This design comes from an exercise in tuning for small area on the open sky130 flow, not from production work. At most, simulation tests tie the RTL to the original design; equivalence was not proved. Not every run is shown, and edits may drop behaviour that the tests do not exercise. For runs 2 to 4 and 10, only the layout was checked, not whether the RTL still works. Power and IR drop assume default switching activity.

**Run 1: routed metal, one colour a layer**

(4 px per um)
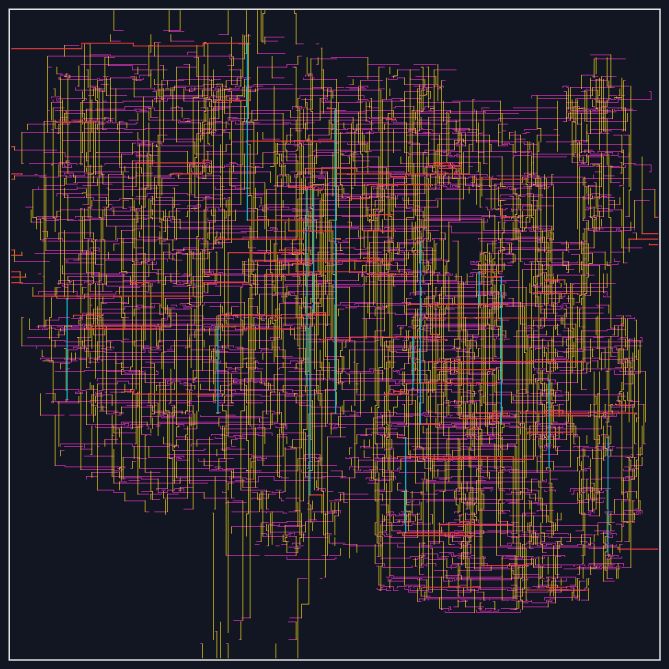
**Run 1: sequential cells grouped by signal name**

(4 px per um)
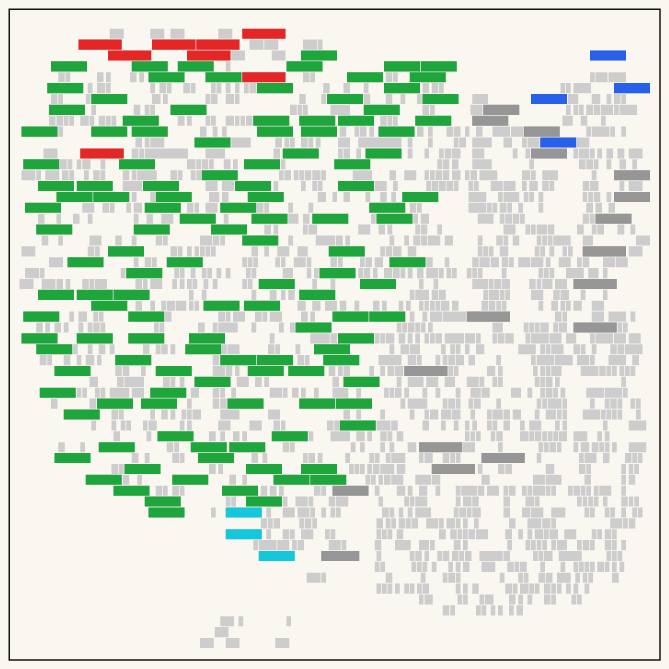
**Run 1: wires at chosen ports, followed through buffers**

(4 px per um)
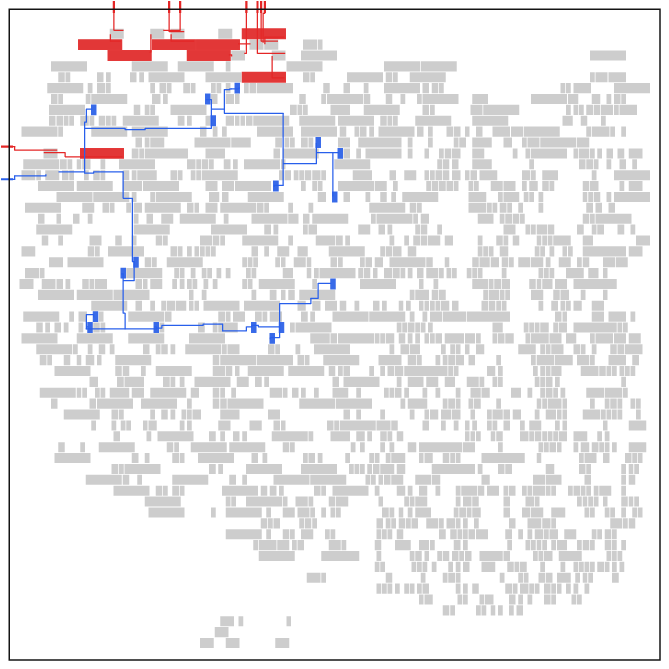
==> flow/design.v <==
module ALU(input [7:0] A, input [7:0] Bin, input [3:0] k, output [7:0] res);
wire sh  = (k == 4'd13) | (k == 4'd14);
wire [7:0] B = sh ? 8'd2 : Bin;
wire MUL = (k == 4'd2) | (k == 4'd14);
wire DIV = (k == 4'd3) | (k == 4'd13);
wire ADD = (k == 4'd0);
wire SUB = (k == 4'd1) | (k == 4'd10) | (k == 4'd11) | (k == 4'd12);
wire CMP = (k == 4'd10) | (k == 4'd11) | (k == 4'd12);
wire arith = ADD | SUB | MUL | DIV;
wire [7:0] nb = ~B;
wire [7:0] P [0:8];
wire [7:0] q;
wire [7:0] s0;
assign P[8] = A & {8{~MUL}};
genvar i, j;
generate for (i=7;i>=1;i=i-1) begin: gr
  localparam W = 8-i;
  wire [W:0] cc; assign cc[0] = DIV;
  wire mrow = MUL & B[i];
  wire [W-1:0] t;
  for (j=0;j<W;j=j+1) begin: gc
    wire x = P[i+1][i+j];
    wire y = (mrow & A[j]) | (~MUL & nb[j]);
    assign t[j] = y ^ cc[j];
    assign cc[j+1] = (x & y) | (cc[j] & (x | y));
  end
  wire z = ~|B[7:W];
  assign q[i] = cc[W] & z;
  wire sel = MUL | (DIV & q[i]);
  for (j=0;j<8;j=j+1) begin: go
    if (j < i) assign P[i][j] = P[i+1][j];
    else assign P[i][j] = P[i+1][j] ^ (sel & t[j-i]);
  end
end endgenerate
reg [3:0] tt;    
always @(*) begin
  case (k)
    4'd0:  tt = 4'b1010;            
    4'd2, 4'd14: tt = {B[0], B[0], 2'b00};  
    4'd4:  tt = 4'b0100;            
    4'd5:  tt = 4'b0010;            
    4'd6:  tt = 4'b1011;            
    4'd7:  tt = 4'b1101;            
    4'd8:  tt = 4'b1010;            
    default: tt = 4'b0101;          
  endcase
end
wire [8:0] c0; assign c0[0] = SUB | DIV;
generate for (j=0;j<8;j=j+1) begin: g0
  wire x = P[1][j];
  wire y = tt[{A[j], B[j]}];
  assign s0[j] = x ^ y ^ c0[j];
  assign c0[j+1] = (x & y & arith) | (c0[j] & (x | y));
end endgenerate
assign q[0] = c0[8];
wire lt = ~c0[8];
wire eq = ~|s0;
wire gt = c0[8] & ~eq;
wire [1:0] cmpr = (k == 4'd10) ? {1'b0, eq} : (k == 4'd11) ? {gt, 1'b0} : {lt, lt};
assign res = DIV ? q : CMP ? {6'b0, cmpr} : s0;
endmodule
module System_Top #(parameter WIDTH = 8, ADDR = 4 , ALU_FUN_WD = 4) (
input    wire                CONTROL_EN,
input    wire                CLKDIV_EN,
input    wire                CLK,
input    wire                RST,
input    wire                WrEn,
input    wire                RdEn,
input    wire   [ADDR-1:0]   Address,
input    wire   [WIDTH-1:0]  WrData,
output   reg    [WIDTH-1:0]  RdData,
output   wire                SYS_OUT,
output   wire                SYS_VLD,
output   wire                DONE_FLAG
);
reg [7:0] mem [0:15];
wire [3:0] lo = 4'b1 << Address[1:0];
wire [3:0] hi = 4'b1 << Address[3:2];
wire [15:0] rsel;
reg  [7:0] rmux;
genvar r;
generate for (r = 0; r < 16; r = r + 1) begin : g_reg
  assign rsel[r] = hi[r/4] & lo[r%4];
  always @(posedge CLK or negedge RST)
    if (!RST) mem[r] <= 8'b0;
    else if (WrEn & rsel[r]) mem[r] <= WrData;
end endgenerate
integer i;
always @(*) begin
  rmux = 8'b0;
  for (i = 0; i < 16; i = i + 1) rmux = rmux | (mem[i] & {8{rsel[i]}});
end
always @(posedge CLK)
  if (RdEn && !WrEn) RdData <= rmux;
wire [7:0]  A   = mem[0];
wire [7:0]  B   = mem[1];
wire [15:0] cfg = {mem[3], mem[2]};
wire [1:0]  ucfg = mem[4][1:0];
wire [7:0]  ratio = mem[5];
reg [2:0] dcnt;
reg       div_clk, odd_tog;
wire      div_on  = CLKDIV_EN & (|ratio[7:1]);
wire [2:0] dcnt_inc = dcnt + 3'd1;
wire      flip = (ratio[0] & ~odd_tog) ? (dcnt == ratio[3:1]) : (dcnt_inc == ratio[3:1]);
wire      tick = ~div_on | (flip & ~div_clk);
always @(posedge CLK or negedge RST)
  if (!RST) begin
    dcnt <= 3'd0; div_clk <= 1'b0; odd_tog <= 1'b1;
  end else if (div_on) begin
    if (flip) begin
      dcnt <= 3'd0;
      div_clk <= ~div_clk;
      if (ratio[0]) odd_tog <= ~odd_tog;
    end else
      dcnt <= dcnt_inc;
  end
localparam P_IDLE = 2'd0, P_CHECK = 2'd1, P_CALC = 2'd2, P_WAIT = 2'd3;
reg [1:0] ph;
reg [3:0] k;
reg [3:0] u;                  
wire busy   = |u;
wire en_k   = cfg[k];
wire last   = &k;
wire alu_en = (ph == P_CHECK) & en_k;
wire valid  = (ph == P_CALC) & ~last;
wire k_inc  = ((ph == P_CHECK) & ~en_k) | ((ph == P_WAIT) & ~busy);
always @(posedge CLK or negedge RST)
  if (!RST) begin
    ph <= P_IDLE; k <= 4'd0;
  end else begin
    if (k_inc) k <= k + 4'd1;
    case (ph)
      P_IDLE : if (CONTROL_EN) ph <= P_CHECK;
      P_CHECK: if (en_k) ph <= P_CALC; else if (last) ph <= P_IDLE;
      P_CALC : ph <= P_WAIT;
      P_WAIT : if (!busy) ph <= last ? P_IDLE : P_CHECK;
    endcase
  end
assign DONE_FLAG = (ph == P_IDLE);
wire [7:0] res;
ALU U0_ALU (.A(A), .Bin(B), .k(k), .res(res));
reg [7:0] sr;
reg       par;
wire      load = tick & valid;
always @(posedge CLK)
  if (alu_en) sr <= res;
  else if (tick & u[3]) sr <= {sr[7], sr[7:1]};
always @(posedge CLK or negedge RST)
  if (!RST) begin
    u <= 4'd0; par <= 1'b0;
  end else if (tick) begin
    if (load & ucfg[0]) par <= ucfg[1] ^ (^sr);
    case (u)
      4'd0: if (valid) u <= 4'd1;
      4'd1: u <= 4'd8;
      4'd2: u <= 4'd3;
      4'd3: u <= 4'd0;
      4'd15: u <= ucfg[0] ? 4'd2 : 4'd3;
      default: u <= u + 4'd1;
    endcase
  end
assign SYS_VLD = busy;
assign SYS_OUT = u[3] ? sr[0] : (u == 4'd1) ? 1'b0 : (u == 4'd2) ? par : 1'b1;
endmodule
==> flow/run.sh <==
#!/bin/bash
# synth_recipe.tcl (not shown) runs the flow's synth.tcl, then flattens the netlist and writes it again
# the make line also repeats each setting of config.mk as NAME=value (left out here)
make -C /OpenROAD-flow-scripts/flow DESIGN_CONFIG=/design/flow/config.mk WORK_HOME=/design/flow/orfs CLKGATE_MAP_FILE= SYNTH_SCRIPT=/design/flow/synth_recipe.tcl finish
==> flow/config.mk <==
export PLATFORM = sky130hd
export DESIGN_NAME = System_Top
export DESIGN_NICKNAME = System_Top
export VERILOG_FILES = /design/flow/design.v
export SDC_FILE = /design/flow/constraint.sdc
export NUM_CORES = 4
export LEC_CHECK = 0
export ABC_AREA = 1
export CAP_MARGIN = 20
export CORE_MARGIN = 2
export CORE_UTILIZATION = 40
export CTS_BUF_LIST = sky130_fd_sc_hd__clkbuf_4 sky130_fd_sc_hd__clkbuf_8
export CTS_CLUSTER_DIAMETER = 100
export CTS_CLUSTER_SIZE = 40
export SLEW_MARGIN = 20
==> flow/constraint.sdc <==
create_clock -name core_clock -period 12.0 [get_ports {CLK}]
set_input_delay 2.4000 -clock core_clock [delete_from_list [all_inputs] [get_ports {CLK}]]
set_output_delay 2.4000 -clock core_clock [all_outputs]
set_load 0.01 [all_outputs]
==> summary.txt, run 1 <==
Power and ir drop:
- The clock power share is 12.9%.
- For this design the ratio of total power to cell area is around 300 nW/um^2.
- The share of total power consumed by net switching is 51.2%.
- The internal cell power is 1.60 mW.
- The net switching power figure is 1.68 mW.
- The proportion of power drawn by combinational gates is 62.5%.

Final layout:
- Summing all multi-input logic gate instances after layout gives 5210 um^2.
- Counting the fill cells in the layout gives between 2000 and 3000.
- Cells with a size suffix above 1 make up 6.12% of the layout.
- The largest register by flop count is mem.
- The fraction of area in multi-input gates is a little under half.
- The total of clock buffers placed in the layout is 17.
- The biggest slice of the area belongs to multi-input combinational cells.
- The design has 160 sequential cells.
- In the final layout, flip-flops and latches take up 37.1% of the cell area.
- In the final layout, flip-flops and latches occupy 4090 um^2.
- The repair_antennas step left the layout with diodes totalling 0.
- The register with the most flip-flops in the layout has 128 of them.
- The largest registers in the layout are mem (128), RdData (8), sr (8).

Logic synthesis:
- The xor and xnor fraction of the mapped netlist area is 4.07%.
- The count of distinct cell types in the synthesized netlist is 52.
- The area of the mapped netlist is approximately 10000 um^2.
- The total number of yosys warnings is 3.
- The most numerous cell in the Yosys netlist is sky130_fd_sc_hd__nand2_1.
- The leading register cell type out of synthesis is sky130_fd_sc_hd__dfrtp_1.
- The dominant combinational cell family by area after synthesis is simple AND/OR/NAND/NOR gates.
- The number of flip-flops and latches in the synthesized netlist is 160.
- The synthesized design spends more area on one cell type than any other, namely sky130_fd_sc_hd__dfrtp_1.
- The share of async-settable or async-resettable flops after synthesis is 90.0%.
- In the synthesized netlist, the cells that appear most often are sky130_fd_sc_hd__nand2_1, sky130_fd_sc_hd__o21ai_0, sky130_fd_sc_hd__inv_1.
- The share of the yosys chip area belonging to registers is between 40% and 50%.
- After synthesis, the share of cell area in mux cells is 0%.
- After synthesis, the mean cell area works out to 7.29 um^2.

Timing:
- Derived from the worst setup path, the maximum achievable clock frequency is 0.103 GHz.
- The clock skew is 0.0144 ns.
- The worst pin sits at a relative slew slack of a little under two fifths.
- Of the available clock period, the critical path in the final layout requires 81.2%.
- The transition time of the tightest slew-check pin is 0.917 ns.
- Summed over all failing endpoints, the final setup total negative slack is 0 ns.
- The max-slew violation count is 0.

Drt:
- The total number of vias is 9018.
- The via density per instance is 5.22.
- The routed length on met1 is 12600 um.
- The met3 wirelength from detailed routing is 1100 um.
- Once detail routing completed, the nets flagged for antenna violations numbered 0.
- The pre-antenna-repair detailed-routing pass consisted of 7 iterations.
- After detailed routing, the average wire length per cell comes to 16.0 um.

CTS:
- The maximum clock insertion buffer count is 2.
- The total number of H-tree levels is 4.
- Clock latency on the worst-skew pair, taken at its later pin, is ~0.46 ns.
- The number of CTS-inserted buffers is 17.
- The CTS tree is built.
- For this design, the sink count on the clock tree is 160.
- After clock tree synthesis, the flow added hold-fix buffers numbering 0.

Global route:
- The global-route wire length before repair is about 45000 um.
- The global route total overflow is 0.
- For this run, the total global-route usage over all layers was measured as 21.7%.
- The initial antenna violation count is 0.
- The pin count of the biggest net entering global routing is between 70 and 80.

Worst setup path:
- Along the worst path, the maximum fanout reaches 20.
- The worst reg-to-reg setup slack is around 2.3 ns.
- The slowest cell on the critical path is sky130_fd_sc_hd__dfrtp_1.
- The startpoint of the worst register-to-register path is k[0].
- The startpoint type of the worst setup path is a flip-flop.
- Data on the critical path arrives at its endpoint at 9.96 ns.
- The critical path startpoint is k[0].
- The startpoint-to-endpoint class of the critical path is reg -> reg.
- Counting stages on the worst path, the most repeated cell is sky130_fd_sc_hd__nand2_1.

Floorplanning:
- The total area inside the core boundary comes to 24500 um^2.
- The die area is between 20000 and 30000 um^2.
- The floorplan step set the die width to roughly 160 um.
- Once the floorplan was initialized, standard cells occupied about two fifths of the core.
- The number of placed I/O pins is 29.

Hold path:
- Counting instances, the worst hold path has a depth of 1.

Status:
- The run finished with no timing, DRC or antenna violations.
Back to the opening pictures, 'routed metal, one colour a layer':
Magenta is met1, wire length 12600 um. Cyan is met4, wire length 467 um. Red is met3, wire length 1100 um. Yellow is met2, wire length 13500 um.

Back to the opening pictures, 'sequential cells grouped by signal name':
Green is mem, placed flops 128. Cyan is dcnt, placed flops 3. Blue is u, placed flops 4, where north-east. Red is RdData, placed flops 8.
Another 17 sequential cells are not coloured.
power attributed to sequential cells: 0.808 mW
post-layout util: 45.0%

Back to the opening pictures, 'wires at chosen ports, followed through buffers':
Blue is WrEn, direction input, end cells 17, buffers 1, wire 300 um. Red is RdData, direction output, end cells 8, buffers 8, wire 142 um.

[run 1: metrics by stage]
stage          cells  worst slack (ns)  instance area (um^2)  power [mW]
2_1_floorplan   1375              3.72                 10000        2.36
3_3_place_gp    1697              2.61                 10600        2.84
3_5_place_dp    1697              2.31                 10600        2.86
4_1_cts         1729              2.29                 11000        3.29
5_1_grt         1729              1.04                 11000        3.63
6_report        1729              2.26                 11000        3.28
[run 1: layout by cell type (no fill, tap or decap), drive strengths merged, types with 9 or more instances in the layout]
master	Yosys	final
nand2	454	454
a21oi	22	22
xnor2	14	14
inv	154	160
nand4	20	20
nor2	98	98
clkbuf	30	17
ha	25	25
o211ai	13	13
o21ai	193	193
a221oi	19	19
edfxtp	16	16
clkdlybuf4s50	0	27
or2	16	16
xor2	30	30
nor3	9	9
nand3	67	67
dfrtp	143	143
[run 1: worst max-delay path, delay by kind of cell, from the launching register on]
family / cells / cell delay (ns)
AND/OR/NAND/NOR: 50 / 5.44
AO/OA/AOI/OAI: 10 / 1.51
XOR/XNOR: 4 / 0.82
buffers and inverters: 4 / 0.63
flip-flops: 1 / 0.52
adder cells (fa/ha/maj): 2 / 0.48
**Run 1: signal wires on met2**

(3 px per um)
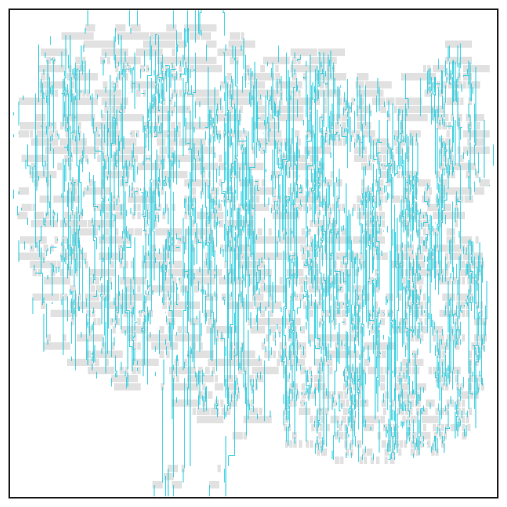

==> run 1 -> run 2 <==
--- a/flow/design.v
+++ b/flow/design.v
@@ -100,6 +100,6 @@
 reg [2:0] dcnt;
-reg       div_clk, odd_tog;
+reg       div_clk, odd_n;       
 wire      div_on  = CLKDIV_EN & (|ratio[7:1]);
 wire [2:0] dcnt_inc = dcnt + 3'd1;
-wire      flip = (ratio[0] & ~odd_tog) ? (dcnt == ratio[3:1]) : (dcnt_inc == ratio[3:1]);
+wire      flip = (ratio[0] & odd_n) ? (dcnt == ratio[3:1]) : (dcnt_inc == ratio[3:1]);
 wire      tick = ~div_on | (flip & ~div_clk);
@@ -107,3 +107,3 @@
   if (!RST) begin
-    dcnt <= 3'd0; div_clk <= 1'b0; odd_tog <= 1'b1;
+    dcnt <= 3'd0; div_clk <= 1'b0; odd_n <= 1'b0;
   end else if (div_on) begin
@@ -112,3 +112,3 @@
       div_clk <= ~div_clk;
-      if (ratio[0]) odd_tog <= ~odd_tog;
+      if (ratio[0]) odd_n <= ~odd_n;
     end else
@@ -146,3 +146,2 @@
   if (alu_en) sr <= res;
-  else if (tick & u[3]) sr <= {sr[7], sr[7:1]};
 always @(posedge CLK or negedge RST)
@@ -162,3 +161,3 @@
 assign SYS_VLD = busy;
-assign SYS_OUT = u[3] ? sr[0] : (u == 4'd1) ? 1'b0 : (u == 4'd2) ? par : 1'b1;
+assign SYS_OUT = u[3] ? sr[u[2:0]] : (u == 4'd1) ? 1'b0 : (u == 4'd2) ? par : 1'b1;
 endmodule
**Run 2: signal wires on met2**

(3 px per um)
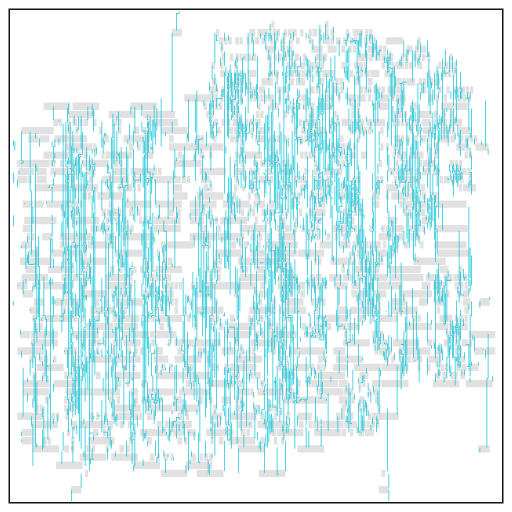
1143 nets have wire on it. The longest straight run is 64.6 um. The layer carries 12300 um of wire. The wires run mostly vertical.

**Run 2: routed metal, one colour a layer**

(4 px per um)
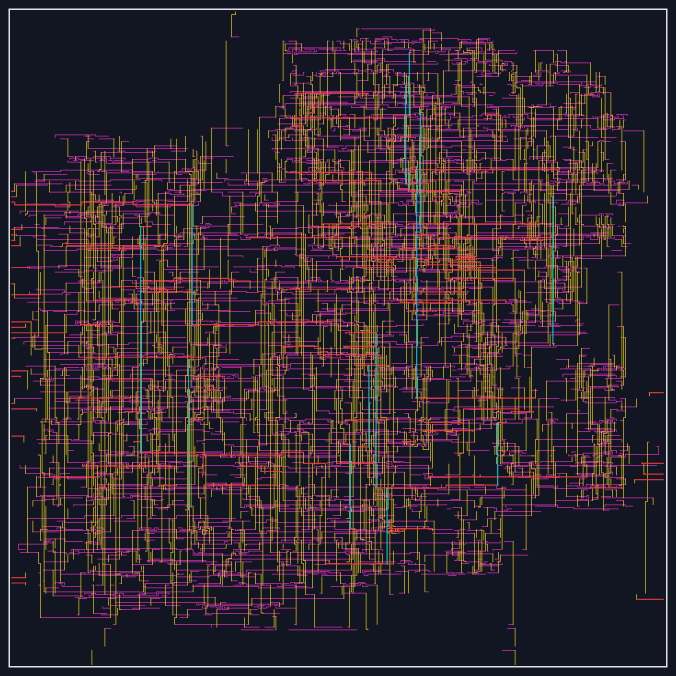
Magenta is met1, wire length 13100 um. Cyan is met4, wire length 408 um. Yellow is met2, wire length 12300 um. Red is met3, wire length 1270 um.
total via count after detailed routing: 9096
Total Routed Length: 27000 um
average routed wire per standard cell: 15.5 um
overall fraction of global-route tracks in use: 20.8%

**Run 2: the worst timing path**

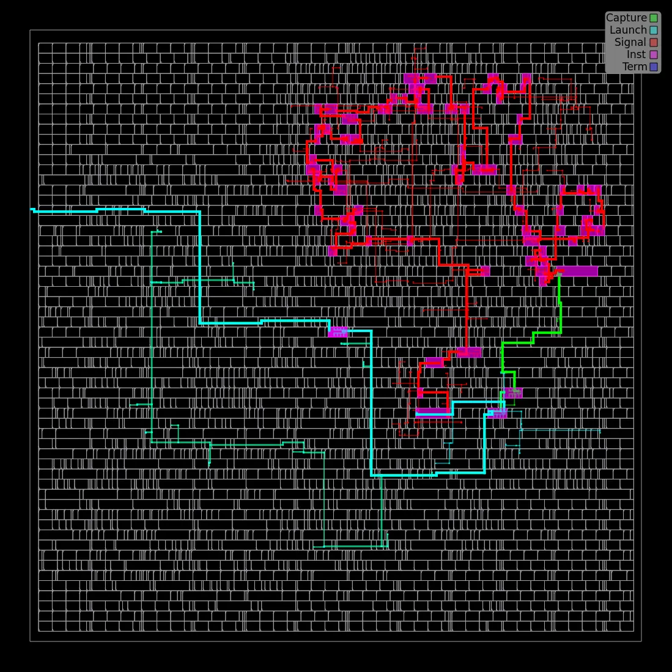
final period demand of the worst path: 9.56 ns
post-layout util: 44.2%
final setup TNS: 0 ns
final non-filler cell total: 1749

==> run 2 against run 1 <==
Against the previous run:
- largest power group unchanged
- critical endpoint unchanged
- via count increased by 0.86%
- critical path depth increased by 5
- die area increased by 2.0%
- largest cell class unchanged
- combinational power increased by 2%
==> summary.txt, run 2 <==
Status:
- The run finished with no timing, DRC or antenna violations.

Logic synthesis:
- Multiplexer cells account for 0% of the synthesized area.
- The most numerous cell in the Yosys netlist is sky130_fd_sc_hd__nand2_1.
- Counting flops with an async set or reset pin after synthesis yields a share of 90.0%.
- The library cell with the largest summed area after synthesis is sky130_fd_sc_hd__dfrtp_1.
- Summing the areas of all and, or, nand and nor instances in the mapped netlist gives 29.4% of the synthesized area.
- The compound-gate portion of the synthesized area is 15.3%.
- The average instance in the mapped netlist occupies 7.34 um^2.
- The number of enable flip-flop cells after synthesis is 16.
- Summing the areas of all fa, ha and maj instances in the mapped netlist gives 3.06% of the synthesized area.
- The most used flip-flop cell after synthesis is sky130_fd_sc_hd__dfrtp_1.
- The xor and xnor fraction of the mapped netlist area is around 3.8%.
- By area, the combinational part of the netlist is dominated by simple AND/OR/NAND/NOR gates.
- After technology mapping, the gate count stands at between 1000 and 1500.
- In the synthesized netlist, the cells that appear most often are sky130_fd_sc_hd__nand2_1, sky130_fd_sc_hd__o21ai_0, sky130_fd_sc_hd__inv_1.
- The area of the mapped netlist is 10200 um^2.
- Synthesis produced a netlist with a net count of around 1400.
- Summed over its instances, the top area cell type makes up 35.2% of the synthesized netlist area.
- During synthesis, Yosys emitted a total of 3 warnings.
- Ranked by total cell area, the synthesized netlist is headed by sky130_fd_sc_hd__dfrtp_1, sky130_fd_sc_hd__nand2_1, sky130_fd_sc_hd__o21ai_0, sky130_fd_sc_hd__inv_1, sky130_fd_sc_hd__edfxtp_1.
- The number of flip-flops and latches in the synthesized netlist is 160.
- After synthesis, flip-flops and latches occupy 39.9% of the total area.
- The count of distinct cell types in the synthesized netlist is 54.

Timing:
- After layout, the worst path uses 79.7% of the clock period.
- Setup repair after global routing left no endpoint under its margin.
- The transition time of the tightest slew-check pin is 1.00 ns.
- The relative slew slack is about 33%.
- The max-slew violation count came to 0.
- The post-layout worst setup margin is ~2.4 ns.
- Derived from the worst setup path, the maximum achievable clock frequency is 0.105 GHz.
- The clock skew is 0.0243 ns.
- The worst hold slack across all endpoints is 0.473 ns.
- The number of endpoints failing setup at the final stage is 0.
- The hold violation count in the final report is 0.

Worst setup path:
- The most critical setup path has its startpoint at k[0].
- In this design, the critical path's most frequently occurring cell is sky130_fd_sc_hd__nand2_1.
- The worst setup path is captured at a flip-flop.
- The sum of buffers and inverters on the critical path is 7.
- Data arrives at the worst endpoint at 9.87 ns.
- In this run the worst path has a maximum fanout of 25.
- The slowest cell on the critical path is sky130_fd_sc_hd__nor2_1.
- The startpoint-to-endpoint class of the critical path is reg -> reg.
- STA classifies the critical path startpoint as a flip-flop.
- Data on the critical path is required at its endpoint by 12.30 ns.
- In this design, the stage delay of the slowest critical-path cell is 0.56 ns.
- The cell family with the largest share of critical-path delay is simple AND/OR/NAND/NOR gates.
- The startpoint identified for the worst register-to-register timing path is k[0].

Final layout:
- The relative area change from synthesis to final layout is 8.73%.
- After the last flow step, the layout net total stands at 1449.
- Leaving out fill and tap cells, the most frequent cells in the layout are sky130_fd_sc_hd__nand2_1, sky130_fd_sc_hd__o21ai_0, sky130_fd_sc_hd__inv_1.
- More flip-flops sit in one register than any other, and that register is mem.
- The final cell area excluding filler cells is about 11000 um^2.
- In the final layout, the registers with the most flip-flops are mem (128), RdData (8), sr (8).
- The fill cell instance count of the final layout is roughly 2600.
- The antenna diode count is 0.
- The ratio of cells with drive above 1 in the final layout is about 8.0%.
- The library cell used most frequently in the layout, excluding fill and tap cells, is sky130_fd_sc_hd__nand2_1.
- The register with the most flip-flops in the layout has 128 of them.

Power and ir drop:
- The total combinational power is 2.09 mW.
- Of the total power, combinational logic draws 62.8%.
- The total power per unit cell area is 300 nW/um^2.
- The completed layout was analyzed and its total power is approximately 3.3 mW.
- The static leakage is around 5.4 nW.
- The flip-flop and latch power is 0.842 mW.
- The internal portion of the total power is 1.59 mW.
- The share of total power consumed by net switching is between 50% and 60%.
- The largest vdd supply drop is 0.212 mV.
- The dominant power group in this design is combinational cells.
- The sequential power share is 25.3%.
- The share of total power dissipated in the clock network is between 10% and 20%.
- For this design the total switching power over the nets is ~1.7 mW.
- The power consumed by the clock network is 0.398 mW.

Placement:
- Once detailed placement completed, the half-perimeter wirelength came to 19600 um.
- The placed instances occupy a cell area of ~11000 um^2.
- The congestion estimate from routability-driven global placement came to 0.889.
- The number of buffer cells added on primary ports is 28.
- The number of placed instances, taps included, is approximately 1700.
- Prior to clock tree synthesis, the placed netlist has a worst setup slack of 2.57 ns.

CTS:
- TritonCTS built the clock tree.
- After clock tree synthesis, the repair step resized 0 gates.
- The register clock-pin slew on the reported worst setup and hold paths is 0.10 ns.
- The total number of H-tree levels is 4.
- The later-pin clock latency in the skew report is approximately 0.48 ns.
- The number of CTS-inserted buffers is 17.
- Hold repair after CTS inserted 0 buffers.
- After clock tree synthesis, the setup repair step added 0 buffers.
- The TritonCTS sink count is 160.
- CTS placed an instance of sky130_fd_sc_hd__clkbuf_8 at the clock tree root.
- The maximum clock insertion buffer count is 2.

Drt:
- The remaining antenna violation count is 0.
- Using the TritonRoute via totals, the vias-per-cell ratio works out to 5.20.
- The pre-antenna-repair detailed-routing pass consisted of 7 iterations.
- The first routing iteration left ~720 violations.
- After detailed routing, the number of remaining DRC violations is 0.

Floorplanning:
- The core outline area is between 20000 and 30000 um^2.
- The initial utilization of the core area, before any placement, comes to 40.7%.
- The floorplan step set the die width to 164 um.
- The floorplan has 58 rows.
- The floorplan step defined a die boundary enclosing 26900 um^2.
- The number of placed I/O pins is 29.
- In this run the vertical extent of the chip is about 160 um.

Global route:
- The first global-routing pass estimated roughly 44000 um of wire.
- After global routing the overflow that remains totals 0.
- The pin count of the biggest net entering global routing is 92.
- The initial antenna violation count is 0.
- The via count of the first global-routing pass came to 8461.

Hold path:
- The critical hold path startpoint is div_clk.
- The tightest min-delay check is of the reg -> reg type.

Job:
- Max-cap violations in this run came to 0.
run 2: final timing paths:
| check | to | cells past startpoint | slack (ns) |
|---|---|---|---|
| setup / recovery | sr[1] | 75 | 2.44 |
| hold / removal | div_clk | 1 | 0.47 |
| setup reg to reg | sr[1] | 75 | 2.44 |
| hold reg to reg | div_clk | 1 | 0.47 |
| max in group asynchronous | mem[4][7] | 2 | 8.77 |
| min in group asynchronous | u[1] | 1 | 1.98 |
run 2: layout make-up:
class	count	area, um^2	area share, %
Sequential cell	160	4080	36.7
Inverter	175	662	5.95
Clock buffer	17	234	2.10
Multi-Input combinational cell	1023	5290	47.5
Tap cell	330	413	3.71
Timing Repair Buffer	29	289	2.60
Clock inverter	15	165	1.48
run 2: routing by layer:
| layer | up-vias | wire (um) | track usage (%) |
|---|---|---|---|
| met5 | - | 0 | 0 |
| met4 | 0 | 408 | 5.02 |
| met3 | 33 | 1270 | 2.88 |
| met2 | 226 | 12300 | 33.0 |
| met1 | 4277 | 13100 | 30.1 |
| li1 | 4560 | - | - |
**Run 2: wires at chosen ports, followed through buffers**

(4 px per um)
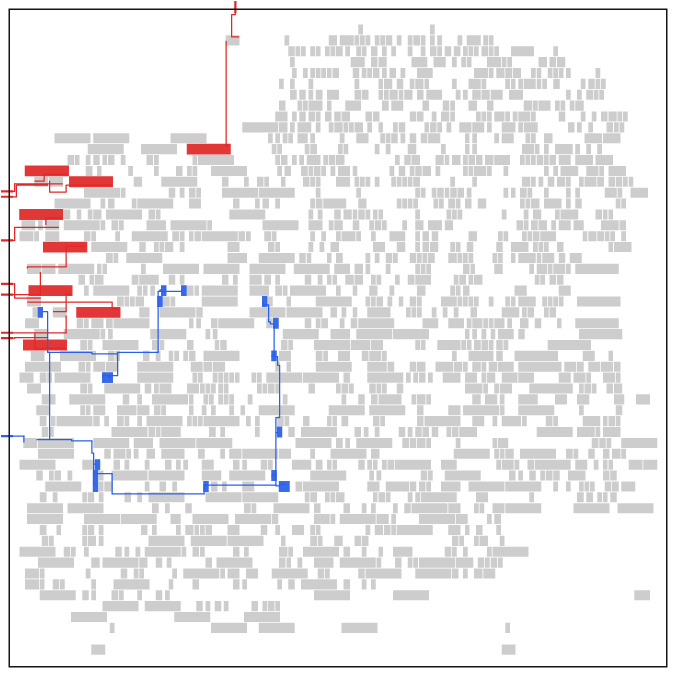

==> run 2 -> run 3 <==
==> flow/flow/run.sh (new file) <==
#!/bin/bash
set -euo pipefail
W=$(pwd)
rm -rf "$W/scripts_area"
cp -r "$FLOW_HOME/scripts" "$W/scripts_area"
cp "$W/flow/abc_area.script" "$W/scripts_area/abc_area.script"
export SCRIPTS_DIR="$W/scripts_area"
export BUFFER_PORTS_ARGS="-buffer_cell sky130_fd_sc_hd__buf_1"
bash "$W/standard.sh" > "$W/standard_flow.log" 2>&1
==> flow/flow/abc_area.script (new file) <==
strash
dch
map -a
&get -n
&st
&dch
&nf -R 1000
&put
topo
==> flow/standard.sh (new file) <==
#!/bin/bash
# synth_recipe.tcl (not shown) runs the flow's synth.tcl, then flattens the netlist and writes it again
# the make line also repeats each setting of config.mk as NAME=value (left out here)
make -C /OpenROAD-flow-scripts/flow DESIGN_CONFIG=/design/flow/config.mk WORK_HOME=/design/flow/orfs CLKGATE_MAP_FILE= SYNTH_SCRIPT=/design/flow/synth_recipe.tcl "${@:-finish}"
--- a/flow/config.mk
+++ b/flow/config.mk
@@ -14,2 +14,3 @@
 export CTS_CLUSTER_SIZE = 40
+export SETUP_SLACK_MARGIN = 0.3
 export SLEW_MARGIN = 20
removed: flow/run.sh
**Run 3: wires at chosen ports, followed through buffers**

(4 px per um)
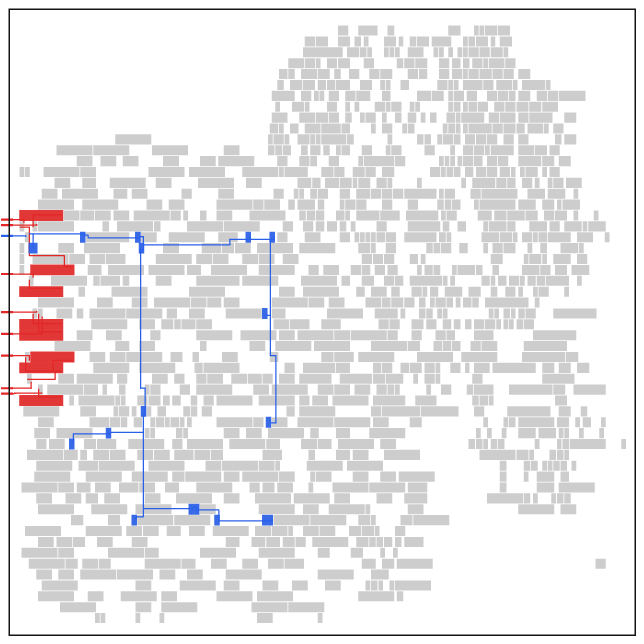
Blue is WrEn, direction input, end cells 17, buffers 1, wire 255 um. Red is RdData, direction output, end cells 8, buffers 8, wire 153 um.

**Run 3: sequential cells grouped by signal name**

(4 px per um)
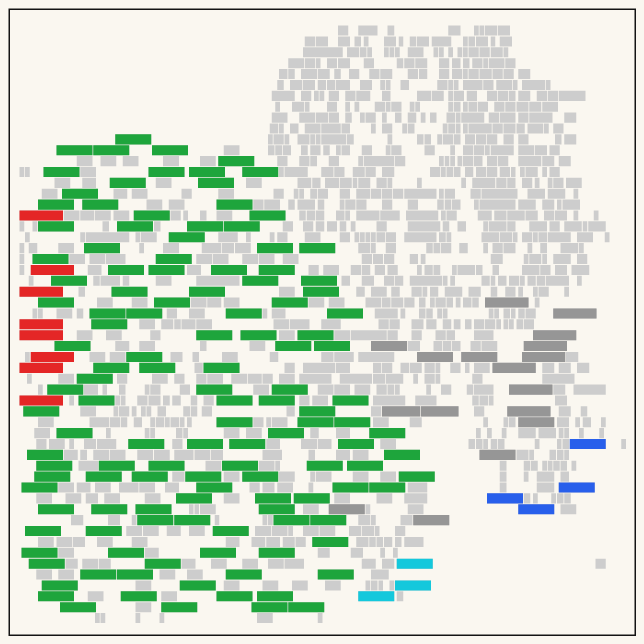
Blue is u, placed flops 4, where south-east. Red is RdData, placed flops 8, where west. Cyan is dcnt, placed flops 3. Green is mem, placed flops 128.
area taken by flip-flops and latches: 4090 um^2
post-layout util: 50.8%
fraction of area in registers: 35.4%
power attributed to sequential cells: 0.872 mW

==> run 3 against run 2 <==
Against the previous run:
- now fails the layout checks on negative setup slack
- die area decreased by 9.4%
- largest cell class unchanged
- clock skew decreased by 0.0053 ns
- power increased by 19%
==> summary.txt, run 3 <==
Power and ir drop:
- The power consumed by the clock network is 0.435 mW.
- For this design the static power due to leakage is between 4 and 5 nW.
- Summed over all nets, the switching power comes to 1.74 mW.
- The total combinational power is 2.67 mW.
- The largest vdd supply drop is 0.207 mV.
- The share of total power dissipated in the clock network is 10.9%.
- Power spread over the standard cell area amounts to 345 nW/um^2.
- The share of total power consumed by net switching is 43.7%.
- Combinational cells account for 67.1% of the total power.

Timing:
- The smallest clock period supported by the final layout is computed as 12.03 ns.
- The relative slew slack is between 20% and 30%.
- The transition time of the tightest slew-check pin is roughly 1.1 ns.
- The max-slew violation count is 0.
- The number of endpoints failing setup at the final stage is 1.
- The post-layout worst setup margin is -0.0326 ns.
- The maximum clock frequency is 0.0831 GHz.
- For the final database, setup skew stands at 0.0190 ns.
- Setup repair after global routing could not meet its margin everywhere.

Logic synthesis:
- Summing the areas of all compound-gate instances in the mapped netlist gives 11.6% of the synthesized area.
- Counting flops and latches in the post-synthesis netlist gives 160.
- The most numerous cell in the Yosys netlist is sky130_fd_sc_hd__dfrtp_1.
- Of the synthesized area, sequential elements account for 44.1%.
- After Yosys synthesis, and, or, nand and nor cells account for 14.9% of the synthesized area.
- Synthesis handed over a netlist of 881 instances.
- Yosys mapped the design onto 45 distinct sky130hd cell types.
- The synthesized netlist net count is 924.
- The dominant combinational cell family by area after synthesis is multiplexers.
- The area of the mapped netlist is about 9300 um^2.
- The top cell type by area accounts for 38.9% of the synthesized area.
- The number of enable flip-flop cells after synthesis is 16.
- The library cell with the largest summed area after synthesis is sky130_fd_sc_hd__dfrtp_1.
- The Yosys step of the flow raised 3 warnings.
- The synthesized netlist devotes 5.68% of its cell area to XOR and XNOR gates.

Floorplanning:
- The y dimension of the die is 156 um.
- The die width is 156 um.
- The starting density of the core is a little over 40%.
- The die area is 24400 um^2.

Global route:
- Entering global routing, the biggest net connects between 70 and 80 pins.
- For this run, global-route usage on met1 was measured as 29.6%.
- Global routing consumed, over all layers together, a little over a fifth of the routing resources.
- The global routing met2 resource utilization is a little over a third.
- For met3 alone, demand over resource in global routing was under 10%.

Drt:
- Dividing the detail-routed wire length by the instance count gives about 19 um.
- The routed layout has 7678 vias.
- The final layout contains routed wiring with a total length of between 20000 and 30000 um.
- The via density per instance is 5.70.
- The first TritonRoute pass finished after 9 iterations.
- The DRC violation total after the first TritonRoute iteration is between 500 and 600.
- The highest metal layer carrying signal wires in the routed design is met4.

Placement:
- Summing all placed instances gives a cell area of 10400 um^2.
- In this run, placement finished with an instance count of 1259.
- The worst setup slack before clock tree synthesis is -0.424 ns.
- The final RePlAce weighted congestion is 0.876.

CTS:
- Once the clock tree was built, the resizer swapped 21 gates to a different size.
- The cell chosen for the clock root is sky130_fd_sc_hd__clkbuf_8.
- The total number of H-tree levels is 4.
- After clock tree synthesis, the flow added hold-fix buffers numbering 0.
- After clock tree synthesis, the clock-pin slew on the worst setup and hold paths is 0.09 ns.

Worst setup path:
- On the critical path, the stage with the largest delay is an instance of sky130_fd_sc_hd__dfrtp_2.
- The sum of buffers and inverters on the critical path is 19.
- The largest fanout on the critical path is 4.

Final layout:
- The post-route netlist has 23.5% of its cells at a drive strength greater than 1.
- The most frequent standard cell in the layout excluding fill and tap cells is sky130_fd_sc_hd__dfrtp_1.
- The final cell area excluding filler cells is ~12000 um^2.
- The relative area change from synthesis to final layout is 24.7%.
- The largest registers in the layout are mem (128), RdData (8), sr (8).
- The filler-free cell count of the finished design is 1348.
- The flip-flop count of the largest register after layout is 128.

Status:
- The flow ran to the end, but the layout failed its checks.
- The checks that failed were negative setup slack.

Job:
- The tool flagged a number of max-cap violations equal to 0.
**Run 3: routed metal, one colour a layer**

(4 px per um)
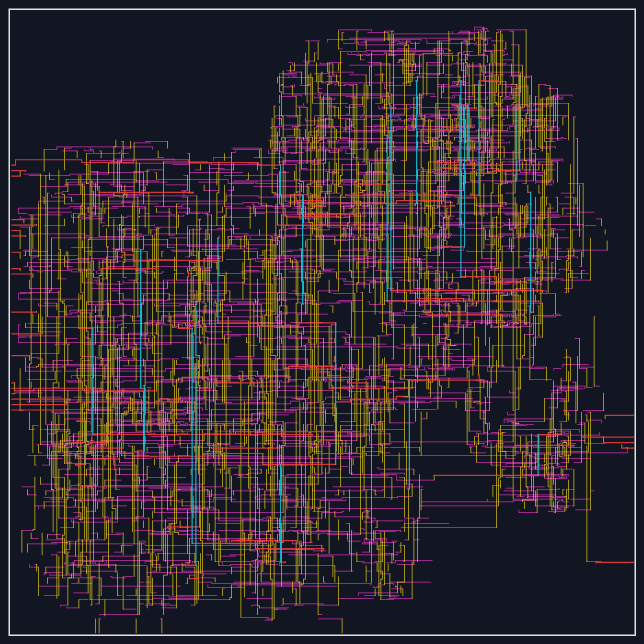
Cyan is met4, wire length 796 um. Magenta is met1, wire length 11600 um. Red is met3, wire length 1240 um. Yellow is met2, wire length 12100 um.

## run 3: area by class of cell
cell class | count | area (um^2)
diodes | 1 | 2.50
clock buffers | 18 | 248
clock inverters | 14 | 185
fillers | 2081 | 11200
inverters | 33 | 136
multi-input cells | 689 | 5510
flip-flops and latches | 160 | 4090
well taps | 285 | 357
repair buffers | 148 | 1020
## run 3: path summary, 6_finish.rpt
check | startpoint | to | slack (ns) | depth (start not counted)
hold / removal | div_clk | div_clk | 0.48 | 1
min in group asynchronous | RST | u[2] | 2.07 | 1
hold reg to reg | div_clk | div_clk | 0.48 | 1
setup reg to reg | k[0] | sr[1] | -0.03 | 84
max in group asynchronous | RST | mem[3][5] | 8.42 | 2
setup / recovery | k[0] | sr[1] | -0.03 | 84
## run 3: kinds of logic (layout without fill, tap and decap cells)
| family | count (synthesis) | count (layout) |
|---|---|---|
| buf+inv | 33 | 213 |
| fa+ha+maj | 30 | 30 |
| xor+xnor | 60 | 60 |
| other cells | 0 | 1 |
| compound gates | 159 | 160 |
| mux | 140 | 140 |
| flops | 160 | 160 |
| simple gates | 299 | 299 |
**Run 3: signal wires on met2**

(3 px per um)
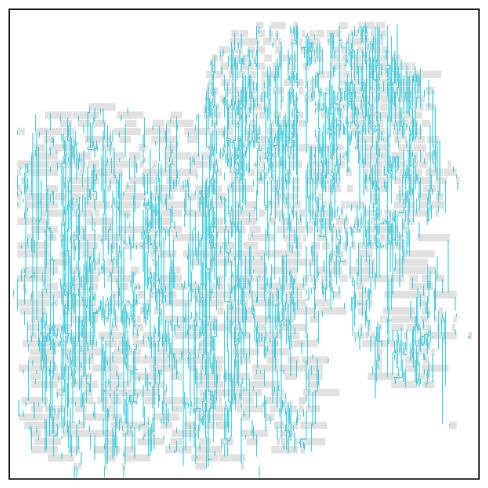

==> run 3 -> run 4 <==
--- a/flow/design.v
+++ b/flow/design.v
@@ -132,7 +132,8 @@
     case (ph)
-      P_IDLE : if (CONTROL_EN) ph <= P_CHECK;
-      P_CHECK: if (en_k) ph <= P_CALC; else if (last) ph <= P_IDLE;
-      P_CALC : ph <= P_WAIT;
-      P_WAIT : if (!busy) ph <= last ? P_IDLE : P_CHECK;
+      P_IDLE : if (CONTROL_EN) ph[0] <= 1'b1;
+      P_CHECK: if (en_k | last) ph[0] <= 1'b0;
+      P_CALC : ph[0] <= 1'b1;
+      P_WAIT : if (!busy & last) ph[0] <= 1'b0;
     endcase
+    if (alu_en | (ph == P_WAIT & !busy)) ph[1] <= (ph == P_CHECK);
   end
--- a/flow/flow/run.sh
+++ b/flow/flow/run.sh
@@ -3,2 +3,3 @@
 W=$(pwd)
+RES="$W/orfs/results/sky130hd/System_Top/base"
 rm -rf "$W/scripts_area"
@@ -8,2 +9,5 @@
 export BUFFER_PORTS_ARGS="-buffer_cell sky130_fd_sc_hd__buf_1"
-bash "$W/standard.sh" > "$W/standard_flow.log" 2>&1
+export CTS_ARGS="-sink_clustering_enable -repair_clock_nets -sink_clustering_size 30 -sink_clustering_max_diameter 150 -buf_list sky130_fd_sc_hd__clkbuf_8 -dont_use_dummy_load"
+bash "$W/standard.sh" "$RES/1_2_yosys.v" > "$W/flow_synth.log" 2>&1
+python3 "$W/flow/mux2a22o.py" "$RES/1_2_yosys.v" > "$W/flow_mux2a22o.log" 2>&1
+bash "$W/standard.sh" > "$W/flow_layout.log" 2>&1
==> flow/flow/mux2a22o.py (new file) <==
#!/usr/bin/env python3
"""Rewrite a Yosys netlist: each sky130 mux2_1 whose select also drives another mux2_1
becomes an a22o_1 (X = S&A1 | ~S&A0), with one shared inverter per select net."""
import re, sys
path = sys.argv[1]
src = open(path).read()
pat = re.compile(r'  sky130_fd_sc_hd__mux2_1 (\S+) \(\n\s*\.A0\(([^\n]*?)\),\n\s*\.A1\(([^\n]*?)\),\n\s*\.S\(([^\n]*?)\),\n\s*\.X\(([^\n]*?)\)\n\s*\);\n')
muxes = pat.findall(src)
count = {}
for m in muxes:
    count[m[3]] = count.get(m[3], 0) + 1
inv_of = {}
decls = []
def repl(mo):
    name, a0, a1, s, x = mo.groups()
    if count[s] < 2:
        return mo.group(0)
    out = ''
    if s not in inv_of:
        n = len(inv_of)
        inv_of[s] = f'mxsel_n_{n}'
        decls.append(f'  wire mxsel_n_{n};\n')
        out += (f'  sky130_fd_sc_hd__inv_1 mxsel_inv_{n} (\n    .A({s}),\n    .Y(mxsel_n_{n})\n  );\n')
    out += (f'  sky130_fd_sc_hd__a22o_1 {name} (\n    .A1({s}),\n    .A2({a1}),\n'
            f'    .B1({inv_of[s]}),\n    .B2({a0}),\n    .X({x})\n  );\n')
    return out
new = pat.sub(repl, src)
# declare the new wires right after the module header
i = new.index(');\n', new.index('module ')) + 3
new = new[:i] + ''.join(decls) + new[i:]
open(path, 'w').write(new)
print(f'mux2a22o: {len(muxes)} mux2_1, rewrote {sum(c for c in count.values() if c >= 2)}, {len(inv_of)} inverters')
--- a/flow/config.mk
+++ b/flow/config.mk
@@ -10,7 +10,4 @@
 export CORE_MARGIN = 2
-export CORE_UTILIZATION = 40
-export CTS_BUF_LIST = sky130_fd_sc_hd__clkbuf_4 sky130_fd_sc_hd__clkbuf_8
-export CTS_CLUSTER_DIAMETER = 100
-export CTS_CLUSTER_SIZE = 40
-export SETUP_SLACK_MARGIN = 0.3
+export CORE_UTILIZATION = 55
+export SETUP_SLACK_MARGIN = 0.1
 export SLEW_MARGIN = 20
**Run 4: signal wires on met2**

(4 px per um)
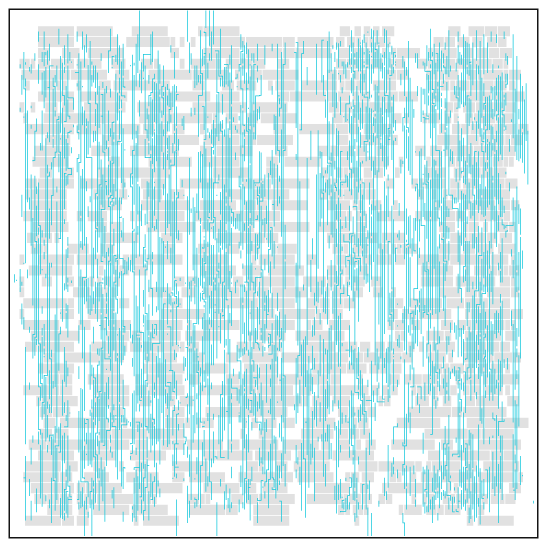
The layer holds 50% of the routed length. The longest straight run is 75.6 um. The layer carries 14400 um of wire. 963 nets have wire on it.

**Run 4: wires at chosen ports, followed through buffers**

(4 px per um)
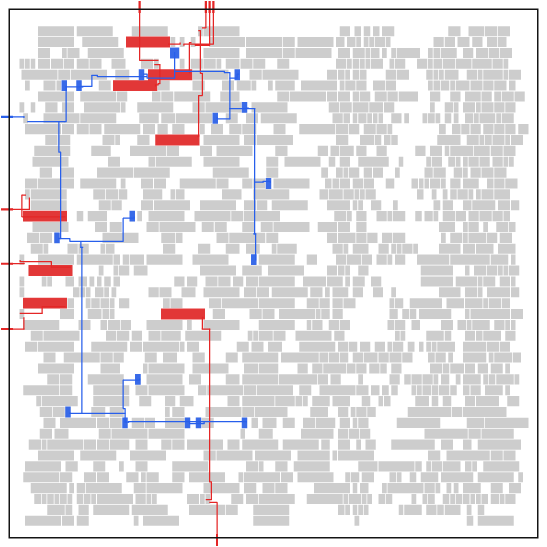
Red is RdData, direction output, end cells 8, buffers 8, wire 219 um. Blue is WrEn, direction input, end cells 17, buffers 1, wire 307 um.

**Run 4: routed metal, one colour a layer**

(6 px per um)
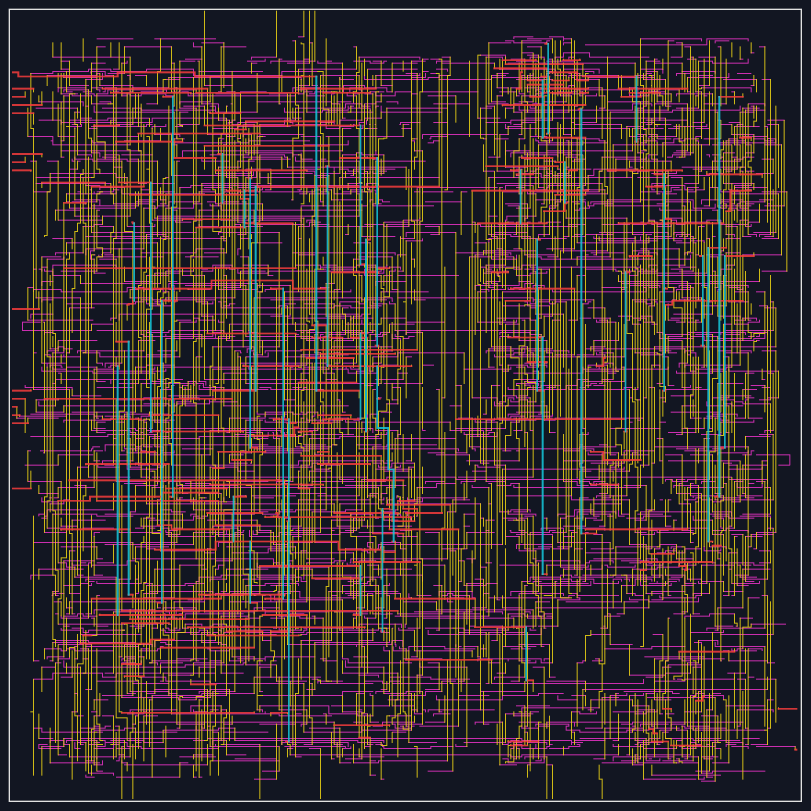
Yellow is met2, wire length 14400 um. Magenta is met1, wire length 11500 um. Cyan is met4, wire length 1140 um. Red is met3, wire length 1810 um.
average routed wire per standard cell: 22.9 um
Total Routed Length: 28800 um
total via count after detailed routing: 8279

==> run 4 against run 3 <==
Against the previous run:
- still fails the layout checks on negative setup slack
- via count grew 7.8%
- critical path type unchanged
- clock skew grew 0.0011 ns
- flip-flop and latch count unchanged
- combinational power up 7.9%
- routed wire length is 12% higher
- final cell count shrank 6.8%
- power rose by 1.3%
- clock power decreased by 33%
- critical path depth is 5 lower
- highest routed layer unchanged
- non-clock buffer count down 1
==> summary.txt, run 4 <==
Status:
- The run finished, with violations left.
- The layout checks failed on negative setup slack.

Floorplanning:
- The core region is ~16000 um^2.
- The y dimension of the die is about 130 um.
- The die area is 17400 um^2.
- In this run the horizontal extent of the chip is 132 um.
- For this design the top-level I/O count stands at 29.
- The starting density of the core is a little under three fifths.
- The number of placement rows is between 40 and 50.

Hold path:
- The count of cells along the worst hold path is 1.
- The end of the worst hold path is odd_n.
- The worst hold path belongs to the class reg -> reg.
- The critical hold path startpoint is odd_n.

Final layout:
- The net count of the finished layout is 1085.
- Leaving out fill and tap cells, the most frequent cell in the layout is sky130_fd_sc_hd__dfrtp_1.
- The relative area change from synthesis to final layout is 21.2%.
- The antenna diode count is 0.
- The flip-flop count of the largest register after layout is about 130.
- Measured on the finished design, the core utilization comes to 68.2%.
- mem holds more flip-flops than any other register.
- The largest registers in the layout are mem (128), RdData (8), sr (8).
- In the layout the commonest cells are sky130_fd_sc_hd__dfrtp_1, sky130_fd_sc_hd__a22o_1, sky130_fd_sc_hd__buf_4.
- The ratio of cells with drive above 1 in the final layout is 21.9%.
- The final cell area excluding filler cells is 10900 um^2.

Power and ir drop:
- The flip-flop and latch power is 0.860 mW.
- Per report_power, the Combinational row totals between 2 and 3 mW.
- The total power per unit cell area is 370 nW/um^2.
- The share of total power consumed by net switching is approximately 43%.
- The analysis attributes to cell leakage a power of 4.80 nW.
- In this run, power in the clock network comes to 0.293 mW.
- The sequential power share is about a fifth.
- In this run, the clock network consumes between 7 and 8% of the power.
- Combinational logic burns 71.4% of the power.
- The internal cell power is 2.29 mW.
- The largest vdd supply drop is roughly 0.38 mV.
- The biggest slice of the total power is consumed by combinational cells.
- For this design the total switching power over the nets is ~1.7 mW.

Worst setup path:
- For this design, the slowest cell found on the critical path is sky130_fd_sc_hd__dfrtp_2.
- The worst-case reg-to-reg path depth is 79.
- In this run the critical register-to-register path is captured at sr[0].
- The startpoint of the worst register-to-register path is k[0].
- The worst endpoint required time is 12.21 ns.
- The critical path is of the reg -> reg type.
- The largest fanout on the critical path is 3.
- The worst setup path is launched from a flip-flop.
- Data on the critical path arrives at its endpoint at 12.88 ns.
- The cell that appears most often on the critical path is sky130_fd_sc_hd__a21oi_2.
- The worst setup path is captured at a flip-flop.
- The peak per-stage delay on the critical path is 0.43 ns.
- The worst reg-to-reg setup slack is -0.67 ns.
- In this run the worst setup path terminates at sr[0].
- The critical path startpoint is k[0].

Global route:
- The via count of the first global-routing pass is 8155.
- The initial antenna violation count is 0.
- Entering global routing, the biggest net connects 81 pins.
- The overall fraction of global-route tracks in use is 33.4%.
- The global route total overflow is 0.
- The global-route wire length before repair is 45100 um.

Logic synthesis:
- The Yosys step of the flow raised 3 warnings.
- The synthesized netlist occupies a cell area of approximately 9000 um^2.
- When the netlist entered floorplanning its net count stood at 919.
- The post-synthesis cell count is roughly 900.
- The synthesized area per cell is 10.3 um^2.

Placement:
- The post-detailed-placement half-perimeter wirelength is 20300 um.
- The number of buffer cells added on primary ports is 28.
- The worst setup slack before clock tree synthesis is -0.894 ns.
- The cell area after placement is 10300 um^2.
- At the end of routability-driven placement, the weighted congestion stood at 0.987.

Timing:
- The clock skew is 0.0201 ns.
- Setup violations remaining at the end of the flow were counted as 5.
- The worst path uses 106% of the clock period.
- Setup repair after global routing could not meet its margin everywhere.
- Static timing analysis puts the maximum clock frequency at 0.0789 GHz.
- The transition time of the tightest slew-check pin is around 1.1 ns.
- The worst hold slack across all endpoints is 0.483 ns.
- In the post-route analysis, the smallest setup slack over all paths is -0.674 ns.
- The minimum clock period after layout is 12.67 ns.
- In this run the tightest slew margin relative to its limit is 24.6%.
- The max-slew violation count is 0.
- The hold violation count in the final report is 0.

CTS:
- The number of buffers inserted by post-CTS setup repair is 12.
- In this run, post-CTS repair resized a total of 10 instances.
- Clock tree synthesis found a total of 160 sinks.
- After clock tree synthesis, the flow added hold-fix buffers numbering 0.
- At the later pin of the worst-skew pair, clock insertion delay measures between 0.4 and 0.5 ns.
- The number of CTS-inserted buffers is 17.
- The cell sitting at the root of the clock tree is a sky130_fd_sc_hd__clkbuf_8.
- The register clock-pin slew on the reported worst setup and hold paths is 0.09 ns.
- The H-tree was split into 4 levels.
- The maximum clock insertion buffer count is 2.
- The CTS tree is built.

Drt:
- Dividing the detail-routed via count by the number of cells gives around 6.6.
- The DRC violation total after the first TritonRoute iteration is 763.
- The remaining antenna violation count is 0.
- The first TritonRoute pass finished after 7 iterations.
- The post-detailed-route DRC marker count is 0.

Job:
- The number of max-cap violations is 0.
-- run 4: per-layer routing --
metal,vias to the layer above,GRT usage [%],share of wire (%)
li1,3681,-,-
met1,4094,42.7,40
met2,422,57.2,50
met3,82,4.54,6.3
met4,0,14.4,3.9
met5,-,0,0
-- run 4: final cells by class --
type / instances / area (um^2)
Sequential cell: 160 / 4090
Timing Repair Buffer: 147 / 1010
Clock buffer: 17 / 234
Fill cell: 1242 / 5060
Multi-Input combinational cell: 673 / 5110
Tap cell: 216 / 270
Inverter: 43 / 169
-- run 4: through the flow --
step	total power [mW]	std cells	setup TNS, ns
6_report	4.03	1256	-1.97
5_1_grt	4.30	1256	-5.45
4_1_cts	3.70	1244	-1.45
3_5_place_dp	3.24	1215	-3.09
3_3_place_gp	3.14	1215	-0.355
2_1_floorplan	2.34	876	-0.983
-- run 4: critical path, delay by kind of cell (launching register included) --
family	cells	cell delay, ns
xor gates and xnor gates	8	1.30
buffers and inverters	2	0.21
adders and majority gates	10	2.97
DFF	1	0.43
AOI/OAI and AO/OA	27	4.22
and+or+nand+nor	32	3.30
**Run 4: sequential cells grouped by signal name**

(4 px per um)
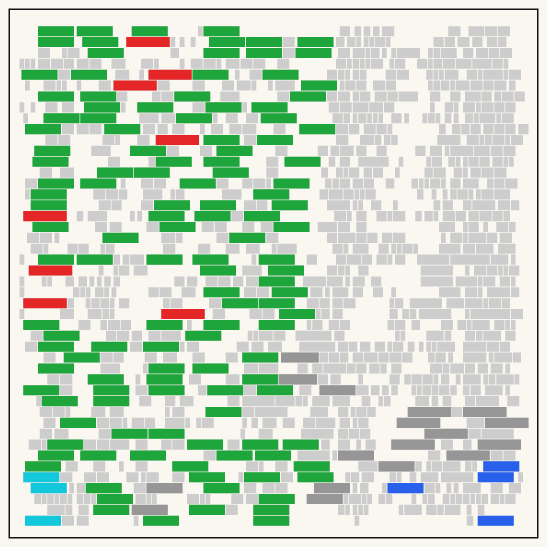

==> run 4 -> run 5 <==
--- a/flow/design.v
+++ b/flow/design.v
@@ -8,26 +8,37 @@
 wire CMP = (k == 4'd10) | (k == 4'd11) | (k == 4'd12);
-wire arith = ADD | SUB | MUL | DIV;
+wire arith = ADD | SUB | MUL;
+genvar i, j;
 wire [7:0] nb = ~B;
-wire [7:0] P [0:8];
+wire [7:0] R [0:8];
 wire [7:0] q;
-wire [7:0] s0;
-assign P[8] = A & {8{~MUL}};
-genvar i, j;
-generate for (i=7;i>=1;i=i-1) begin: gr
+assign R[8] = A;
+generate for (i=7;i>=0;i=i-1) begin: gd
   localparam W = 8-i;
-  wire [W:0] cc; assign cc[0] = DIV;
-  wire mrow = MUL & B[i];
-  wire [W-1:0] t;
+  wire [W:0] cc; assign cc[0] = 1'b1;
   for (j=0;j<W;j=j+1) begin: gc
-    wire x = P[i+1][i+j];
-    wire y = (mrow & A[j]) | (~MUL & nb[j]);
-    assign t[j] = y ^ cc[j];
+    wire x = R[i+1][i+j];
+    wire y = nb[j];
     assign cc[j+1] = (x & y) | (cc[j] & (x | y));
   end
-  wire z = ~|B[7:W];
+  wire z;
+  if (i == 0) begin: gz assign z = 1'b1; end else begin: gz2 assign z = ~|B[7:W]; end
   assign q[i] = cc[W] & z;
-  wire sel = MUL | (DIV & q[i]);
   for (j=0;j<8;j=j+1) begin: go
+    if (j < i) assign R[i][j] = R[i+1][j];
+    else assign R[i][j] = R[i+1][j] ^ (q[i] & (nb[j-i] ^ cc[j-i]));
+  end
+end endgenerate
+wire [7:0] P [1:8];
+assign P[8] = 8'b0;
+generate for (i=7;i>=1;i=i-1) begin: gm
+  localparam W = 8-i;
+  wire [W:0] cc; assign cc[0] = 1'b0;
+  for (j=0;j<8;j=j+1) begin: gc
     if (j < i) assign P[i][j] = P[i+1][j];
-    else assign P[i][j] = P[i+1][j] ^ (sel & t[j-i]);
+    else begin
+      wire x = P[i+1][j];
+      wire y = A[j-i] & B[i];
+      assign P[i][j] = x ^ y ^ cc[j-i];
+      assign cc[j-i+1] = (x & y) | (cc[j-i] & (x ^ y));
+    end
   end
@@ -37,15 +48,16 @@
   case (k)
-    4'd0:  tt = 4'b1010;            
+    4'd0:  tt = 4'b1010;                    
     4'd2, 4'd14: tt = {B[0], B[0], 2'b00};  
-    4'd4:  tt = 4'b0100;            
-    4'd5:  tt = 4'b0010;            
-    4'd6:  tt = 4'b1011;            
-    4'd7:  tt = 4'b1101;            
-    4'd8:  tt = 4'b1010;            
-    default: tt = 4'b0101;          
+    4'd4:  tt = 4'b0100;                    
+    4'd5:  tt = 4'b0010;                    
+    4'd6:  tt = 4'b1011;                    
+    4'd7:  tt = 4'b1101;                    
+    4'd8:  tt = 4'b1010;                    
+    default: tt = 4'b0101;                  
   endcase
 end
-wire [8:0] c0; assign c0[0] = SUB | DIV;
+wire [7:0] s0;
+wire [8:0] c0; assign c0[0] = SUB;
 generate for (j=0;j<8;j=j+1) begin: g0
-  wire x = P[1][j];
+  wire x = MUL ? P[1][j] : A[j];
   wire y = tt[{A[j], B[j]}];
@@ -54,5 +66,4 @@
 end endgenerate
-assign q[0] = c0[8];
 wire lt = ~c0[8];
-wire eq = ~|s0;
+wire eq = (A == Bin);
 wire gt = c0[8] & ~eq;
--- a/flow/config.mk
+++ b/flow/config.mk
@@ -10,4 +10,4 @@
 export CORE_MARGIN = 2
-export CORE_UTILIZATION = 55
-export SETUP_SLACK_MARGIN = 0.1
+export CORE_UTILIZATION = 40
+export SETUP_SLACK_MARGIN = 0.3
 export SLEW_MARGIN = 20
**Run 5: sequential cells grouped by signal name**

(4 px per um)
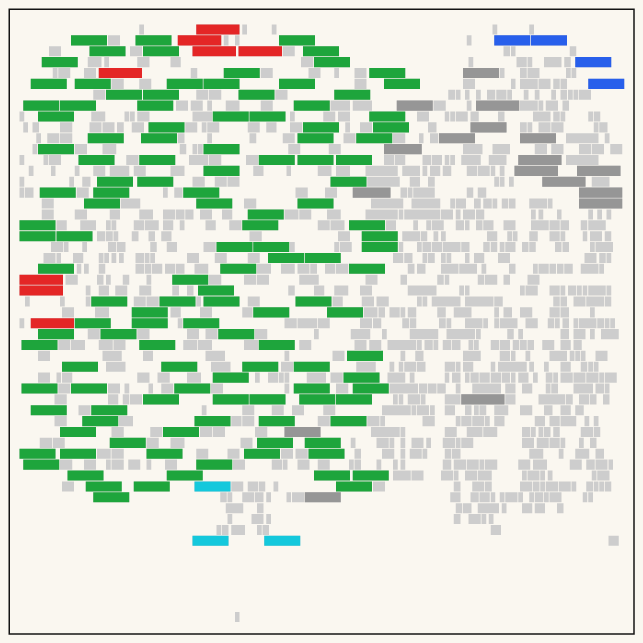
Green is mem, placed flops 128. Red is RdData, placed flops 8. Blue is u, placed flops 4, where north-east. Cyan is dcnt, placed flops 3.
Another 17 sequential cells are not coloured.

**Run 5: the worst timing path**

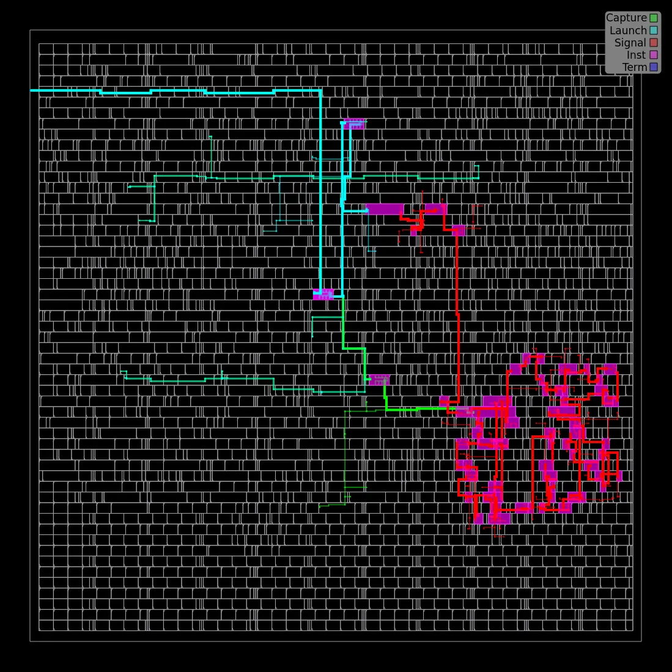
final non-filler cell total: 1261
final period demand of the worst path: 10.64 ns

==> run 5 against run 4 <==
Against the previous run:
- now clean on timing, DRC and antenna
- global-route usage down 10 points
- routed wire length is 3.6% lower
- worst hold slack got worse by 0.0033 ns
- combinational power fell by about 50%
- critical path type unchanged
- sequential power is 0.7% lower
- flip-flop and latch count is the same
- largest power group unchanged
- clock-buffer cell count is the same
- clock power is essentially flat
- final cell count up 0.40%
- register-to-register slack gained 2.0 ns
- cell area is 6.0% lower
- critical path depth shrank 19
- largest cell class unchanged
==> summary.txt, run 5 <==
Drt:
- The first detailed-routing pass took 5 iterations.
- The detailed router finished its first iteration with 721 violations.
- The remaining antenna violation count is 0.
- The post-detailed-route DRC marker count is 0.
- The wire length per cell is 22.0 um.
- The via density per instance is 6.19.

Worst setup path:
- In this design, the stage delay of the slowest critical-path cell is 0.47 ns.
- Of all nets on the critical path, the largest fanout is 8.
- The critical path starts at k[1].
- The slowest stage of the critical path belongs to the cell sky130_fd_sc_hd__dfrtp_2.
- STA puts the critical path data required time at 12.14 ns.
- Setup slack on the worst reg-to-reg path comes out at 1.36 ns.
- In this run the worst setup path terminates at sr[0].
- In this run the critical register-to-register path is captured at sr[0].
- In this run the critical register-to-register path is launched from k[1].
- The worst setup path is launched from a flip-flop.
- The startpoint-to-endpoint class of the critical path is reg -> reg.
- Data arrives at the worst endpoint at 10.78 ns.
- The worst register-to-register path has a depth of 60.
- STA classifies the critical path endpoint as a flip-flop.

Hold path:
- The end of the worst hold path is par.
- The worst hold path belongs to the class reg -> reg.
- In this run the most critical hold path is launched from par.
- The count of cells along the worst hold path is 2.

Final layout:
- Cells with a size suffix above 1 make up 7.07% of the layout.
- From synthesis to final layout, the design area changed by 10.9%.
- mem holds more flip-flops than any other register.
- The flip-flop count of the largest register after layout is about 130.
- The finished cells cover a little over 10000 um^2.
- At the end of the flow, the number of nets in the layout was 1036.
- 0 antenna diodes ended up in the layout.
- The largest registers in the layout are mem (128), RdData (8), sr (8).
- Measured on the finished design, the core utilization comes to 45.2%.
- Leaving out fill and tap cells, the most frequent cell in the layout is sky130_fd_sc_hd__dfrtp_1.
- Leaving out fill and tap cells, the most frequent cells in the layout are sky130_fd_sc_hd__dfrtp_1, sky130_fd_sc_hd__a22o_1, sky130_fd_sc_hd__nand2_1.
- The filler cells instantiated in the layout total 2182.

Timing:
- The post-layout worst setup margin is 1.36 ns.
- The clock skew is approximately 0.044 ns.
- The hold violation count in the final report is 0.
- The worst path uses 88.6% of the clock period.
- Setup violations remaining at the end of the flow were counted as 0.
- In this run the tightest slew margin relative to its limit is 20.6%.
- The worst hold slack across all endpoints is 0.480 ns.
- The maximum clock frequency is between 0.09 and 0.1 GHz.
- At the pin with the least slew margin, the transition time is 1.19 ns.
- The max-slew violation count is 0.
- Summed over all failing endpoints, the final setup total negative slack is 0 ns.
- Setup repair after global routing left no endpoint under its margin.

Floorplanning:
- The die is 156 um wide.
- The core outline area is around 23000 um^2.
- The die is between 150 and 200 um tall.
- The number of placement rows is 55.
- The die area is 24300 um^2.
- The initial utilization of the core area, before any placement, comes to 40.7%.
- In this run the count of I/O pins placed on the die edge is 29.

Logic synthesis:
- During synthesis, Yosys emitted a total of 3 warnings.
- Averaged over all synthesized cells, the footprint is ~10 um^2.
- The area of the mapped netlist is 9220 um^2.
- The post-synthesis cell count is 906.
- Synthesis produced a netlist with a net count of 964.

CTS:
- The maximum clock insertion buffer count is 2.
- CTS placed an instance of sky130_fd_sc_hd__clkbuf_8 at the clock tree root.
- The total number of H-tree levels is 4.
- The register clock-pin slew on the reported worst setup and hold paths is about 0.070 ns.
- For the worst-skew pair, the clock arrives at the later sink with an insertion delay of 0.45 ns.
- In this run, post-CTS hold repair placed 0 buffers.
- The CTS tree is built.
- For this design, the sink count on the clock tree is 160.
- Counting the buffers created by CTS gives 17.

Power and ir drop:
- The total power per unit cell area is 253 nW/um^2.
- For this design the static power due to leakage is about 4.3 nW.
- VDD sags by at most 0.0813 mV.
- The total chip power is 2.58 mW.

Placement:
- In this run the tool buffered the top-level ports with 28 buffer cells.
- The final RePlAce weighted congestion is 0.879.
- Detailed placement finished with a half-perimeter wire length of 19400 um.
- The worst setup slack before clock tree synthesis is 0.124 ns.
- Counting tap cells, the placed design contains a total of 1237 instances.
- The cell area after placement is 9820 um^2.

Job:
- The number of max-cap violations is 0.

Global route:
- Entering global routing, the biggest net connects between 70 and 80 pins.
- The via count of the first global-routing pass was 7500.
- The overall fraction of global-route tracks in use is 23.3%.
- The global-route wire length before repair is 43700 um.
- The initial antenna violation count was 0.
- The global route total overflow is 0.

Status:
- The run finished with no timing, DRC or antenna violations.
**Run 5: signal wires on met2**

(3 px per um)
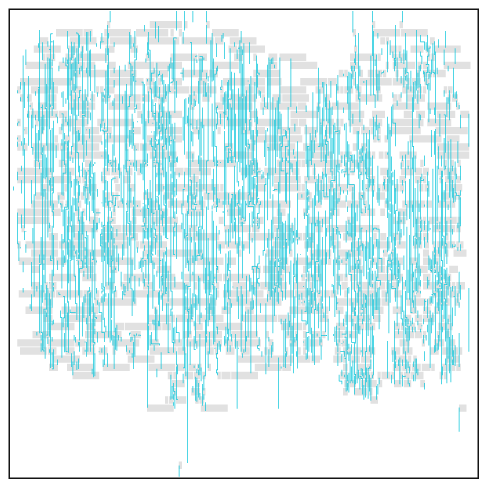
The layer holds 47% of the routed length. 866 nets have wire on it. The layer carries 13200 um of wire.
Total Routed Length: 27800 um
total via count after detailed routing: 7806
met2 Track Usage GR: 37.6%

run 5: per-layer routing:
metal	part of all wire, %	track usage, %	vias up
met5	0	0	-
met4	2.8	7.30	0
met3	5.8	4.47	46
met2	47	37.6	263
met1	44	32.0	3917
li1	-	-	3580
run 5: where the power goes:
part           internal (mW)  switching, mW  total, mW
registers              0.704          0.151      0.854
logic                  0.616          0.818       1.43
clock network          0.125          0.170      0.295
total                   1.45           1.14       2.58
run 5: area by class of cell:
class,count,area [um^2],share of cell area [%]
inverters,51,195,1.91
clock buffers,17,234,2.29
flip-flops and latches,160,4090,40.0
repair buffers,53,314,3.07
well taps,285,357,3.49
multi-input cells,695,5040,49.3
run 5: what timing repair did:
item / in CTS / in global routing
gates resized for setup: 2 / 27
hold endpoints to repair: 0 / 0
endpoints found under the setup margin: 1 / 2
setup buffers: 0 / 6
pin swaps: 0 / 5
run 5: critical path: cells and delay by family, from the launching register on:
kind,cells,cell delay (ns)
fa+ha+maj,7,2.46
xor+xnor,4,0.59
compound gates,25,3.81
buf+inv,1,0.10
simple gates,23,2.90
flops,1,0.47
**Run 5: wires at chosen ports, followed through buffers**

(4 px per um)
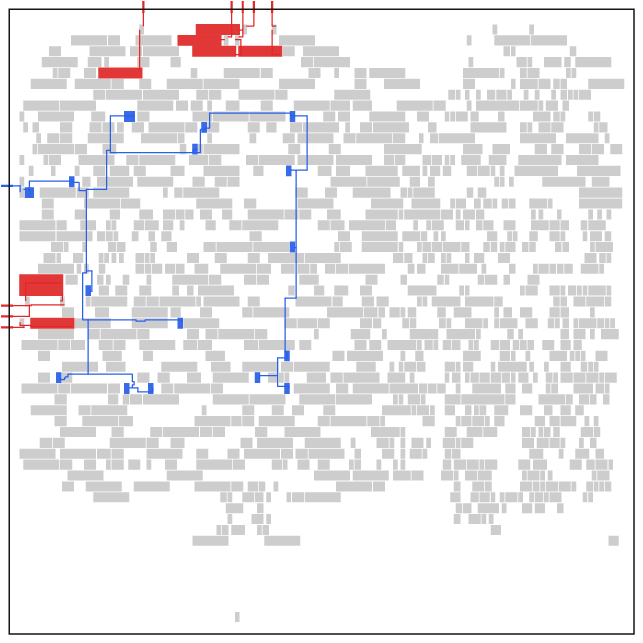

==> run 5 -> run 6 <==
--- a/flow/config.mk
+++ b/flow/config.mk
@@ -10,4 +10,4 @@
 export CORE_MARGIN = 2
-export CORE_UTILIZATION = 40
-export SETUP_SLACK_MARGIN = 0.3
+export CORE_UTILIZATION = 55
+export SETUP_SLACK_MARGIN = 0.1
 export SLEW_MARGIN = 20
**Run 6: wires at chosen ports, followed through buffers**

(4 px per um)
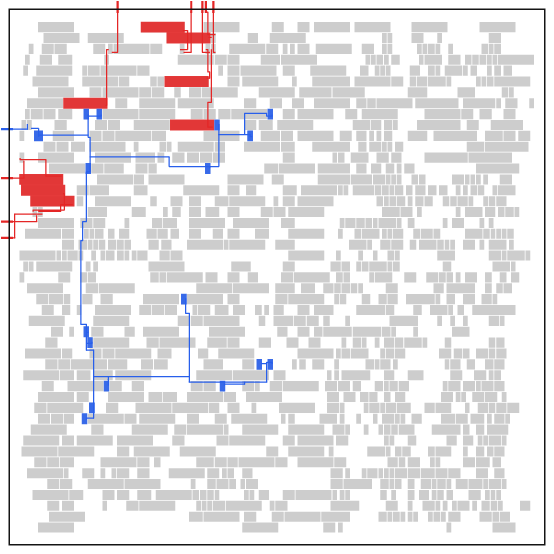
Blue is WrEn, direction input, end cells 17, buffers 1, wire 261 um. Red is RdData, direction output, end cells 8, buffers 8, wire 174 um.

**Run 6: the worst timing path**

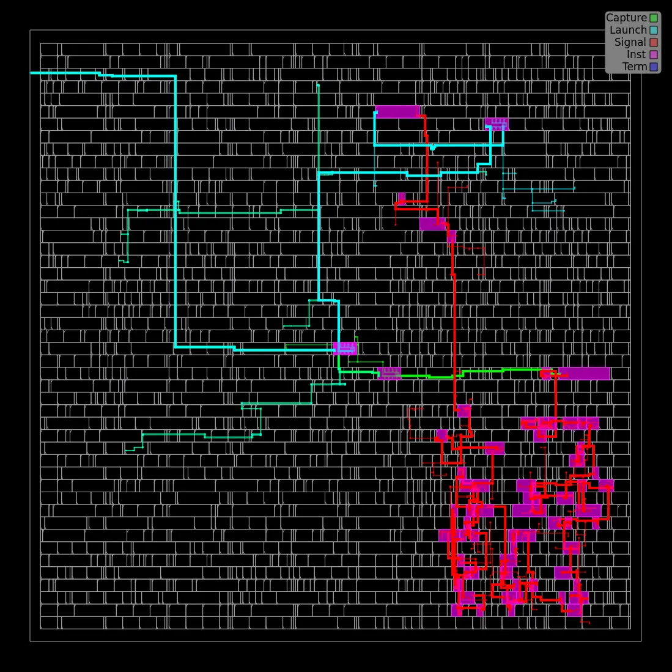
final non-filler cell total: 1198
final period demand of the worst path: 11.13 ns

**Run 6: signal wires on met2**

(4 px per um)
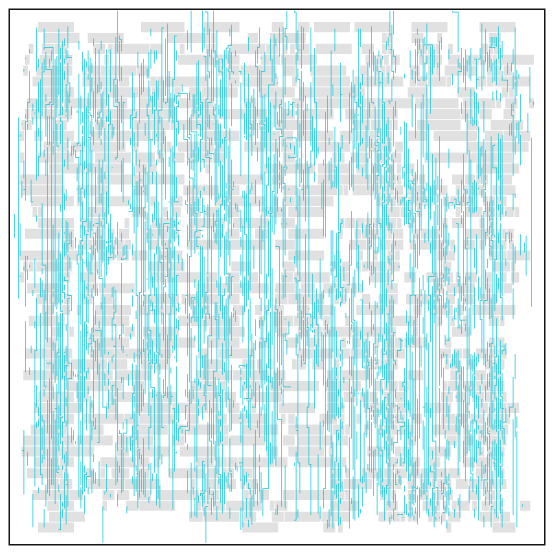
The wires run mostly vertical. 895 nets have wire on it. The longest straight run is 83.5 um. The layer holds 49% of the routed length. The layer carries 13800 um of wire.
total via count after detailed routing: 7966
Total Routed Length: 28000 um
met2 Track Usage GR: 53.9%

==> run 6 against run 5 <==
Against the previous run:
- clock power up 2%
- final cell count shrank 5.0%
- clock-buffer cell count stayed put
- clock skew down 0.0015 ns
- power rose by 1.6%
- highest routed layer unchanged
- largest cell class unchanged
- still clean on timing, DRC and antenna
- global-route usage grew 8.7 points
- critical path type unchanged
==> summary.txt, run 6 <==
Logic synthesis:
- Yosys printed 3 warnings.
- When the netlist entered floorplanning its net count stood at 964.
- Averaged over all synthesized cells, the footprint is 10.2 um^2.
- The post-synthesis cell count is 906.

Final layout:
- In the final layout, the multi-input gates occupy 5010 um^2.
- The largest register by flop count is mem.
- Leaving out fill and tap cells, the most frequent cell in the layout is sky130_fd_sc_hd__dfrtp_1.
- The fill cell instance count of the final layout is 1381.
- The utilization of the core after routing is around three fifths.
- From synthesis to final layout, the design area changed by 9.72%.
- The register with the most flip-flops in the layout has roughly 130 of them.
- In the final layout, the registers with the most flip-flops are mem (128), RdData (8), sr (8).
- Summing all non-filler instances in the final layout gives an area of 10100 um^2.
- The top cell types in the final layout, fill and taps aside, are sky130_fd_sc_hd__dfrtp_1, sky130_fd_sc_hd__a22o_1, sky130_fd_sc_hd__nand2_1.

Drt:
- Signal routing reaches up to met4.
- In the final routing, the length of wire on met1 measures 11300 um.
- For this run, design rule violations remaining after detail routing come to 0.
- Summed over all nets, wire length on met2 after detailed routing comes to 13800 um.
- Summed over all nets, wire length on met3 after detailed routing comes to 1670 um.
- The via density per instance is 6.65.
- The detailed router finished its first iteration with 913 violations.

Placement:
- The post-detailed-placement half-perimeter wirelength is 19700 um.
- The worst setup slack before clock tree synthesis is -0.113 ns.
- The congestion estimate from routability-driven global placement came to around 0.93.
- The number of cells after detailed placement is 1172.
- In this run the tool buffered the top-level ports with 28 buffer cells.

Worst setup path:
- The worst reg-to-reg setup slack is 0.87 ns.
- The worst endpoint required time is about 12 ns.
- The worst setup path is launched from a flip-flop.
- For this run, the slowest stage of the critical path takes roughly 0.44 ns.
- The cell family with the largest share of critical-path delay is compound AO/OA/AOI/OAI gates.
- The startpoint of the worst register-to-register path is k[0].
- The endpoint identified for the worst register-to-register timing path is sr[0].
- The critical path contains buffers and inverters numbering 3 combined.
- The cell seen most often among critical-path stages is sky130_fd_sc_hd__a21oi_1.
- The slowest cell on the critical path is sky130_fd_sc_hd__or4_1.
- Data on the critical path arrives at its endpoint at 11.25 ns.
- The startpoint-to-endpoint class of the critical path is reg -> reg.

Timing:
- The max-slew violation count was 0.
- The maximum clock frequency is between 0.08 and 0.09 GHz.
- The sum of negative setup slack is 0 ns.
- The post-route fraction of the period consumed by the critical path is 92.7%.
- The worst hold slack across all endpoints is approximately 0.48 ns.
- The clock arrives with 0.0422 ns of skew.
- The post-layout worst setup margin is 0.872 ns.
- For the pin with the worst max-slew slack, the measured transition is about 1.2 ns.
- The relative slew slack is 19.4%.
- Setup violations remaining at the end of the flow were counted as 0.
- Setup repair after global routing left no endpoint under its margin.

Global route:
- The initial antenna violation count is 0.
- The overall fraction of global-route tracks in use is 32.0%.
- Entering global routing, the biggest net connects 54 pins.
- Summed over all layers, the global routing overflow is 0.
- The layer with the highest usage after global routing is met2.
- The met3 global-route usage is under 10%.
- The routing usage on met1 is 41.5%.

Job:
- The tool flagged a number of max-cap violations equal to 0.

Status:
- The run finished with no timing, DRC or antenna violations.

Hold path:
- The count of cells along the worst hold path is 1.
- The worst hold path begins at div_clk.
- The classification of the worst-slack hold path is reg -> reg.
- The end of the worst hold path is div_clk.

Floorplanning:
- The number of placed I/O pins is 29.
- The die area is 17800 um^2.
- From left edge to right edge, the die measures 133 um.
- The floorplan has 47 rows.
- The core outline area is 16500 um^2.
- The starting density of the core is 56.0%.

CTS:
- After clock tree synthesis, the clock-pin slew on the worst setup and hold paths is about 0.1 ns.
- The number of CTS-inserted buffers is 17.
- In this run the number of H-tree levels came out at 4.
- The CTS tree is built.
- The clock passes through at most 2 buffers.
- The cell chosen for the clock root is sky130_fd_sc_hd__clkbuf_8.

Power and ir drop:
- The design draws 2.62 mW.
- In this run the power density over the cells is roughly 260 nW/um^2.
- Across the VDD grid, the largest voltage drop is 0.135 mV.
## run 6: how the worst max path moves through the flow
stage / endpoint / cells past startpoint
final: sr[0] / 61
after global routing: sr[0] / 62
after CTS: sr[0] / 60
after detailed placement: sr[0] / 59
after global placement: sr[0] / 60
after floorplan: sr[0] / 57
## run 6: worst reg2reg max path: cells and delay by family (launching register included)
kind | cells | cell delay (ns)
AO/OA/AOI/OAI | 24 | 4.01
flip-flops | 1 | 0.43
adder cells (fa/ha/maj) | 7 | 2.33
AND/OR/NAND/NOR | 23 | 2.96
XOR/XNOR | 4 | 0.59
buffers and inverters | 3 | 0.49
## run 6: what timing repair did
| item | CTS | global route |
|---|---|---|
| cloned | 0 | 0 |
| setup buffers | 0 | 9 |
| endpoints found under the setup margin | 1 | 1 |
| pin swaps | 0 | 5 |
| gates resized for setup | 2 | 21 |
## run 6: final cells by class
cell class	instances	area share (%)
flip-flops and latches	160	40.4
repair buffers	55	3.15
clock buffers	17	2.31
well taps	220	2.72
inverters	51	1.89
multi-input cells	695	49.5
## run 6: power by group
group	internal [mW]	switching, mW
registers	0.703	0.148
clock network	0.125	0.175
logic	0.622	0.850
**Run 6: routed metal, one colour a layer**

(6 px per um)
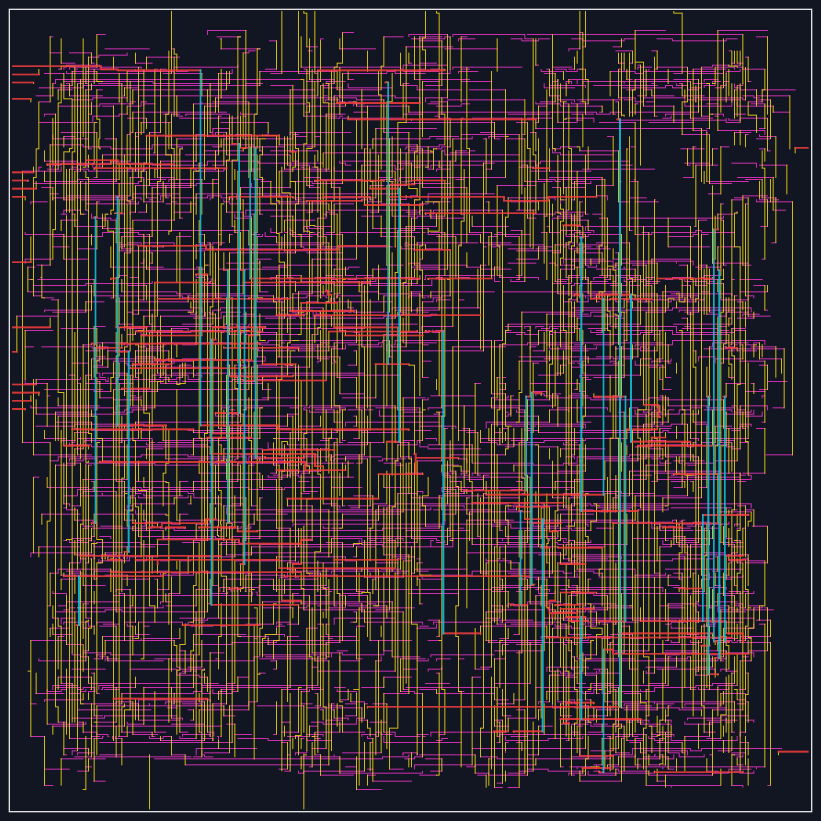

==> run 6 -> run 7 <==
--- a/flow/design.v
+++ b/flow/design.v
@@ -67,3 +67,3 @@
 wire lt = ~c0[8];
-wire eq = (A == Bin);
+wire eq = ~|s0;           
 wire gt = c0[8] & ~eq;
**Run 7: routed metal, one colour a layer**

(6 px per um)
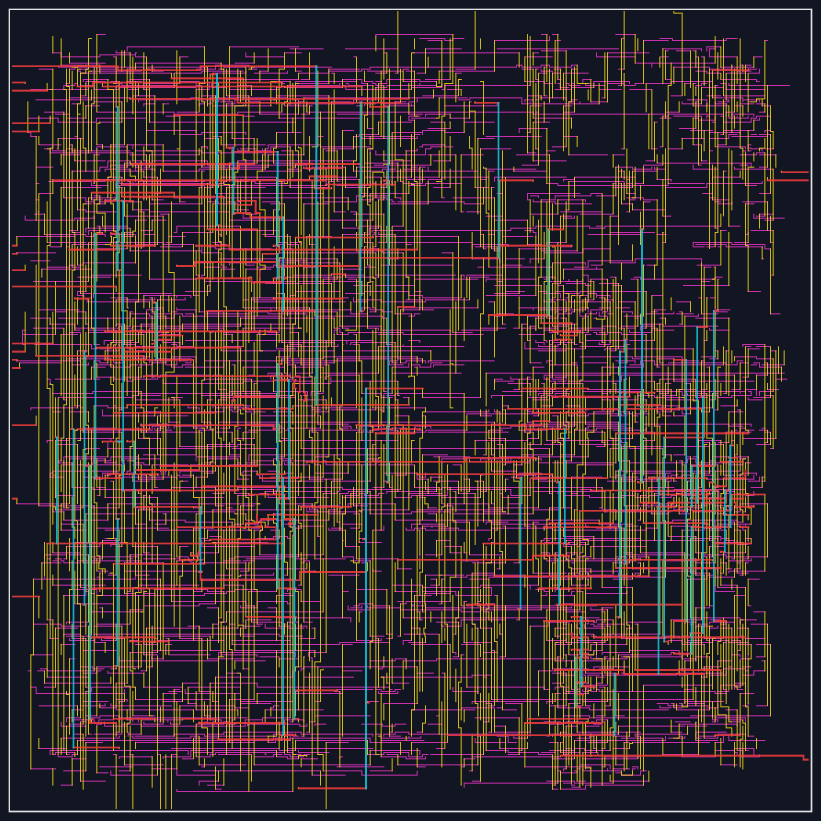
Yellow is met2, wire length 13500 um. Magenta is met1, wire length 11500 um. Red is met3, wire length 2120 um. Cyan is met4, wire length 1290 um.
average routed wire per standard cell: 23.5 um
overall fraction of global-route tracks in use: 32.4%
total via count after detailed routing: 8121
Total Routed Length: 28400 um

**Run 7: the worst timing path**

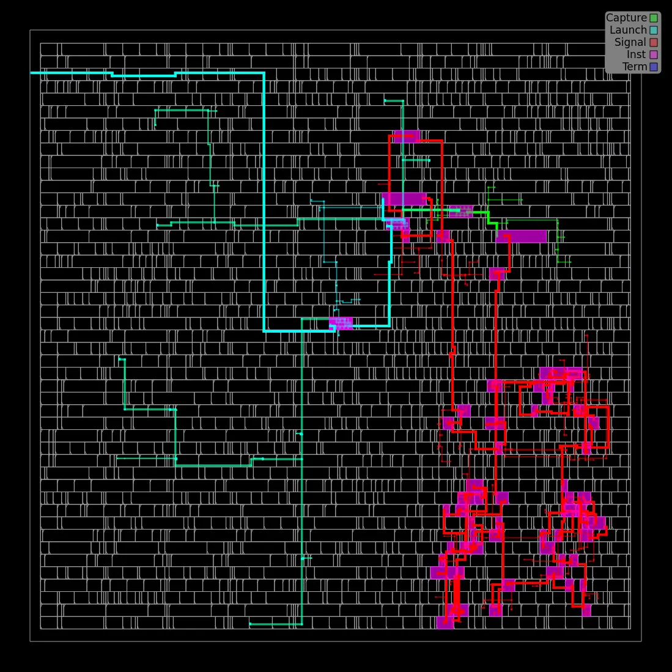
worst setup margin: 0.856 ns
final period demand of the worst path: 11.14 ns
final non-filler cell total: 1208
post-layout util: 61.3%

==> run 7 against run 6 <==
Against the previous run:
- core utilization fell by 0.091 points
- critical path type unchanged
- critical endpoint unchanged
- via count up 1.9%
- power rose by 6.0%
- largest cell class unchanged
- area after synthesis hardly changed
- sequential power hardly changed
- synthesized cell count is 0.99% higher
==> summary.txt, run 7 <==
Power and ir drop:
- The internal cell power is around 1.5 mW.
- In this run the power spent charging and discharging nets is 1.27 mW.
- The largest vdd supply drop is 0.193 mV.
- The sequential power share is approximately 31%.
- The total combinational power is 1.64 mW.
- In this run, power in flip-flops and latches comes to 0.854 mW.
- For this design the static power due to leakage is 4.41 nW.
- Summed over the clock group, the power is 0.291 mW.
- The total power per unit cell area is 276 nW/um^2.
- Per report_power, the clock group accounts for 10.5% of the total.
- The share of total power consumed by net switching is a little under half.
- Ranked by power, first place goes to combinational cells.
- Per report_power, the combinational group accounts for 58.8% of the total.

Hold path:
- The worst hold path belongs to the class reg -> reg.
- The end of the worst hold path is div_clk.
- The critical hold path startpoint is div_clk.

Status:
- The run finished with no timing, DRC or antenna violations.

Worst setup path:
- In this run the worst path has a maximum fanout of 9.
- The peak per-stage delay on the critical path is roughly 0.48 ns.
- The startpoint of the worst register-to-register path is k[0].
- The cell seen most often among critical-path stages is sky130_fd_sc_hd__nand2_1.
- The end of the worst register-to-register path is sr[0].
- The total stage count of the critical path is 59.
- The slowest cell on the critical path is sky130_fd_sc_hd__or4_4.
- The worst-case reg-to-reg path depth is 59.
- The critical path capture point type is a flip-flop.
- At the worst endpoint, the arrival time is between 10 and 15 ns.
- The startpoint-to-endpoint class of the critical path is reg -> reg.
- The worst setup path is launched from a flip-flop.

Global route:
- In the global route stage, met1 resource usage came out at 42.0%.
- The pin count of the biggest net entering global routing is 51.
- The initial antenna violation count is 0.
- The via count of the first global-routing pass is 7980.
- In the global route stage, met3 resource usage came out at 6.24%.
- The global-route wire length before repair is 44200 um.
- The global routing stage identified its most utilized layer as met2.

Floorplanning:
- The y dimension of the die is 133 um.
- Measured along the x axis, the die boundary spans roughly 130 um.
- 29 I/O pins were placed.
- The die covers around 18000 um^2.
- In this run the standard cell core region covers ~16000 um^2.

Drt:
- Routed signal wires occupy layers up through met4.
- The remaining antenna violation count is 0.
- The via density per instance is 6.72.
- The detailed-routing iteration count for the pre-antenna-repair pass is 8.
- The routed wire length on met2 is 13500 um.
- The met3 wirelength from detailed routing is 2120 um.

CTS:
- Buffers inserted to repair hold after CTS numbered 0.
- The total of cells resized after clock tree synthesis is 0.
- The maximum clock insertion buffer count is 2.
- Buffers inserted during clock tree synthesis total 17.
- The number of buffers inserted by post-CTS setup repair is 0.
- The CTS tree is built.
- The cell chosen for the clock root is sky130_fd_sc_hd__clkbuf_8.
- The later-pin clock latency in the skew report is 0.47 ns.
- The TritonCTS sink count is 160.
- The register clock-pin slew on the reported worst setup and hold paths is 0.08 ns.
- The total number of H-tree levels is 4.

Final layout:
- The flip-flop count of the largest register after layout is about 130.
- The largest registers in the layout are mem (128), RdData (8), sr (8).
- In the final design database the tool counted 1048 nets.
- The layout has approximately 1400 filler cells.
- 0 antenna diodes ended up in the layout.
- The sequential cells in the finished layout cover a total of 4090 um^2.
- The relative area change from synthesis to final layout is 9.58%.

Logic synthesis:
- After technology mapping, the gate count stands at 915.
- The synthesized area per cell is 10.1 um^2.
- The total number of yosys warnings is 3.
- The number of nets handed over by synthesis was 973.
- The cell area that synthesis handed to floorplanning was ~9000 um^2.

Placement:
- Timing analysis after detailed placement gives a worst setup slack of approximately 0.22 ns.
- Summed over all nets, the half-perimeter wirelength after detailed placement is 20000 um.
- At the end of routability-driven placement, the weighted congestion stood at 0.933.

Timing:
- The worst hold slack across all endpoints is 0.485 ns.
- Setup repair after global routing left no endpoint under its margin.
- The clock arrives with 0.0408 ns of skew.
- Timing would allow up to ~0.090 GHz.
- The max-slew violation count is 0.
- The number of endpoints failing setup at the final stage is 0.
- In this run the tightest slew margin relative to its limit is 22.4%.

Job:
- The number of max-cap violations is 0.
**Run 7: signal wires on met2**

(4 px per um)
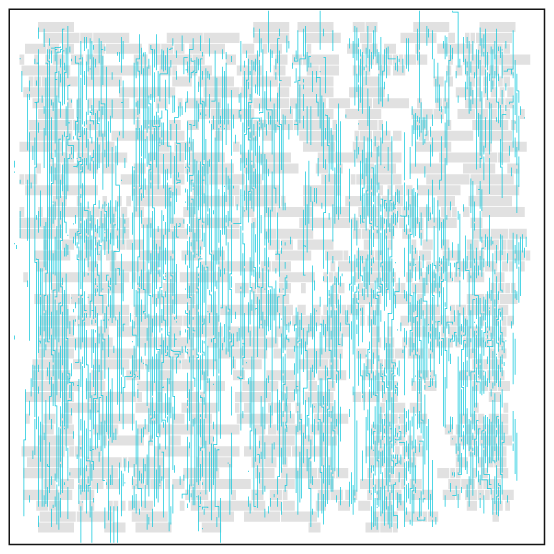
The wires run mostly vertical. The layer carries 13500 um of wire. The longest straight run is 69.5 um. The layer holds 48% of the routed length.

run 7: cell count changes in the layout (fill, tap and decap cells not counted), moves of 5 or more:
cell,delta
sky130_fd_sc_hd__nand3_1,+14
sky130_fd_sc_hd__xnor2_1,-6
sky130_fd_sc_hd__a211oi_1,-9
sky130_fd_sc_hd__nand2_1,+27
sky130_fd_sc_hd__nor2_1,-15
sky130_fd_sc_hd__and3_1,+17
sky130_fd_sc_hd__or2_0,-8
sky130_fd_sc_hd__and2_0,+5
sky130_fd_sc_hd__a21oi_1,-11
run 7: stage by stage:
step / utilization, % / cells / power, mW / cell area, um^2
global route: 61.3 / 1208 / 2.99 / 10100
finish: 61.3 / 1208 / 2.78 / 10100
detailed placement: 59.0 / 1178 / 2.38 / 9720
floorplan: - / 915 / 1.96 / 9220
CTS: 60.5 / 1195 / 2.67 / 9960
global placement: 59.0 / 1177 / 2.31 / 9710
run 7: final cells by class:
cell class	count	area share [%]
Clock buffer	17	2.32
Inverter	50	1.86
Multi-Input combinational cell	705	49.3
Sequential cell	160	40.5
Tap cell	220	2.73
Timing Repair Buffer	56	3.32
**Run 7: wires at chosen ports, followed through buffers**

(4 px per um)
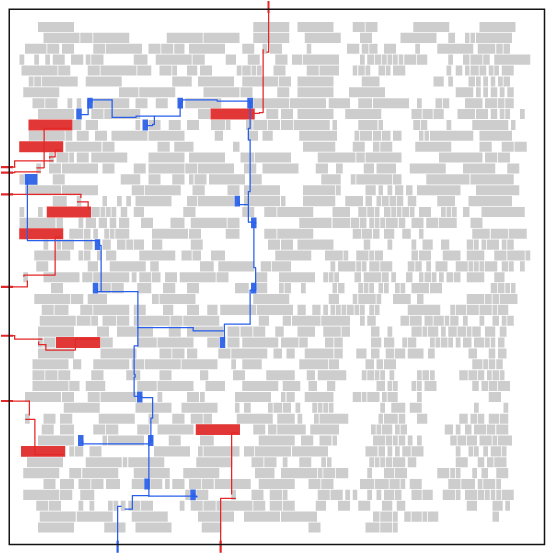

==> run 7 -> run 8 <==
--- a/flow/config.mk
+++ b/flow/config.mk
@@ -11,2 +11,3 @@
 export CORE_UTILIZATION = 55
+export GPL_TIMING_DRIVEN = 0
 export SETUP_SLACK_MARGIN = 0.1
**Run 8: wires at chosen ports, followed through buffers**

(4 px per um)
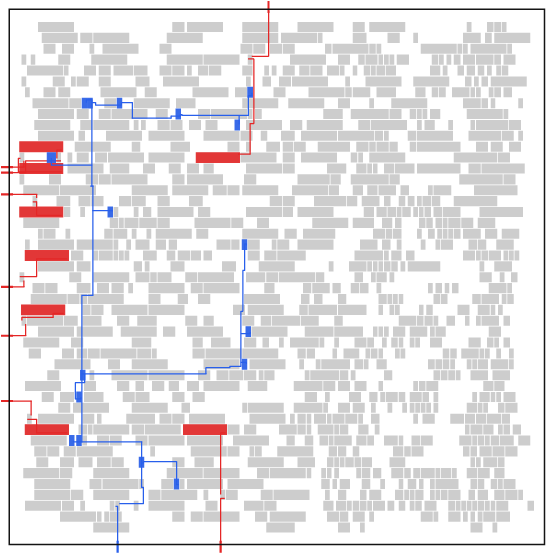
Blue is WrEn, direction input, end cells 17, buffers 1, wire 314 um. Red is RdData, direction output, end cells 8, buffers 8, wire 189 um.

**Run 8: the worst timing path**

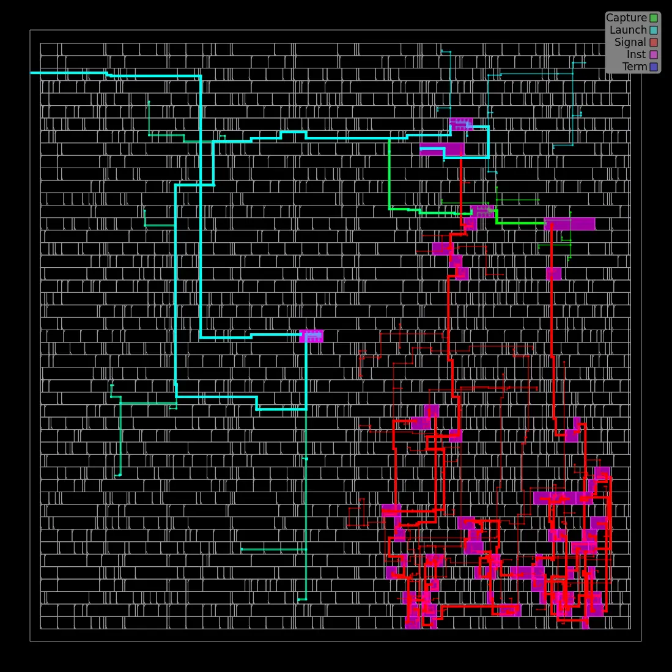
post-layout util: 61.4%
final period demand of the worst path: 11.25 ns
worst setup margin: 0.747 ns
final non-filler cell total: 1199

==> run 8 against run 7 <==
Against the previous run:
- still clean on timing, DRC and antenna
- sequential power is 0.5% lower
- fmax fell by 0.97%
- combinational power barely moved
- final cell count down 0.75%
- synthesized cell count is the same
- register-to-register slack worse by 0.11 ns
- sequential share of layout area down 0.065 points
- non-clock buffer count shrank 9
- clock-buffer cell count unchanged
- global-route usage shrank 0.72 points
- area after synthesis unchanged
==> summary.txt, run 8 <==
Status:
- The run finished with no timing, DRC or antenna violations.

Logic synthesis:
- The total number of yosys warnings is 3.
- The synthesized area per cell is 10.1 um^2.
- In this run the cell area of the synthesized design comes to ~9000 um^2.
- When the netlist entered floorplanning its net count stood at a little under 1000.
- Synthesis produced between 900 and 1000 cells.

Job:
- The number of max-cap violations is 0.

Worst setup path:
- The largest fanout on the critical path is 15.
- The worst setup path is captured at a flip-flop.
- The kind of cell with the highest combined delay along the critical path is simple AND/OR/NAND/NOR gates.
- The startpoint type of the worst setup path is a flip-flop.
- The end of the worst register-to-register path is sr[0].
- The number of cells on the worst reg-to-reg path is 60.
- The worst endpoint required time is between 10 and 15 ns.
- The data arrival time at the worst-slack endpoint is ~11 ns.
- The worst reg-to-reg setup slack is 0.75 ns.
- By instance count, the cell type seen most on the critical path is sky130_fd_sc_hd__nand2_1.
- The critical path starts at k[0].
- The peak per-stage delay on the critical path is 0.52 ns.
- The startpoint-to-endpoint class of the critical path is reg -> reg.
- The sum of buffers and inverters on the critical path is 3.
- The slowest cell on the critical path is sky130_fd_sc_hd__or4_4.

Final layout:
- In the final layout, the registers with the most flip-flops are mem (128), RdData (8), sr (8).
- The final layout contains 1039 nets.
- The library cells used most frequently in the layout, excluding fill and tap cells, are sky130_fd_sc_hd__dfrtp_1, sky130_fd_sc_hd__a22o_1, sky130_fd_sc_hd__nand2_1.
- The library cell used most frequently in the layout, excluding fill and tap cells, is sky130_fd_sc_hd__dfrtp_1.
- The largest register by flop count is mem.
- The finished cells cover 10100 um^2.
- The relative area change from synthesis to final layout is 9.76%.
- The post-route netlist has slightly below 7% of its cells at a drive strength greater than 1.
- The antenna diode count is 0.

Drt:
- For this block, wires on met1 add up to 11500 um.
- The detailed-routing iteration count for the pre-antenna-repair pass is 6.
- The post-detailed-route DRC marker count is 0.
- The routed wire length on met2 is 13600 um.
- The wire length per cell is 22.9 um.
- The detailed router used layers up to and including met4.
- The remaining antenna violation count is 0.
- The wire length reported by the detailed router is roughly 28000 um.
- The routed layout has 7923 vias.
- Detailed routing placed a total of 1590 um of wire on met3.

Power and ir drop:
- The clock power share is between 10% and 20%.
- The proportion of power drawn by combinational gates is 58.3%.
- Power spread over the standard cell area amounts to 272 nW/um^2.
- Of the total power, registers draw 30.8%.
- In this run the power spent charging and discharging nets is roughly 1.2 mW.
- The power consumed by the clock network is 0.299 mW.
- In this run the static leakage power is between 4 and 5 nW.
- The total chip power is between 2 and 3 mW.
- Net switching is between 40 and 50% of the power.
- IR analysis of the VDD net gives a maximum drop of 0.275 mV.
- The biggest slice of the total power is consumed by combinational cells.
- The flip-flop and latch power is 0.850 mW.

Timing:
- The clock arrives with between 0.02 and 0.03 ns of skew.
- The hold violation count in the final report is 0.
- The max-slew violation count is 0.
- Hold timing on the final database bottoms out at a slack of 0.496 ns.
- Setup violations remaining at the end of the flow were counted as 0.
- The transition time of the tightest slew-check pin is 1.16 ns.
- The post-route fraction of the period consumed by the critical path is 93.8%.
- The maximum clock frequency is 0.0889 GHz.
- The sum of negative setup slack is 0 ns.
- The worst pin sits at a relative slew slack of 22.5%.

CTS:
- In this run the clock root is driven by a sky130_fd_sc_hd__clkbuf_8.
- TritonCTS built the clock tree.
- The register clock-pin slew on the reported worst setup and hold paths is 0.08 ns.
- Counting every sink on the clock net gives 160.
- TritonCTS created 17 clock buffers.
- The total number of H-tree levels is 4.
- The maximum clock insertion buffer count is 2.
- The later-pin clock latency in the skew report is 0.46 ns.

Global route:
- Summed over all layers, the global routing overflow is 0.
- The global-route wire length before repair is 43200 um.
- The initial antenna violation count is 0.
- Global routing consumed, over all layers together, between 30% and 40% of the routing resources.
- The via count of the first global-routing pass is slightly below 8000.
- Entering global routing, the biggest net connects 35 pins.

Floorplanning:
- The number of placed I/O pins is 29.
- The die is 133 um tall.
- In this run the core area contains 47 standard-cell rows.
- The die area is 17800 um^2.
- The initial utilization of the core area, before any placement, comes to 56.0%.
- The core outline area is 16500 um^2.

Placement:
- The post-detailed-placement half-perimeter wirelength is 19300 um.
- The number of buffer cells added on primary ports is 28.
- The congestion estimate from routability-driven global placement came to 0.948.
- The placed instances occupy a cell area of 9720 um^2.

Hold path:
- The classification of the worst-slack hold path is reg -> reg.
- The worst hold path terminates at odd_n.
- The count of cells along the worst hold path is 1.
**Run 8: routed metal, one colour a layer**

(6 px per um)
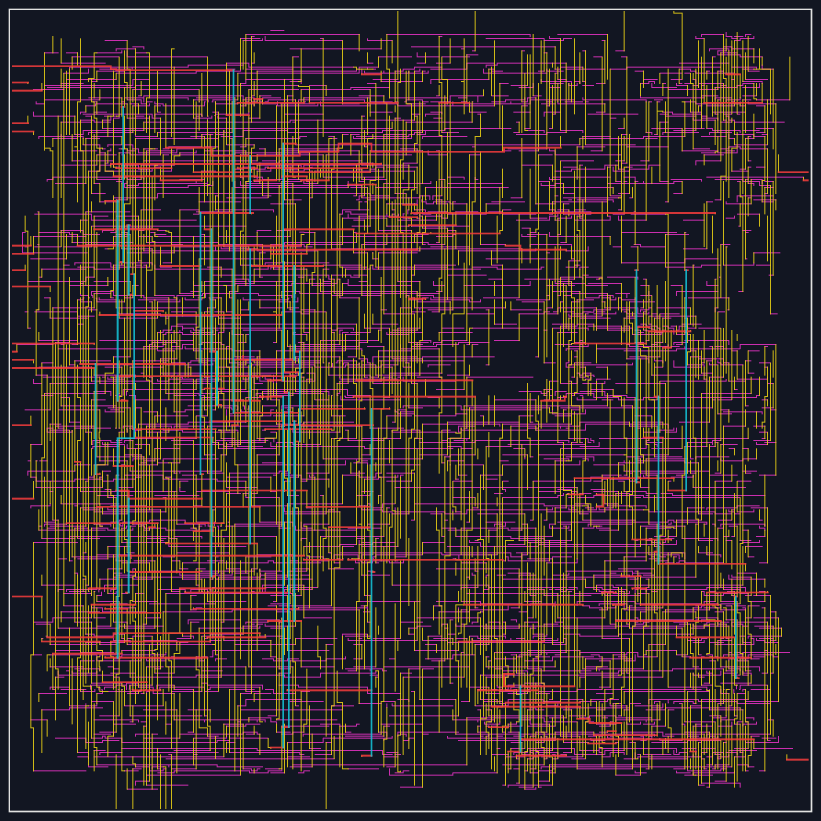
Cyan is met4, wire length 797 um. Magenta is met1, wire length 11500 um. Red is met3, wire length 1590 um. Yellow is met2, wire length 13600 um.

run 8: metrics by stage:
step                      setup slack [ns]  cells
after detailed placement            -0.342   1170
after global routing               -0.0169   1199
after global placement               -1.09   1163
after CTS                            0.186   1187
after floorplan                       1.36    915
final                                0.747   1199
run 8: how the worst max path moves through the flow:
stage | slack, ns | cells past startpoint | end
after floorplan | 1.36 | 57 | sr[0]
after global placement | -1.09 | 57 | sr[0]
after detailed placement | -0.34 | 59 | sr[0]
after CTS | 0.19 | 60 | sr[0]
after global routing | -0.02 | 59 | sr[0]
final | 0.75 | 60 | sr[0]
run 8: layer usage:
metal | track usage, % | vias up
met3 | 4.41 | 54
met2 | 53.2 | 306
met4 | 11.3 | 0
met1 | 42.4 | 3971
met5 | 0 | -
li1 | - | 3592
run 8: repair_timing:
| action | 4_1_cts | 5_1_grt |
|---|---|---|
| setup buffers | 0 | 12 |
| resized for setup | 5 | 15 |
| pin swaps | 0 | 2 |
| hold buffers | 0 | 0 |
| endpoints found under the setup margin | 1 | 1 |
run 8: layout make-up:
class	instances	area [um^2]
timing repair buffer	47	299
inverter	50	191
clock buffer	17	234
tap	220	275
fill	1428	6350
multi-input combinational	705	5030
sequential	160	4090
**Run 8: signal wires on met2**

(4 px per um)
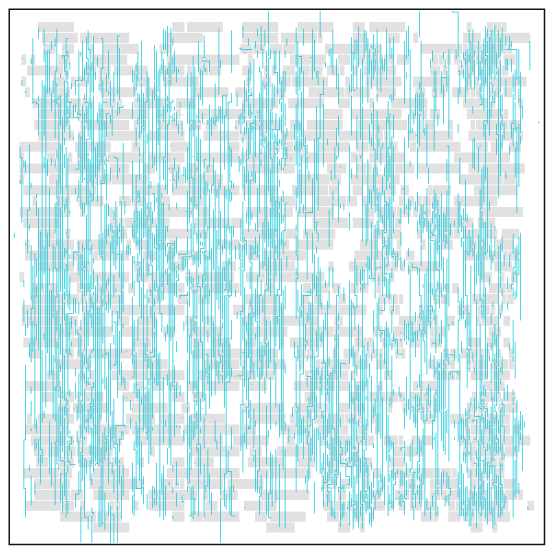

==> run 8 -> run 9 <==
--- a/flow/flow/run.sh
+++ b/flow/flow/run.sh
@@ -11,3 +11,3 @@
 bash "$W/standard.sh" "$RES/1_2_yosys.v" > "$W/flow_synth.log" 2>&1
-python3 "$W/flow/mux2a22o.py" "$RES/1_2_yosys.v" > "$W/flow_mux2a22o.log" 2>&1
+python3 "$W/flow/netfix.py" "$RES/1_2_yosys.v" > "$W/flow_netfix.log" 2>&1
 bash "$W/standard.sh" > "$W/flow_layout.log" 2>&1
==> flow/flow/netfix.py (new file) <==
#!/usr/bin/env python3
"""Rewrite a Yosys netlist in place: each sky130 mux2_1 whose select also drives another mux2_1
becomes an a22o_1 (X = S&A1 | ~S&A0), with one shared inverter per select net."""
import re, sys
path = sys.argv[1]
src = open(path).read()
pat = re.compile(r'  sky130_fd_sc_hd__mux2_1 (\S+) \(\n\s*\.A0\(([^\n]*?)\),\n\s*\.A1\(([^\n]*?)\),\n\s*\.S\(([^\n]*?)\),\n\s*\.X\(([^\n]*?)\)\n\s*\);\n')
muxes = pat.findall(src)
count = {}
for m in muxes:
    count[m[3]] = count.get(m[3], 0) + 1
inv_of = {}
decls = []
def repl(mo):
    name, a0, a1, s, x = mo.groups()
    if count[s] < 2:
        return mo.group(0)
    out = ''
    if s not in inv_of:
        n = len(inv_of)
        inv_of[s] = f'mxsel_n_{n}'
        decls.append(f'  wire mxsel_n_{n};\n')
        out += (f'  sky130_fd_sc_hd__inv_1 mxsel_inv_{n} (\n    .A({s}),\n    .Y(mxsel_n_{n})\n  );\n')
    out += (f'  sky130_fd_sc_hd__a22o_1 {name} (\n    .A1({s}),\n    .A2({a1}),\n'
            f'    .B1({inv_of[s]}),\n    .B2({a0}),\n    .X({x})\n  );\n')
    return out
new = pat.sub(repl, src)
# declare the new wires right after the module header
i = new.index(');\n', new.index('module ')) + 3
new = new[:i] + ''.join(decls) + new[i:]
open(path, 'w').write(new)
print(f'mux2a22o: {len(muxes)} mux2_1, rewrote {sum(c for c in count.values() if c >= 2)}, {len(inv_of)} inverters')

# Half adders whose sum output drives nothing become plain and2 gates.
src = open(path).read()
hpat = re.compile(r'  sky130_fd_sc_hd__ha_1 (\S+) \(\n\s*\.A\(([^\n]*?)\),\n\s*\.B\(([^\n]*?)\),\n\s*\.COUT\(([^\n]*?)\),\n\s*\.SUM\(([^\n]*?)\)\n\s*\);\n')
def net_uses(net):
    return len(re.findall(r'\(' + re.escape(net) + r'\)', src))
nha = 0
def hrepl(mo):
    global nha
    name, a, b, co, sm = mo.groups()
    if net_uses(sm) != 1 or re.search(r'output\s[^;]*\b' + re.escape(sm.strip()) + r'\b', src):
        return mo.group(0)
    nha += 1
    return (f'  sky130_fd_sc_hd__and2_0 {name} (\n    .A({a}),\n    .B({b}),\n    .X({co})\n  );\n')
src2 = hpat.sub(hrepl, src)
open(path, 'w').write(src2)
print(f'ha_1 with unused sum rewritten to and2_0: {nha}')
--- a/flow/config.mk
+++ b/flow/config.mk
@@ -11,3 +11,2 @@
 export CORE_UTILIZATION = 55
-export GPL_TIMING_DRIVEN = 0
 export SETUP_SLACK_MARGIN = 0.1
removed: flow/flow/mux2a22o.py
**Run 9: signal wires on met2**

(4 px per um)
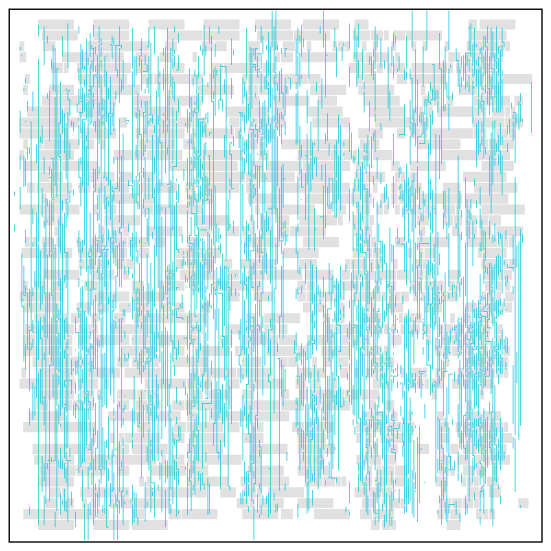
The wires run mostly vertical. The longest straight run is 64.3 um. The layer holds 48% of the routed length.
met2 Track Usage GR: 52.2%
Total Routed Length: 28000 um
total via count after detailed routing: 8127

**Run 9: the worst timing path**

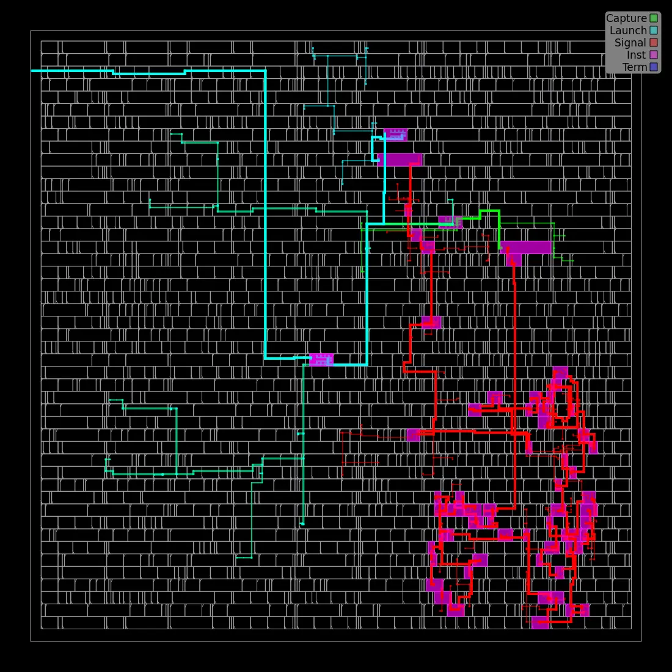
final non-filler cell total: 1197
worst setup margin: 0.999 ns

**Run 9: routed metal, one colour a layer**

(6 px per um)
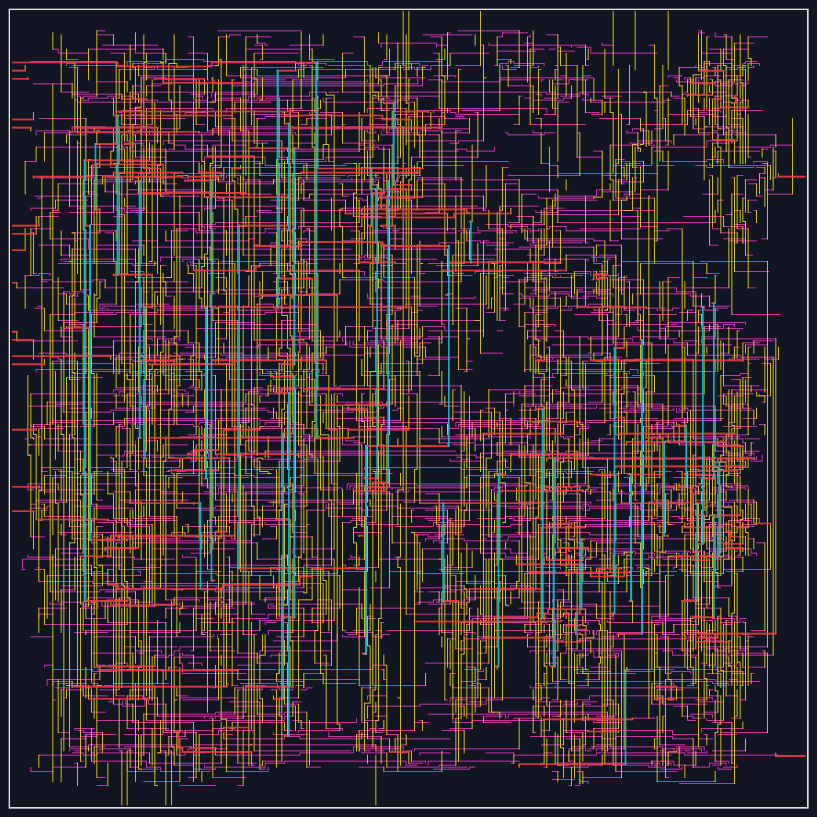
Cyan is met4, wire length 1300 um. Red is met3, wire length 1730 um. Yellow is met2, wire length 13300 um. Magenta is met1, wire length 11600 um.

==> run 9 against run 8 <==
Against the previous run:
- still clean on timing, DRC and antenna
- clock skew increased by 0.0092 ns
- critical path type unchanged
- largest power group unchanged
- setup slack better by 0.25 ns
- final cell count decreased by 0.17%
- clock-buffer cell count stayed put
==> summary.txt, run 9 <==
Final layout:
- The top cell types in the final layout, fill and taps aside, are sky130_fd_sc_hd__dfrtp_1, sky130_fd_sc_hd__a22o_1, sky130_fd_sc_hd__nand2_1.
- The largest register by flop count is mem.
- The flip-flop count of the largest register after layout is 128.
- The ratio of cells with drive above 1 in the final layout is a little over 5%.
- The area growth from synthesis to layout is 8.41%.
- The repair_antennas step left the layout with diodes totalling 0.
- Summing all flip-flop and latch instances after layout gives 4090 um^2.
- The number of nets in the final layout is between 1000 and 1500.
- The filler cells instantiated in the layout total 1396.
- The area used by multi-input combinational logic is 4870 um^2.
- The library cell used most frequently in the layout, excluding fill and tap cells, is sky130_fd_sc_hd__dfrtp_1.
- The largest registers in the layout are mem (128), RdData (8), sr (8).
- The final cell area excluding filler cells is 9900 um^2.

Hold path:
- The tightest min-delay check is of the reg -> reg type.
- Counting instances, the worst hold path has a depth of 1.

Timing:
- The hold violation count in the final report was 0.
- The post-route fraction of the period consumed by the critical path is 91.7%.
- Hold is met by 0.481 ns.
- The clock period could shrink to 11.00 ns.
- For the final routed database, the setup TNS stands at 0 ns.
- Static timing analysis puts the maximum clock frequency at 0.0909 GHz.
- The relative slew slack is about 23%.
- The transition time of the tightest slew-check pin is approximately 1.2 ns.
- Setup repair after global routing left no endpoint under its margin.
- Setup violations remaining at the end of the flow were counted as 0.
- On the final layout, the worst clock skew is 0.0367 ns.

Logic synthesis:
- The synthesized netlist net count is around 960.
- The post-synthesis cell count is 915.
- The area of the mapped netlist is between 9000 and 10000 um^2.
- A synthesized cell averages 9.98 um^2.
- The total number of yosys warnings is 3.

Worst setup path:
- The critical path crosses 59 cells after its start point.
- The largest single stage delay on the critical path is 0.48 ns.
- In this run the critical register-to-register path is launched from k[0].
- The largest fanout on the critical path is 15.
- The worst endpoint required time is 12.17 ns.
- STA classifies the critical path startpoint as a flip-flop.
- For flop-to-flop paths, the worst setup slack is 1.0 ns.
- The worst register-to-register path ends at sr[0].
- The setup path with the least slack is of type reg -> reg.
- The cell family with the largest share of critical-path delay is simple AND/OR/NAND/NOR gates.
- The most critical setup path has its endpoint at sr[0].
- Counting stages on the worst path, the most repeated cell is sky130_fd_sc_hd__nand2_1.
- Together, buffers and inverters on the worst path number 2.
- The worst-case reg-to-reg path depth is 59.
- The data arrival time at the worst-slack endpoint is around 11 ns.
- In this run the worst setup path begins at k[0].
- On the critical path, the stage with the largest delay is an instance of sky130_fd_sc_hd__or4_1.

Drt:
- The DRC violation total after the first TritonRoute iteration is 818.
- In the routed design, unresolved DRC markers number 0.
- The remaining antenna violation count is 0.
- The detailed-routing iteration count for the pre-antenna-repair pass is 7.
- In the routed layout, each cell is associated on average with a via count of 6.79.
- Dividing the detail-routed wire length by the instance count gives 23.4 um.

Global route:
- The global route total overflow is 0.
- Entering global routing, the biggest net connects 88 pins.
- The via count of the first global-routing pass is 8037.
- Global routing used 32.5% of the available tracks.
- The first global-routing pass estimated 44300 um of wire.
- The initial antenna violation count is 0.

Placement:
- The number of buffer cells added on primary ports is 28.
- Once placement finished, the instance area stood at 9600 um^2.
- The HPWL after detailed placement is 19500 um.
- Routability-driven placement finished with a final weighted congestion of 0.959.

CTS:
- The longest clock path from root to sink contains 2 buffers.
- Clock-pin slew was measured on the worst setup and hold paths at 0.09 ns.
- The CTS tree is built.
- TritonCTS created 17 clock buffers.
- Clock latency on the worst-skew pair, taken at its later pin, is 0.46 ns.
- The clock drives between 150 and 200 sinks.
- The cell chosen for the clock root is sky130_fd_sc_hd__clkbuf_8.
- Hold repair after CTS inserted 0 buffers.

Floorplanning:
- In this run the vertical extent of the chip is 133 um.
- 29 I/O pins were placed.
- The core region is roughly 16000 um^2.
- In this run the core area contains between 40 and 50 standard-cell rows.
- The die is about 130 um wide.
- The die area is between 15000 and 20000 um^2.

Power and ir drop:
- The share of total power dissipated in sequential elements is a little under a third.
- The static leakage is 4.26 nW.
- The internal cell power is about 1.5 mW.
- In this run switching power makes up 45.4% of total power.
- For the sequential group, total power comes out at 0.855 mW.
- The largest part of the power goes to combinational cells.
- The total chip power is 2.73 mW.
- The clock power share is a little over a tenth.
- The proportion of power drawn by combinational gates is about 58%.
- Power spread over the standard cell area amounts to 275 nW/um^2.
- The largest vdd supply drop is between 0.15 and 0.2 mV.

Status:
- The run finished with no timing, DRC or antenna violations.

Job:
- The number of max-cap violations is 0.
-- run 9: repair_timing --
item,in CTS,in global routing
gates resized for setup,0,12
setup endpoints to repair,0,1
setup buffers,0,5
-- run 9: area by class of cell --
class,count,area share [%]
sequential,160,41.3
tap,220,2.78
clock buffer,17,2.36
inverter,50,1.90
multi-input combinational,705,49.2
timing repair buffer,45,2.45
-- run 9: how the worst min path moves through the flow --
stage               slack [ns]  endpoint  startpoint
floorplan                 0.44   div_clk     div_clk
global placement          0.46   div_clk     div_clk
detailed placement        0.46   div_clk     div_clk
CTS                       0.48     odd_n       odd_n
global route              0.50     odd_n       odd_n
finish                    0.48     odd_n       odd_n
-- run 9: layer usage --
layer | up-vias | global-route usage, % | routed length [um]
met5 | - | 0 | 0
met4 | 0 | 16.7 | 1300
met3 | 86 | 4.79 | 1730
met2 | 402 | 52.2 | 13300
met1 | 4051 | 43.0 | 11600
li1 | 3588 | - | -
-- run 9: metrics by stage --
step,instances,util [%]
global route,1197,60.3
global placement,1174,58.5
CTS,1191,59.9
floorplan,915,-
finish,1197,60.3
detailed placement,1174,58.5
**Run 9: sequential cells grouped by signal name**

(4 px per um)
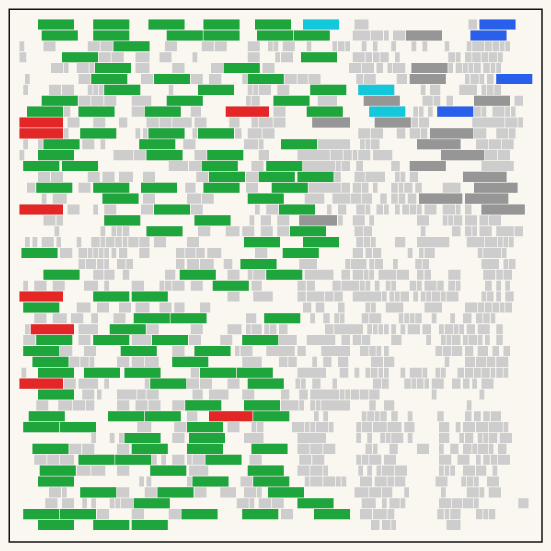

## Run 10: large edit since run 9, in outline
flow/design.v: 175 -> 164 lines; modules unchanged: 0
  ALU: edited, 72 -> 61 lines
  System_Top: edited, 103 -> 103 lines
==> module ALU as of run 10 <==
module ALU(input [7:0] A, B, input [3:0] k, output reg [7:0] res);
wire MUL = (k == 4'd2);
wire DIV = (k == 4'd3);
wire ADD = (k == 4'd0);
wire [7:0] nb = ~B;
wire [7:0] P [0:8];
wire [7:0] q;
wire [7:0] s0;
wire co0;
assign P[8] = A & {8{~MUL}};
genvar i, j;
generate for (i=7;i>=1;i=i-1) begin: gr
  localparam W = 8-i;
  wire [W:0] cc; assign cc[0] = DIV;
  wire [W-1:0] d;
  wire mrow = MUL & B[i];
  for (j=0;j<W;j=j+1) begin: gc
    wire x = P[i+1][i+j];
    wire y = (mrow & A[j]) | (~MUL & nb[j]);
    assign d[j] = x ^ y ^ cc[j];
    assign cc[j+1] = (x & y) | (cc[j] & (x ^ y));
  end
  wire z = ~|B[7:W];
  assign q[i] = cc[W] & z;
  wire sel = MUL | (DIV & q[i]);
  for (j=0;j<8;j=j+1) begin: go
    if (j < i) assign P[i][j] = P[i+1][j];
    else assign P[i][j] = sel ? d[j-i] : P[i+1][j];
  end
end endgenerate
wire inv0 = ~ADD;
wire [8:0] c0; assign c0[0] = ~(ADD | MUL);
generate for (j=0;j<8;j=j+1) begin: g0
  wire x = P[1][j];
  wire y = MUL ? (B[0] & A[j]) : (B[j] ^ inv0);
  assign s0[j] = x ^ y ^ c0[j];
  assign c0[j+1] = (x & y) | (c0[j] & (x ^ y));
end endgenerate
assign q[0] = c0[8];
wire lt = ~c0[8];
wire eq = ~|s0;
wire gt = c0[8] & ~eq;
always @(*) begin
  case (k)
    4'd0, 4'd1, 4'd2 : res = s0;
    4'd3 : res = q;
    4'd4 : res = A & B;
    4'd5 : res = A | B;
    4'd6 : res = ~(A & B);
    4'd7 : res = ~(A | B);
    4'd8 : res = A ^ B;
    4'd9 : res = A ~^ B;
    4'd10: res = {7'b0, eq};
    4'd11: res = {6'b0, gt, 1'b0};
    4'd12: res = {6'b0, lt, lt};
    4'd13: res = A >> 1;
    4'd14: res = A << 1;
    default: res = 8'b0;
  endcase
end
endmodule
==> flow/run.sh (new file) <==
#!/bin/bash
# synth_recipe.tcl (not shown) runs the flow's synth.tcl, then flattens the netlist and writes it again
# the make line also repeats each setting of config.mk as NAME=value (left out here)
make -C /OpenROAD-flow-scripts/flow DESIGN_CONFIG=/design/flow/config.mk WORK_HOME=/design/flow/orfs CLKGATE_MAP_FILE= SYNTH_SCRIPT=/design/flow/synth_recipe.tcl finish
--- a/flow/config.mk
+++ b/flow/config.mk
@@ -9,5 +9,4 @@
 export CAP_MARGIN = 20
 export CORE_MARGIN = 2
-export CORE_UTILIZATION = 55
-export SETUP_SLACK_MARGIN = 0.1
+export CORE_UTILIZATION = 40
 export SLEW_MARGIN = 20
removed: flow/flow/run.sh
removed: flow/flow/abc_area.script
removed: flow/flow/netfix.py
removed: flow/standard.sh
**Run 10: sequential cells grouped by signal name**

(4 px per um)
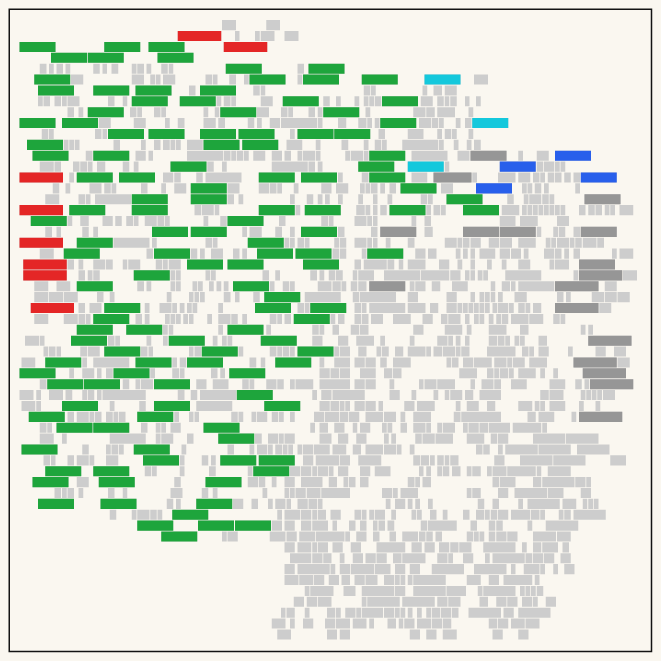
Cyan is dcnt, placed flops 3. Red is RdData, placed flops 8. Blue is u, placed flops 4, where north-east. Green is mem, placed flops 128.
Another 17 sequential cells are not coloured.

**Run 10: signal wires on met2**

(3 px per um)
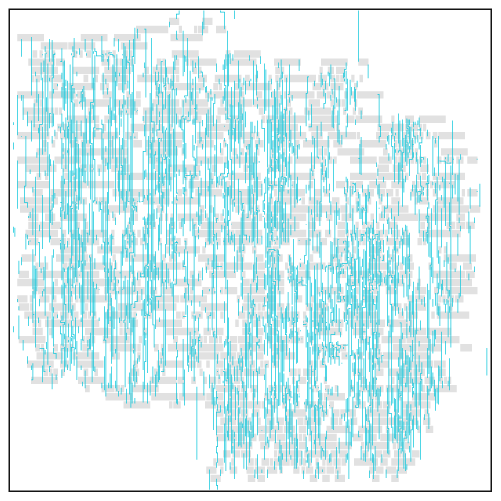
1094 nets have wire on it. The wires run mostly vertical. The layer carries 13200 um of wire. The layer holds 47% of the routed length. The longest straight run is 53.0 um.
met2 Track Usage GR: 36.2%
Total Routed Length: 28000 um

**Run 10: wires at chosen ports, followed through buffers**

(4 px per um)
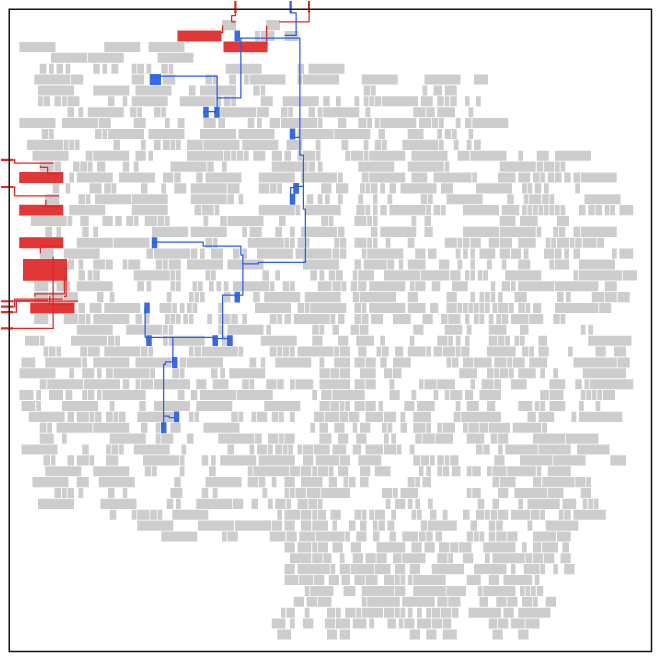
Red is RdData, direction output, end cells 8, buffers 8, wire 166 um. Blue is WrEn, direction input, end cells 17, buffers 1, wire 272 um.

==> run 10 against run 9 <==
Against the previous run:
- the layout now fails its checks (negative setup slack)
- register-to-register slack lost 3.3 ns
- die area up 45%
- sequential share of layout area shrank 7.7 points
- critical path type unchanged
- largest cell class unchanged
- largest power group unchanged
==> summary.txt, run 10 <==
Timing:
- The worst hold slack across all endpoints is about 0.47 ns.
- Setup repair after global routing could not meet its margin everywhere.
- The transition time of the tightest slew-check pin is a little under 1 ns.
- The post-route fraction of the period consumed by the critical path is 119%.
- The clock skew is roughly 0.018 ns.
- Once routing completed, OpenROAD measured the worst setup slack at -2.31 ns.
- Setup violations remaining at the end of the flow were counted as 8.
- The sum of negative setup slack is -12.91 ns.
- Counting I/O delays and the setup requirement, the final critical path takes 14.31 ns.
- The max-slew violation count was 0.

Final layout:
- The largest register by flop count is mem.
- The largest registers in the layout are mem (128), RdData (8), sr (8).
- Leaving out filler cells and counting taps, the final layout contains 1627.
- The final cell area excluding filler cells is 12200 um^2.
- The antenna diode count is 0.
- Fill cells in the final layout number 2342.
- The flip-flop count of the largest register after layout is 128.
- Of the cells placed in the final design, the portion with a size suffix greater than 1 is 22.2%.
- For this run, the share of the core covered by cells in the final layout is 50.5%.
- Relative to the synthesized area, the layout overhead comes to 24.7%.
- The top cell types in the final layout, fill and taps aside, are sky130_fd_sc_hd__nand2_1, sky130_fd_sc_hd__o21ai_0, sky130_fd_sc_hd__dfrtp_1.
- Leaving out fill and tap cells, the most frequent cell in the layout is sky130_fd_sc_hd__nand2_1.

Drt:
- Once detail routing completed, the nets flagged for antenna violations numbered 0.
- Signal routing reaches up to met4.
- The post-detailed-route DRC marker count is 0.
- The detailed router put a total of 13000 um of wire on met1.
- The pre-antenna-repair detailed-routing pass consisted of 5 iterations.
- Using the TritonRoute via totals, the vias-per-cell ratio works out to 5.31.
- The met3 wirelength from detailed routing is 1450 um.

CTS:
- Clock tree synthesis found a total of 160 sinks.
- The H-tree was split into 4 levels.
- The CTS tree is built.
- The register clock-pin slew on the reported worst setup and hold paths is ~0.070 ns.
- The number of gates resized after CTS was 11.
- The number of hold buffers added after CTS was 0.
- At the later pin of the worst-skew pair, clock insertion delay measures around 0.43 ns.
- In this run the deepest clock path goes through 2 buffers.

Logic synthesis:
- In this run, distinct cell masters in the synthesized netlist total 56.
- During synthesis, Yosys emitted a total of 3 warnings.
- In the post-synthesis netlist, the cell with the most instances is sky130_fd_sc_hd__nand2_1.
- The dominant combinational cell family by area after synthesis is compound AO/OA/AOI/OAI gates.
- The post-synthesis mux area share is 0.641%.
- The library cell with the largest summed area after synthesis is sky130_fd_sc_hd__dfrtp_1.
- Sequential elements use 41.9% of the synthesized area.
- The share of async-settable or async-resettable flops after synthesis is 90.0%.
- The cell area that synthesis handed to floorplanning was between 9000 and 10000 um^2.
- The synthesized netlist net count is 1233.
- The synthesized netlist devotes about a tenth of its cell area to adder and majority cells.
- The xor and xnor fraction of the mapped netlist area is 1.88%.
- The synthesized area per cell is 8.46 um^2.
- The commonest cells after synthesis are sky130_fd_sc_hd__nand2_1, sky130_fd_sc_hd__o21ai_0, sky130_fd_sc_hd__dfrtp_1.
- Summed over its instances, the top area cell type makes up 36.7% of the synthesized netlist area.
- The compound-gate portion of the synthesized area is 19.8%.

Worst setup path:
- The startpoint type of the worst setup path is a flip-flop.
- The largest single stage delay on the critical path is 0.44 ns.
- The worst setup path is of the reg -> reg kind.
- STA classifies the critical path endpoint as a flip-flop.
- The worst register-to-register path ends at sr[0].
- The cell seen most often among critical-path stages is sky130_fd_sc_hd__fa_2.
- At the worst endpoint, the required time is about 12 ns.
- The cell family with the largest share of critical-path delay is adder cells.
- The slowest cell on the critical path is sky130_fd_sc_hd__fa_1.
- At the worst endpoint, the arrival time is 14.48 ns.

Status:
- The reasons given for failing layout checks are negative setup slack.
- The run finished, with violations left.

Floorplanning:
- The core outline area is 24100 um^2.
- Pin placement for this block handled 29 I/O pins.
- For this configuration, the core starts out at a cell density of 40.5%.
- The die area is around 26000 um^2.

Global route:
- The overall fraction of global-route tracks in use is 22.1%.
- The first global-routing pass estimated 44900 um of wire.
- The initial antenna violation count is 0.
- The global route total overflow is 0.

Job:
- Across the run, the number of max-cap violations was 0.

Power and ir drop:
- After layout, the design draws a total of 3.24 mW.
- The largest vdd supply drop is 0.149 mV.
- In this run the static leakage power is 5.56 nW.
- For this design the ratio of total power to cell area is 266 nW/um^2.

Hold path:
- The classification of the worst-slack hold path is reg -> reg.
- Along the worst hold path, the cell count comes to 1.
- The worst hold path terminates at div_clk.
- The startpoint identified for the worst hold timing path is div_clk.

Placement:
- The number of buffer cells added on primary ports is 28.
- The cell area after placement is 11300 um^2.
- At the end of routability-driven placement, the weighted congestion stood at 0.912.
- Including well taps, the total number of placed cells is 1577.
run 10: area by class of cell:
type / instances / share of cell area [%]
flip-flops and latches: 160 / 33.6
repair buffers: 153 / 10.1
multi-input cells: 844 / 44.5
clock inverters: 14 / 1.35
well taps: 324 / 3.33
inverters: 114 / 3.62
clock buffers: 18 / 3.53
run 10: worst max-delay path by stage:
| stage | from | end | slack, ns | cells past startpoint |
|---|---|---|---|---|
| CTS | k[0] | sr[1] | -2.36 | 93 |
| detailed placement | k[0] | sr[1] | -2.57 | 93 |
| finish | k[0] | sr[0] | -2.31 | 92 |
| floorplan | k[0] | sr[1] | -2.52 | 91 |
| global placement | k[0] | sr[1] | -2.20 | 92 |
| global route | k[0] | sr[1] | -3.01 | 91 |
run 10: power by group:
group | total, mW | internal, mW | switching, mW
sequential | 0.789 | 0.697 | 0.0922
combinational | 1.90 | 0.872 | 1.03
clock | 0.546 | 0.299 | 0.247
total | 3.24 | 1.87 | 1.37
run 10: routing by layer:
layer	up-vias	global-route usage, %
met5	-	0
met4	0	5.65
met3	34	3.12
met2	256	36.2
met1	4161	31.1
li1	4192	-

static timing again, ports no longer ideal:
In the flow no input, the clock included, has a driving cell. The finished layouts below were timed again as built, in two steps. Step 1, drivers: a clkbuf_16 drives CLK and a buf_2 each remaining input, both assumed. Step 2, shift: input delay + t, output delay - t, t = (earliest + latest rising clock arrival at the registers) / 2. This alone moves slack from input paths to output paths. Three values: ideal ports, drivers, drivers and shift; two values: the first two.
run | shift t [ns] | slack for setup (ns)
run 1 | 0.495 | 2.259 / 2.259 / 2.259
run 2 | 0.508 | 2.438 / 2.438 / 2.438
run 3 | 0.506 | -0.033 / -0.033 / -0.033
run 4 | 0.484 | -0.674 / -0.674 / -0.674
run 5 | 0.475 | 1.364 / 1.364 / 1.364
run 6 | 0.479 | 0.872 / 0.872 / 0.872
run 7 | 0.489 | 0.856 / 0.856 / 0.856
run 8 | 0.490 | 0.747 / 0.747 / 0.747
run 9 | 0.480 | 0.999 / 0.999 / 0.999
run 10 | 0.472 | -2.314 / -2.314 / -2.314
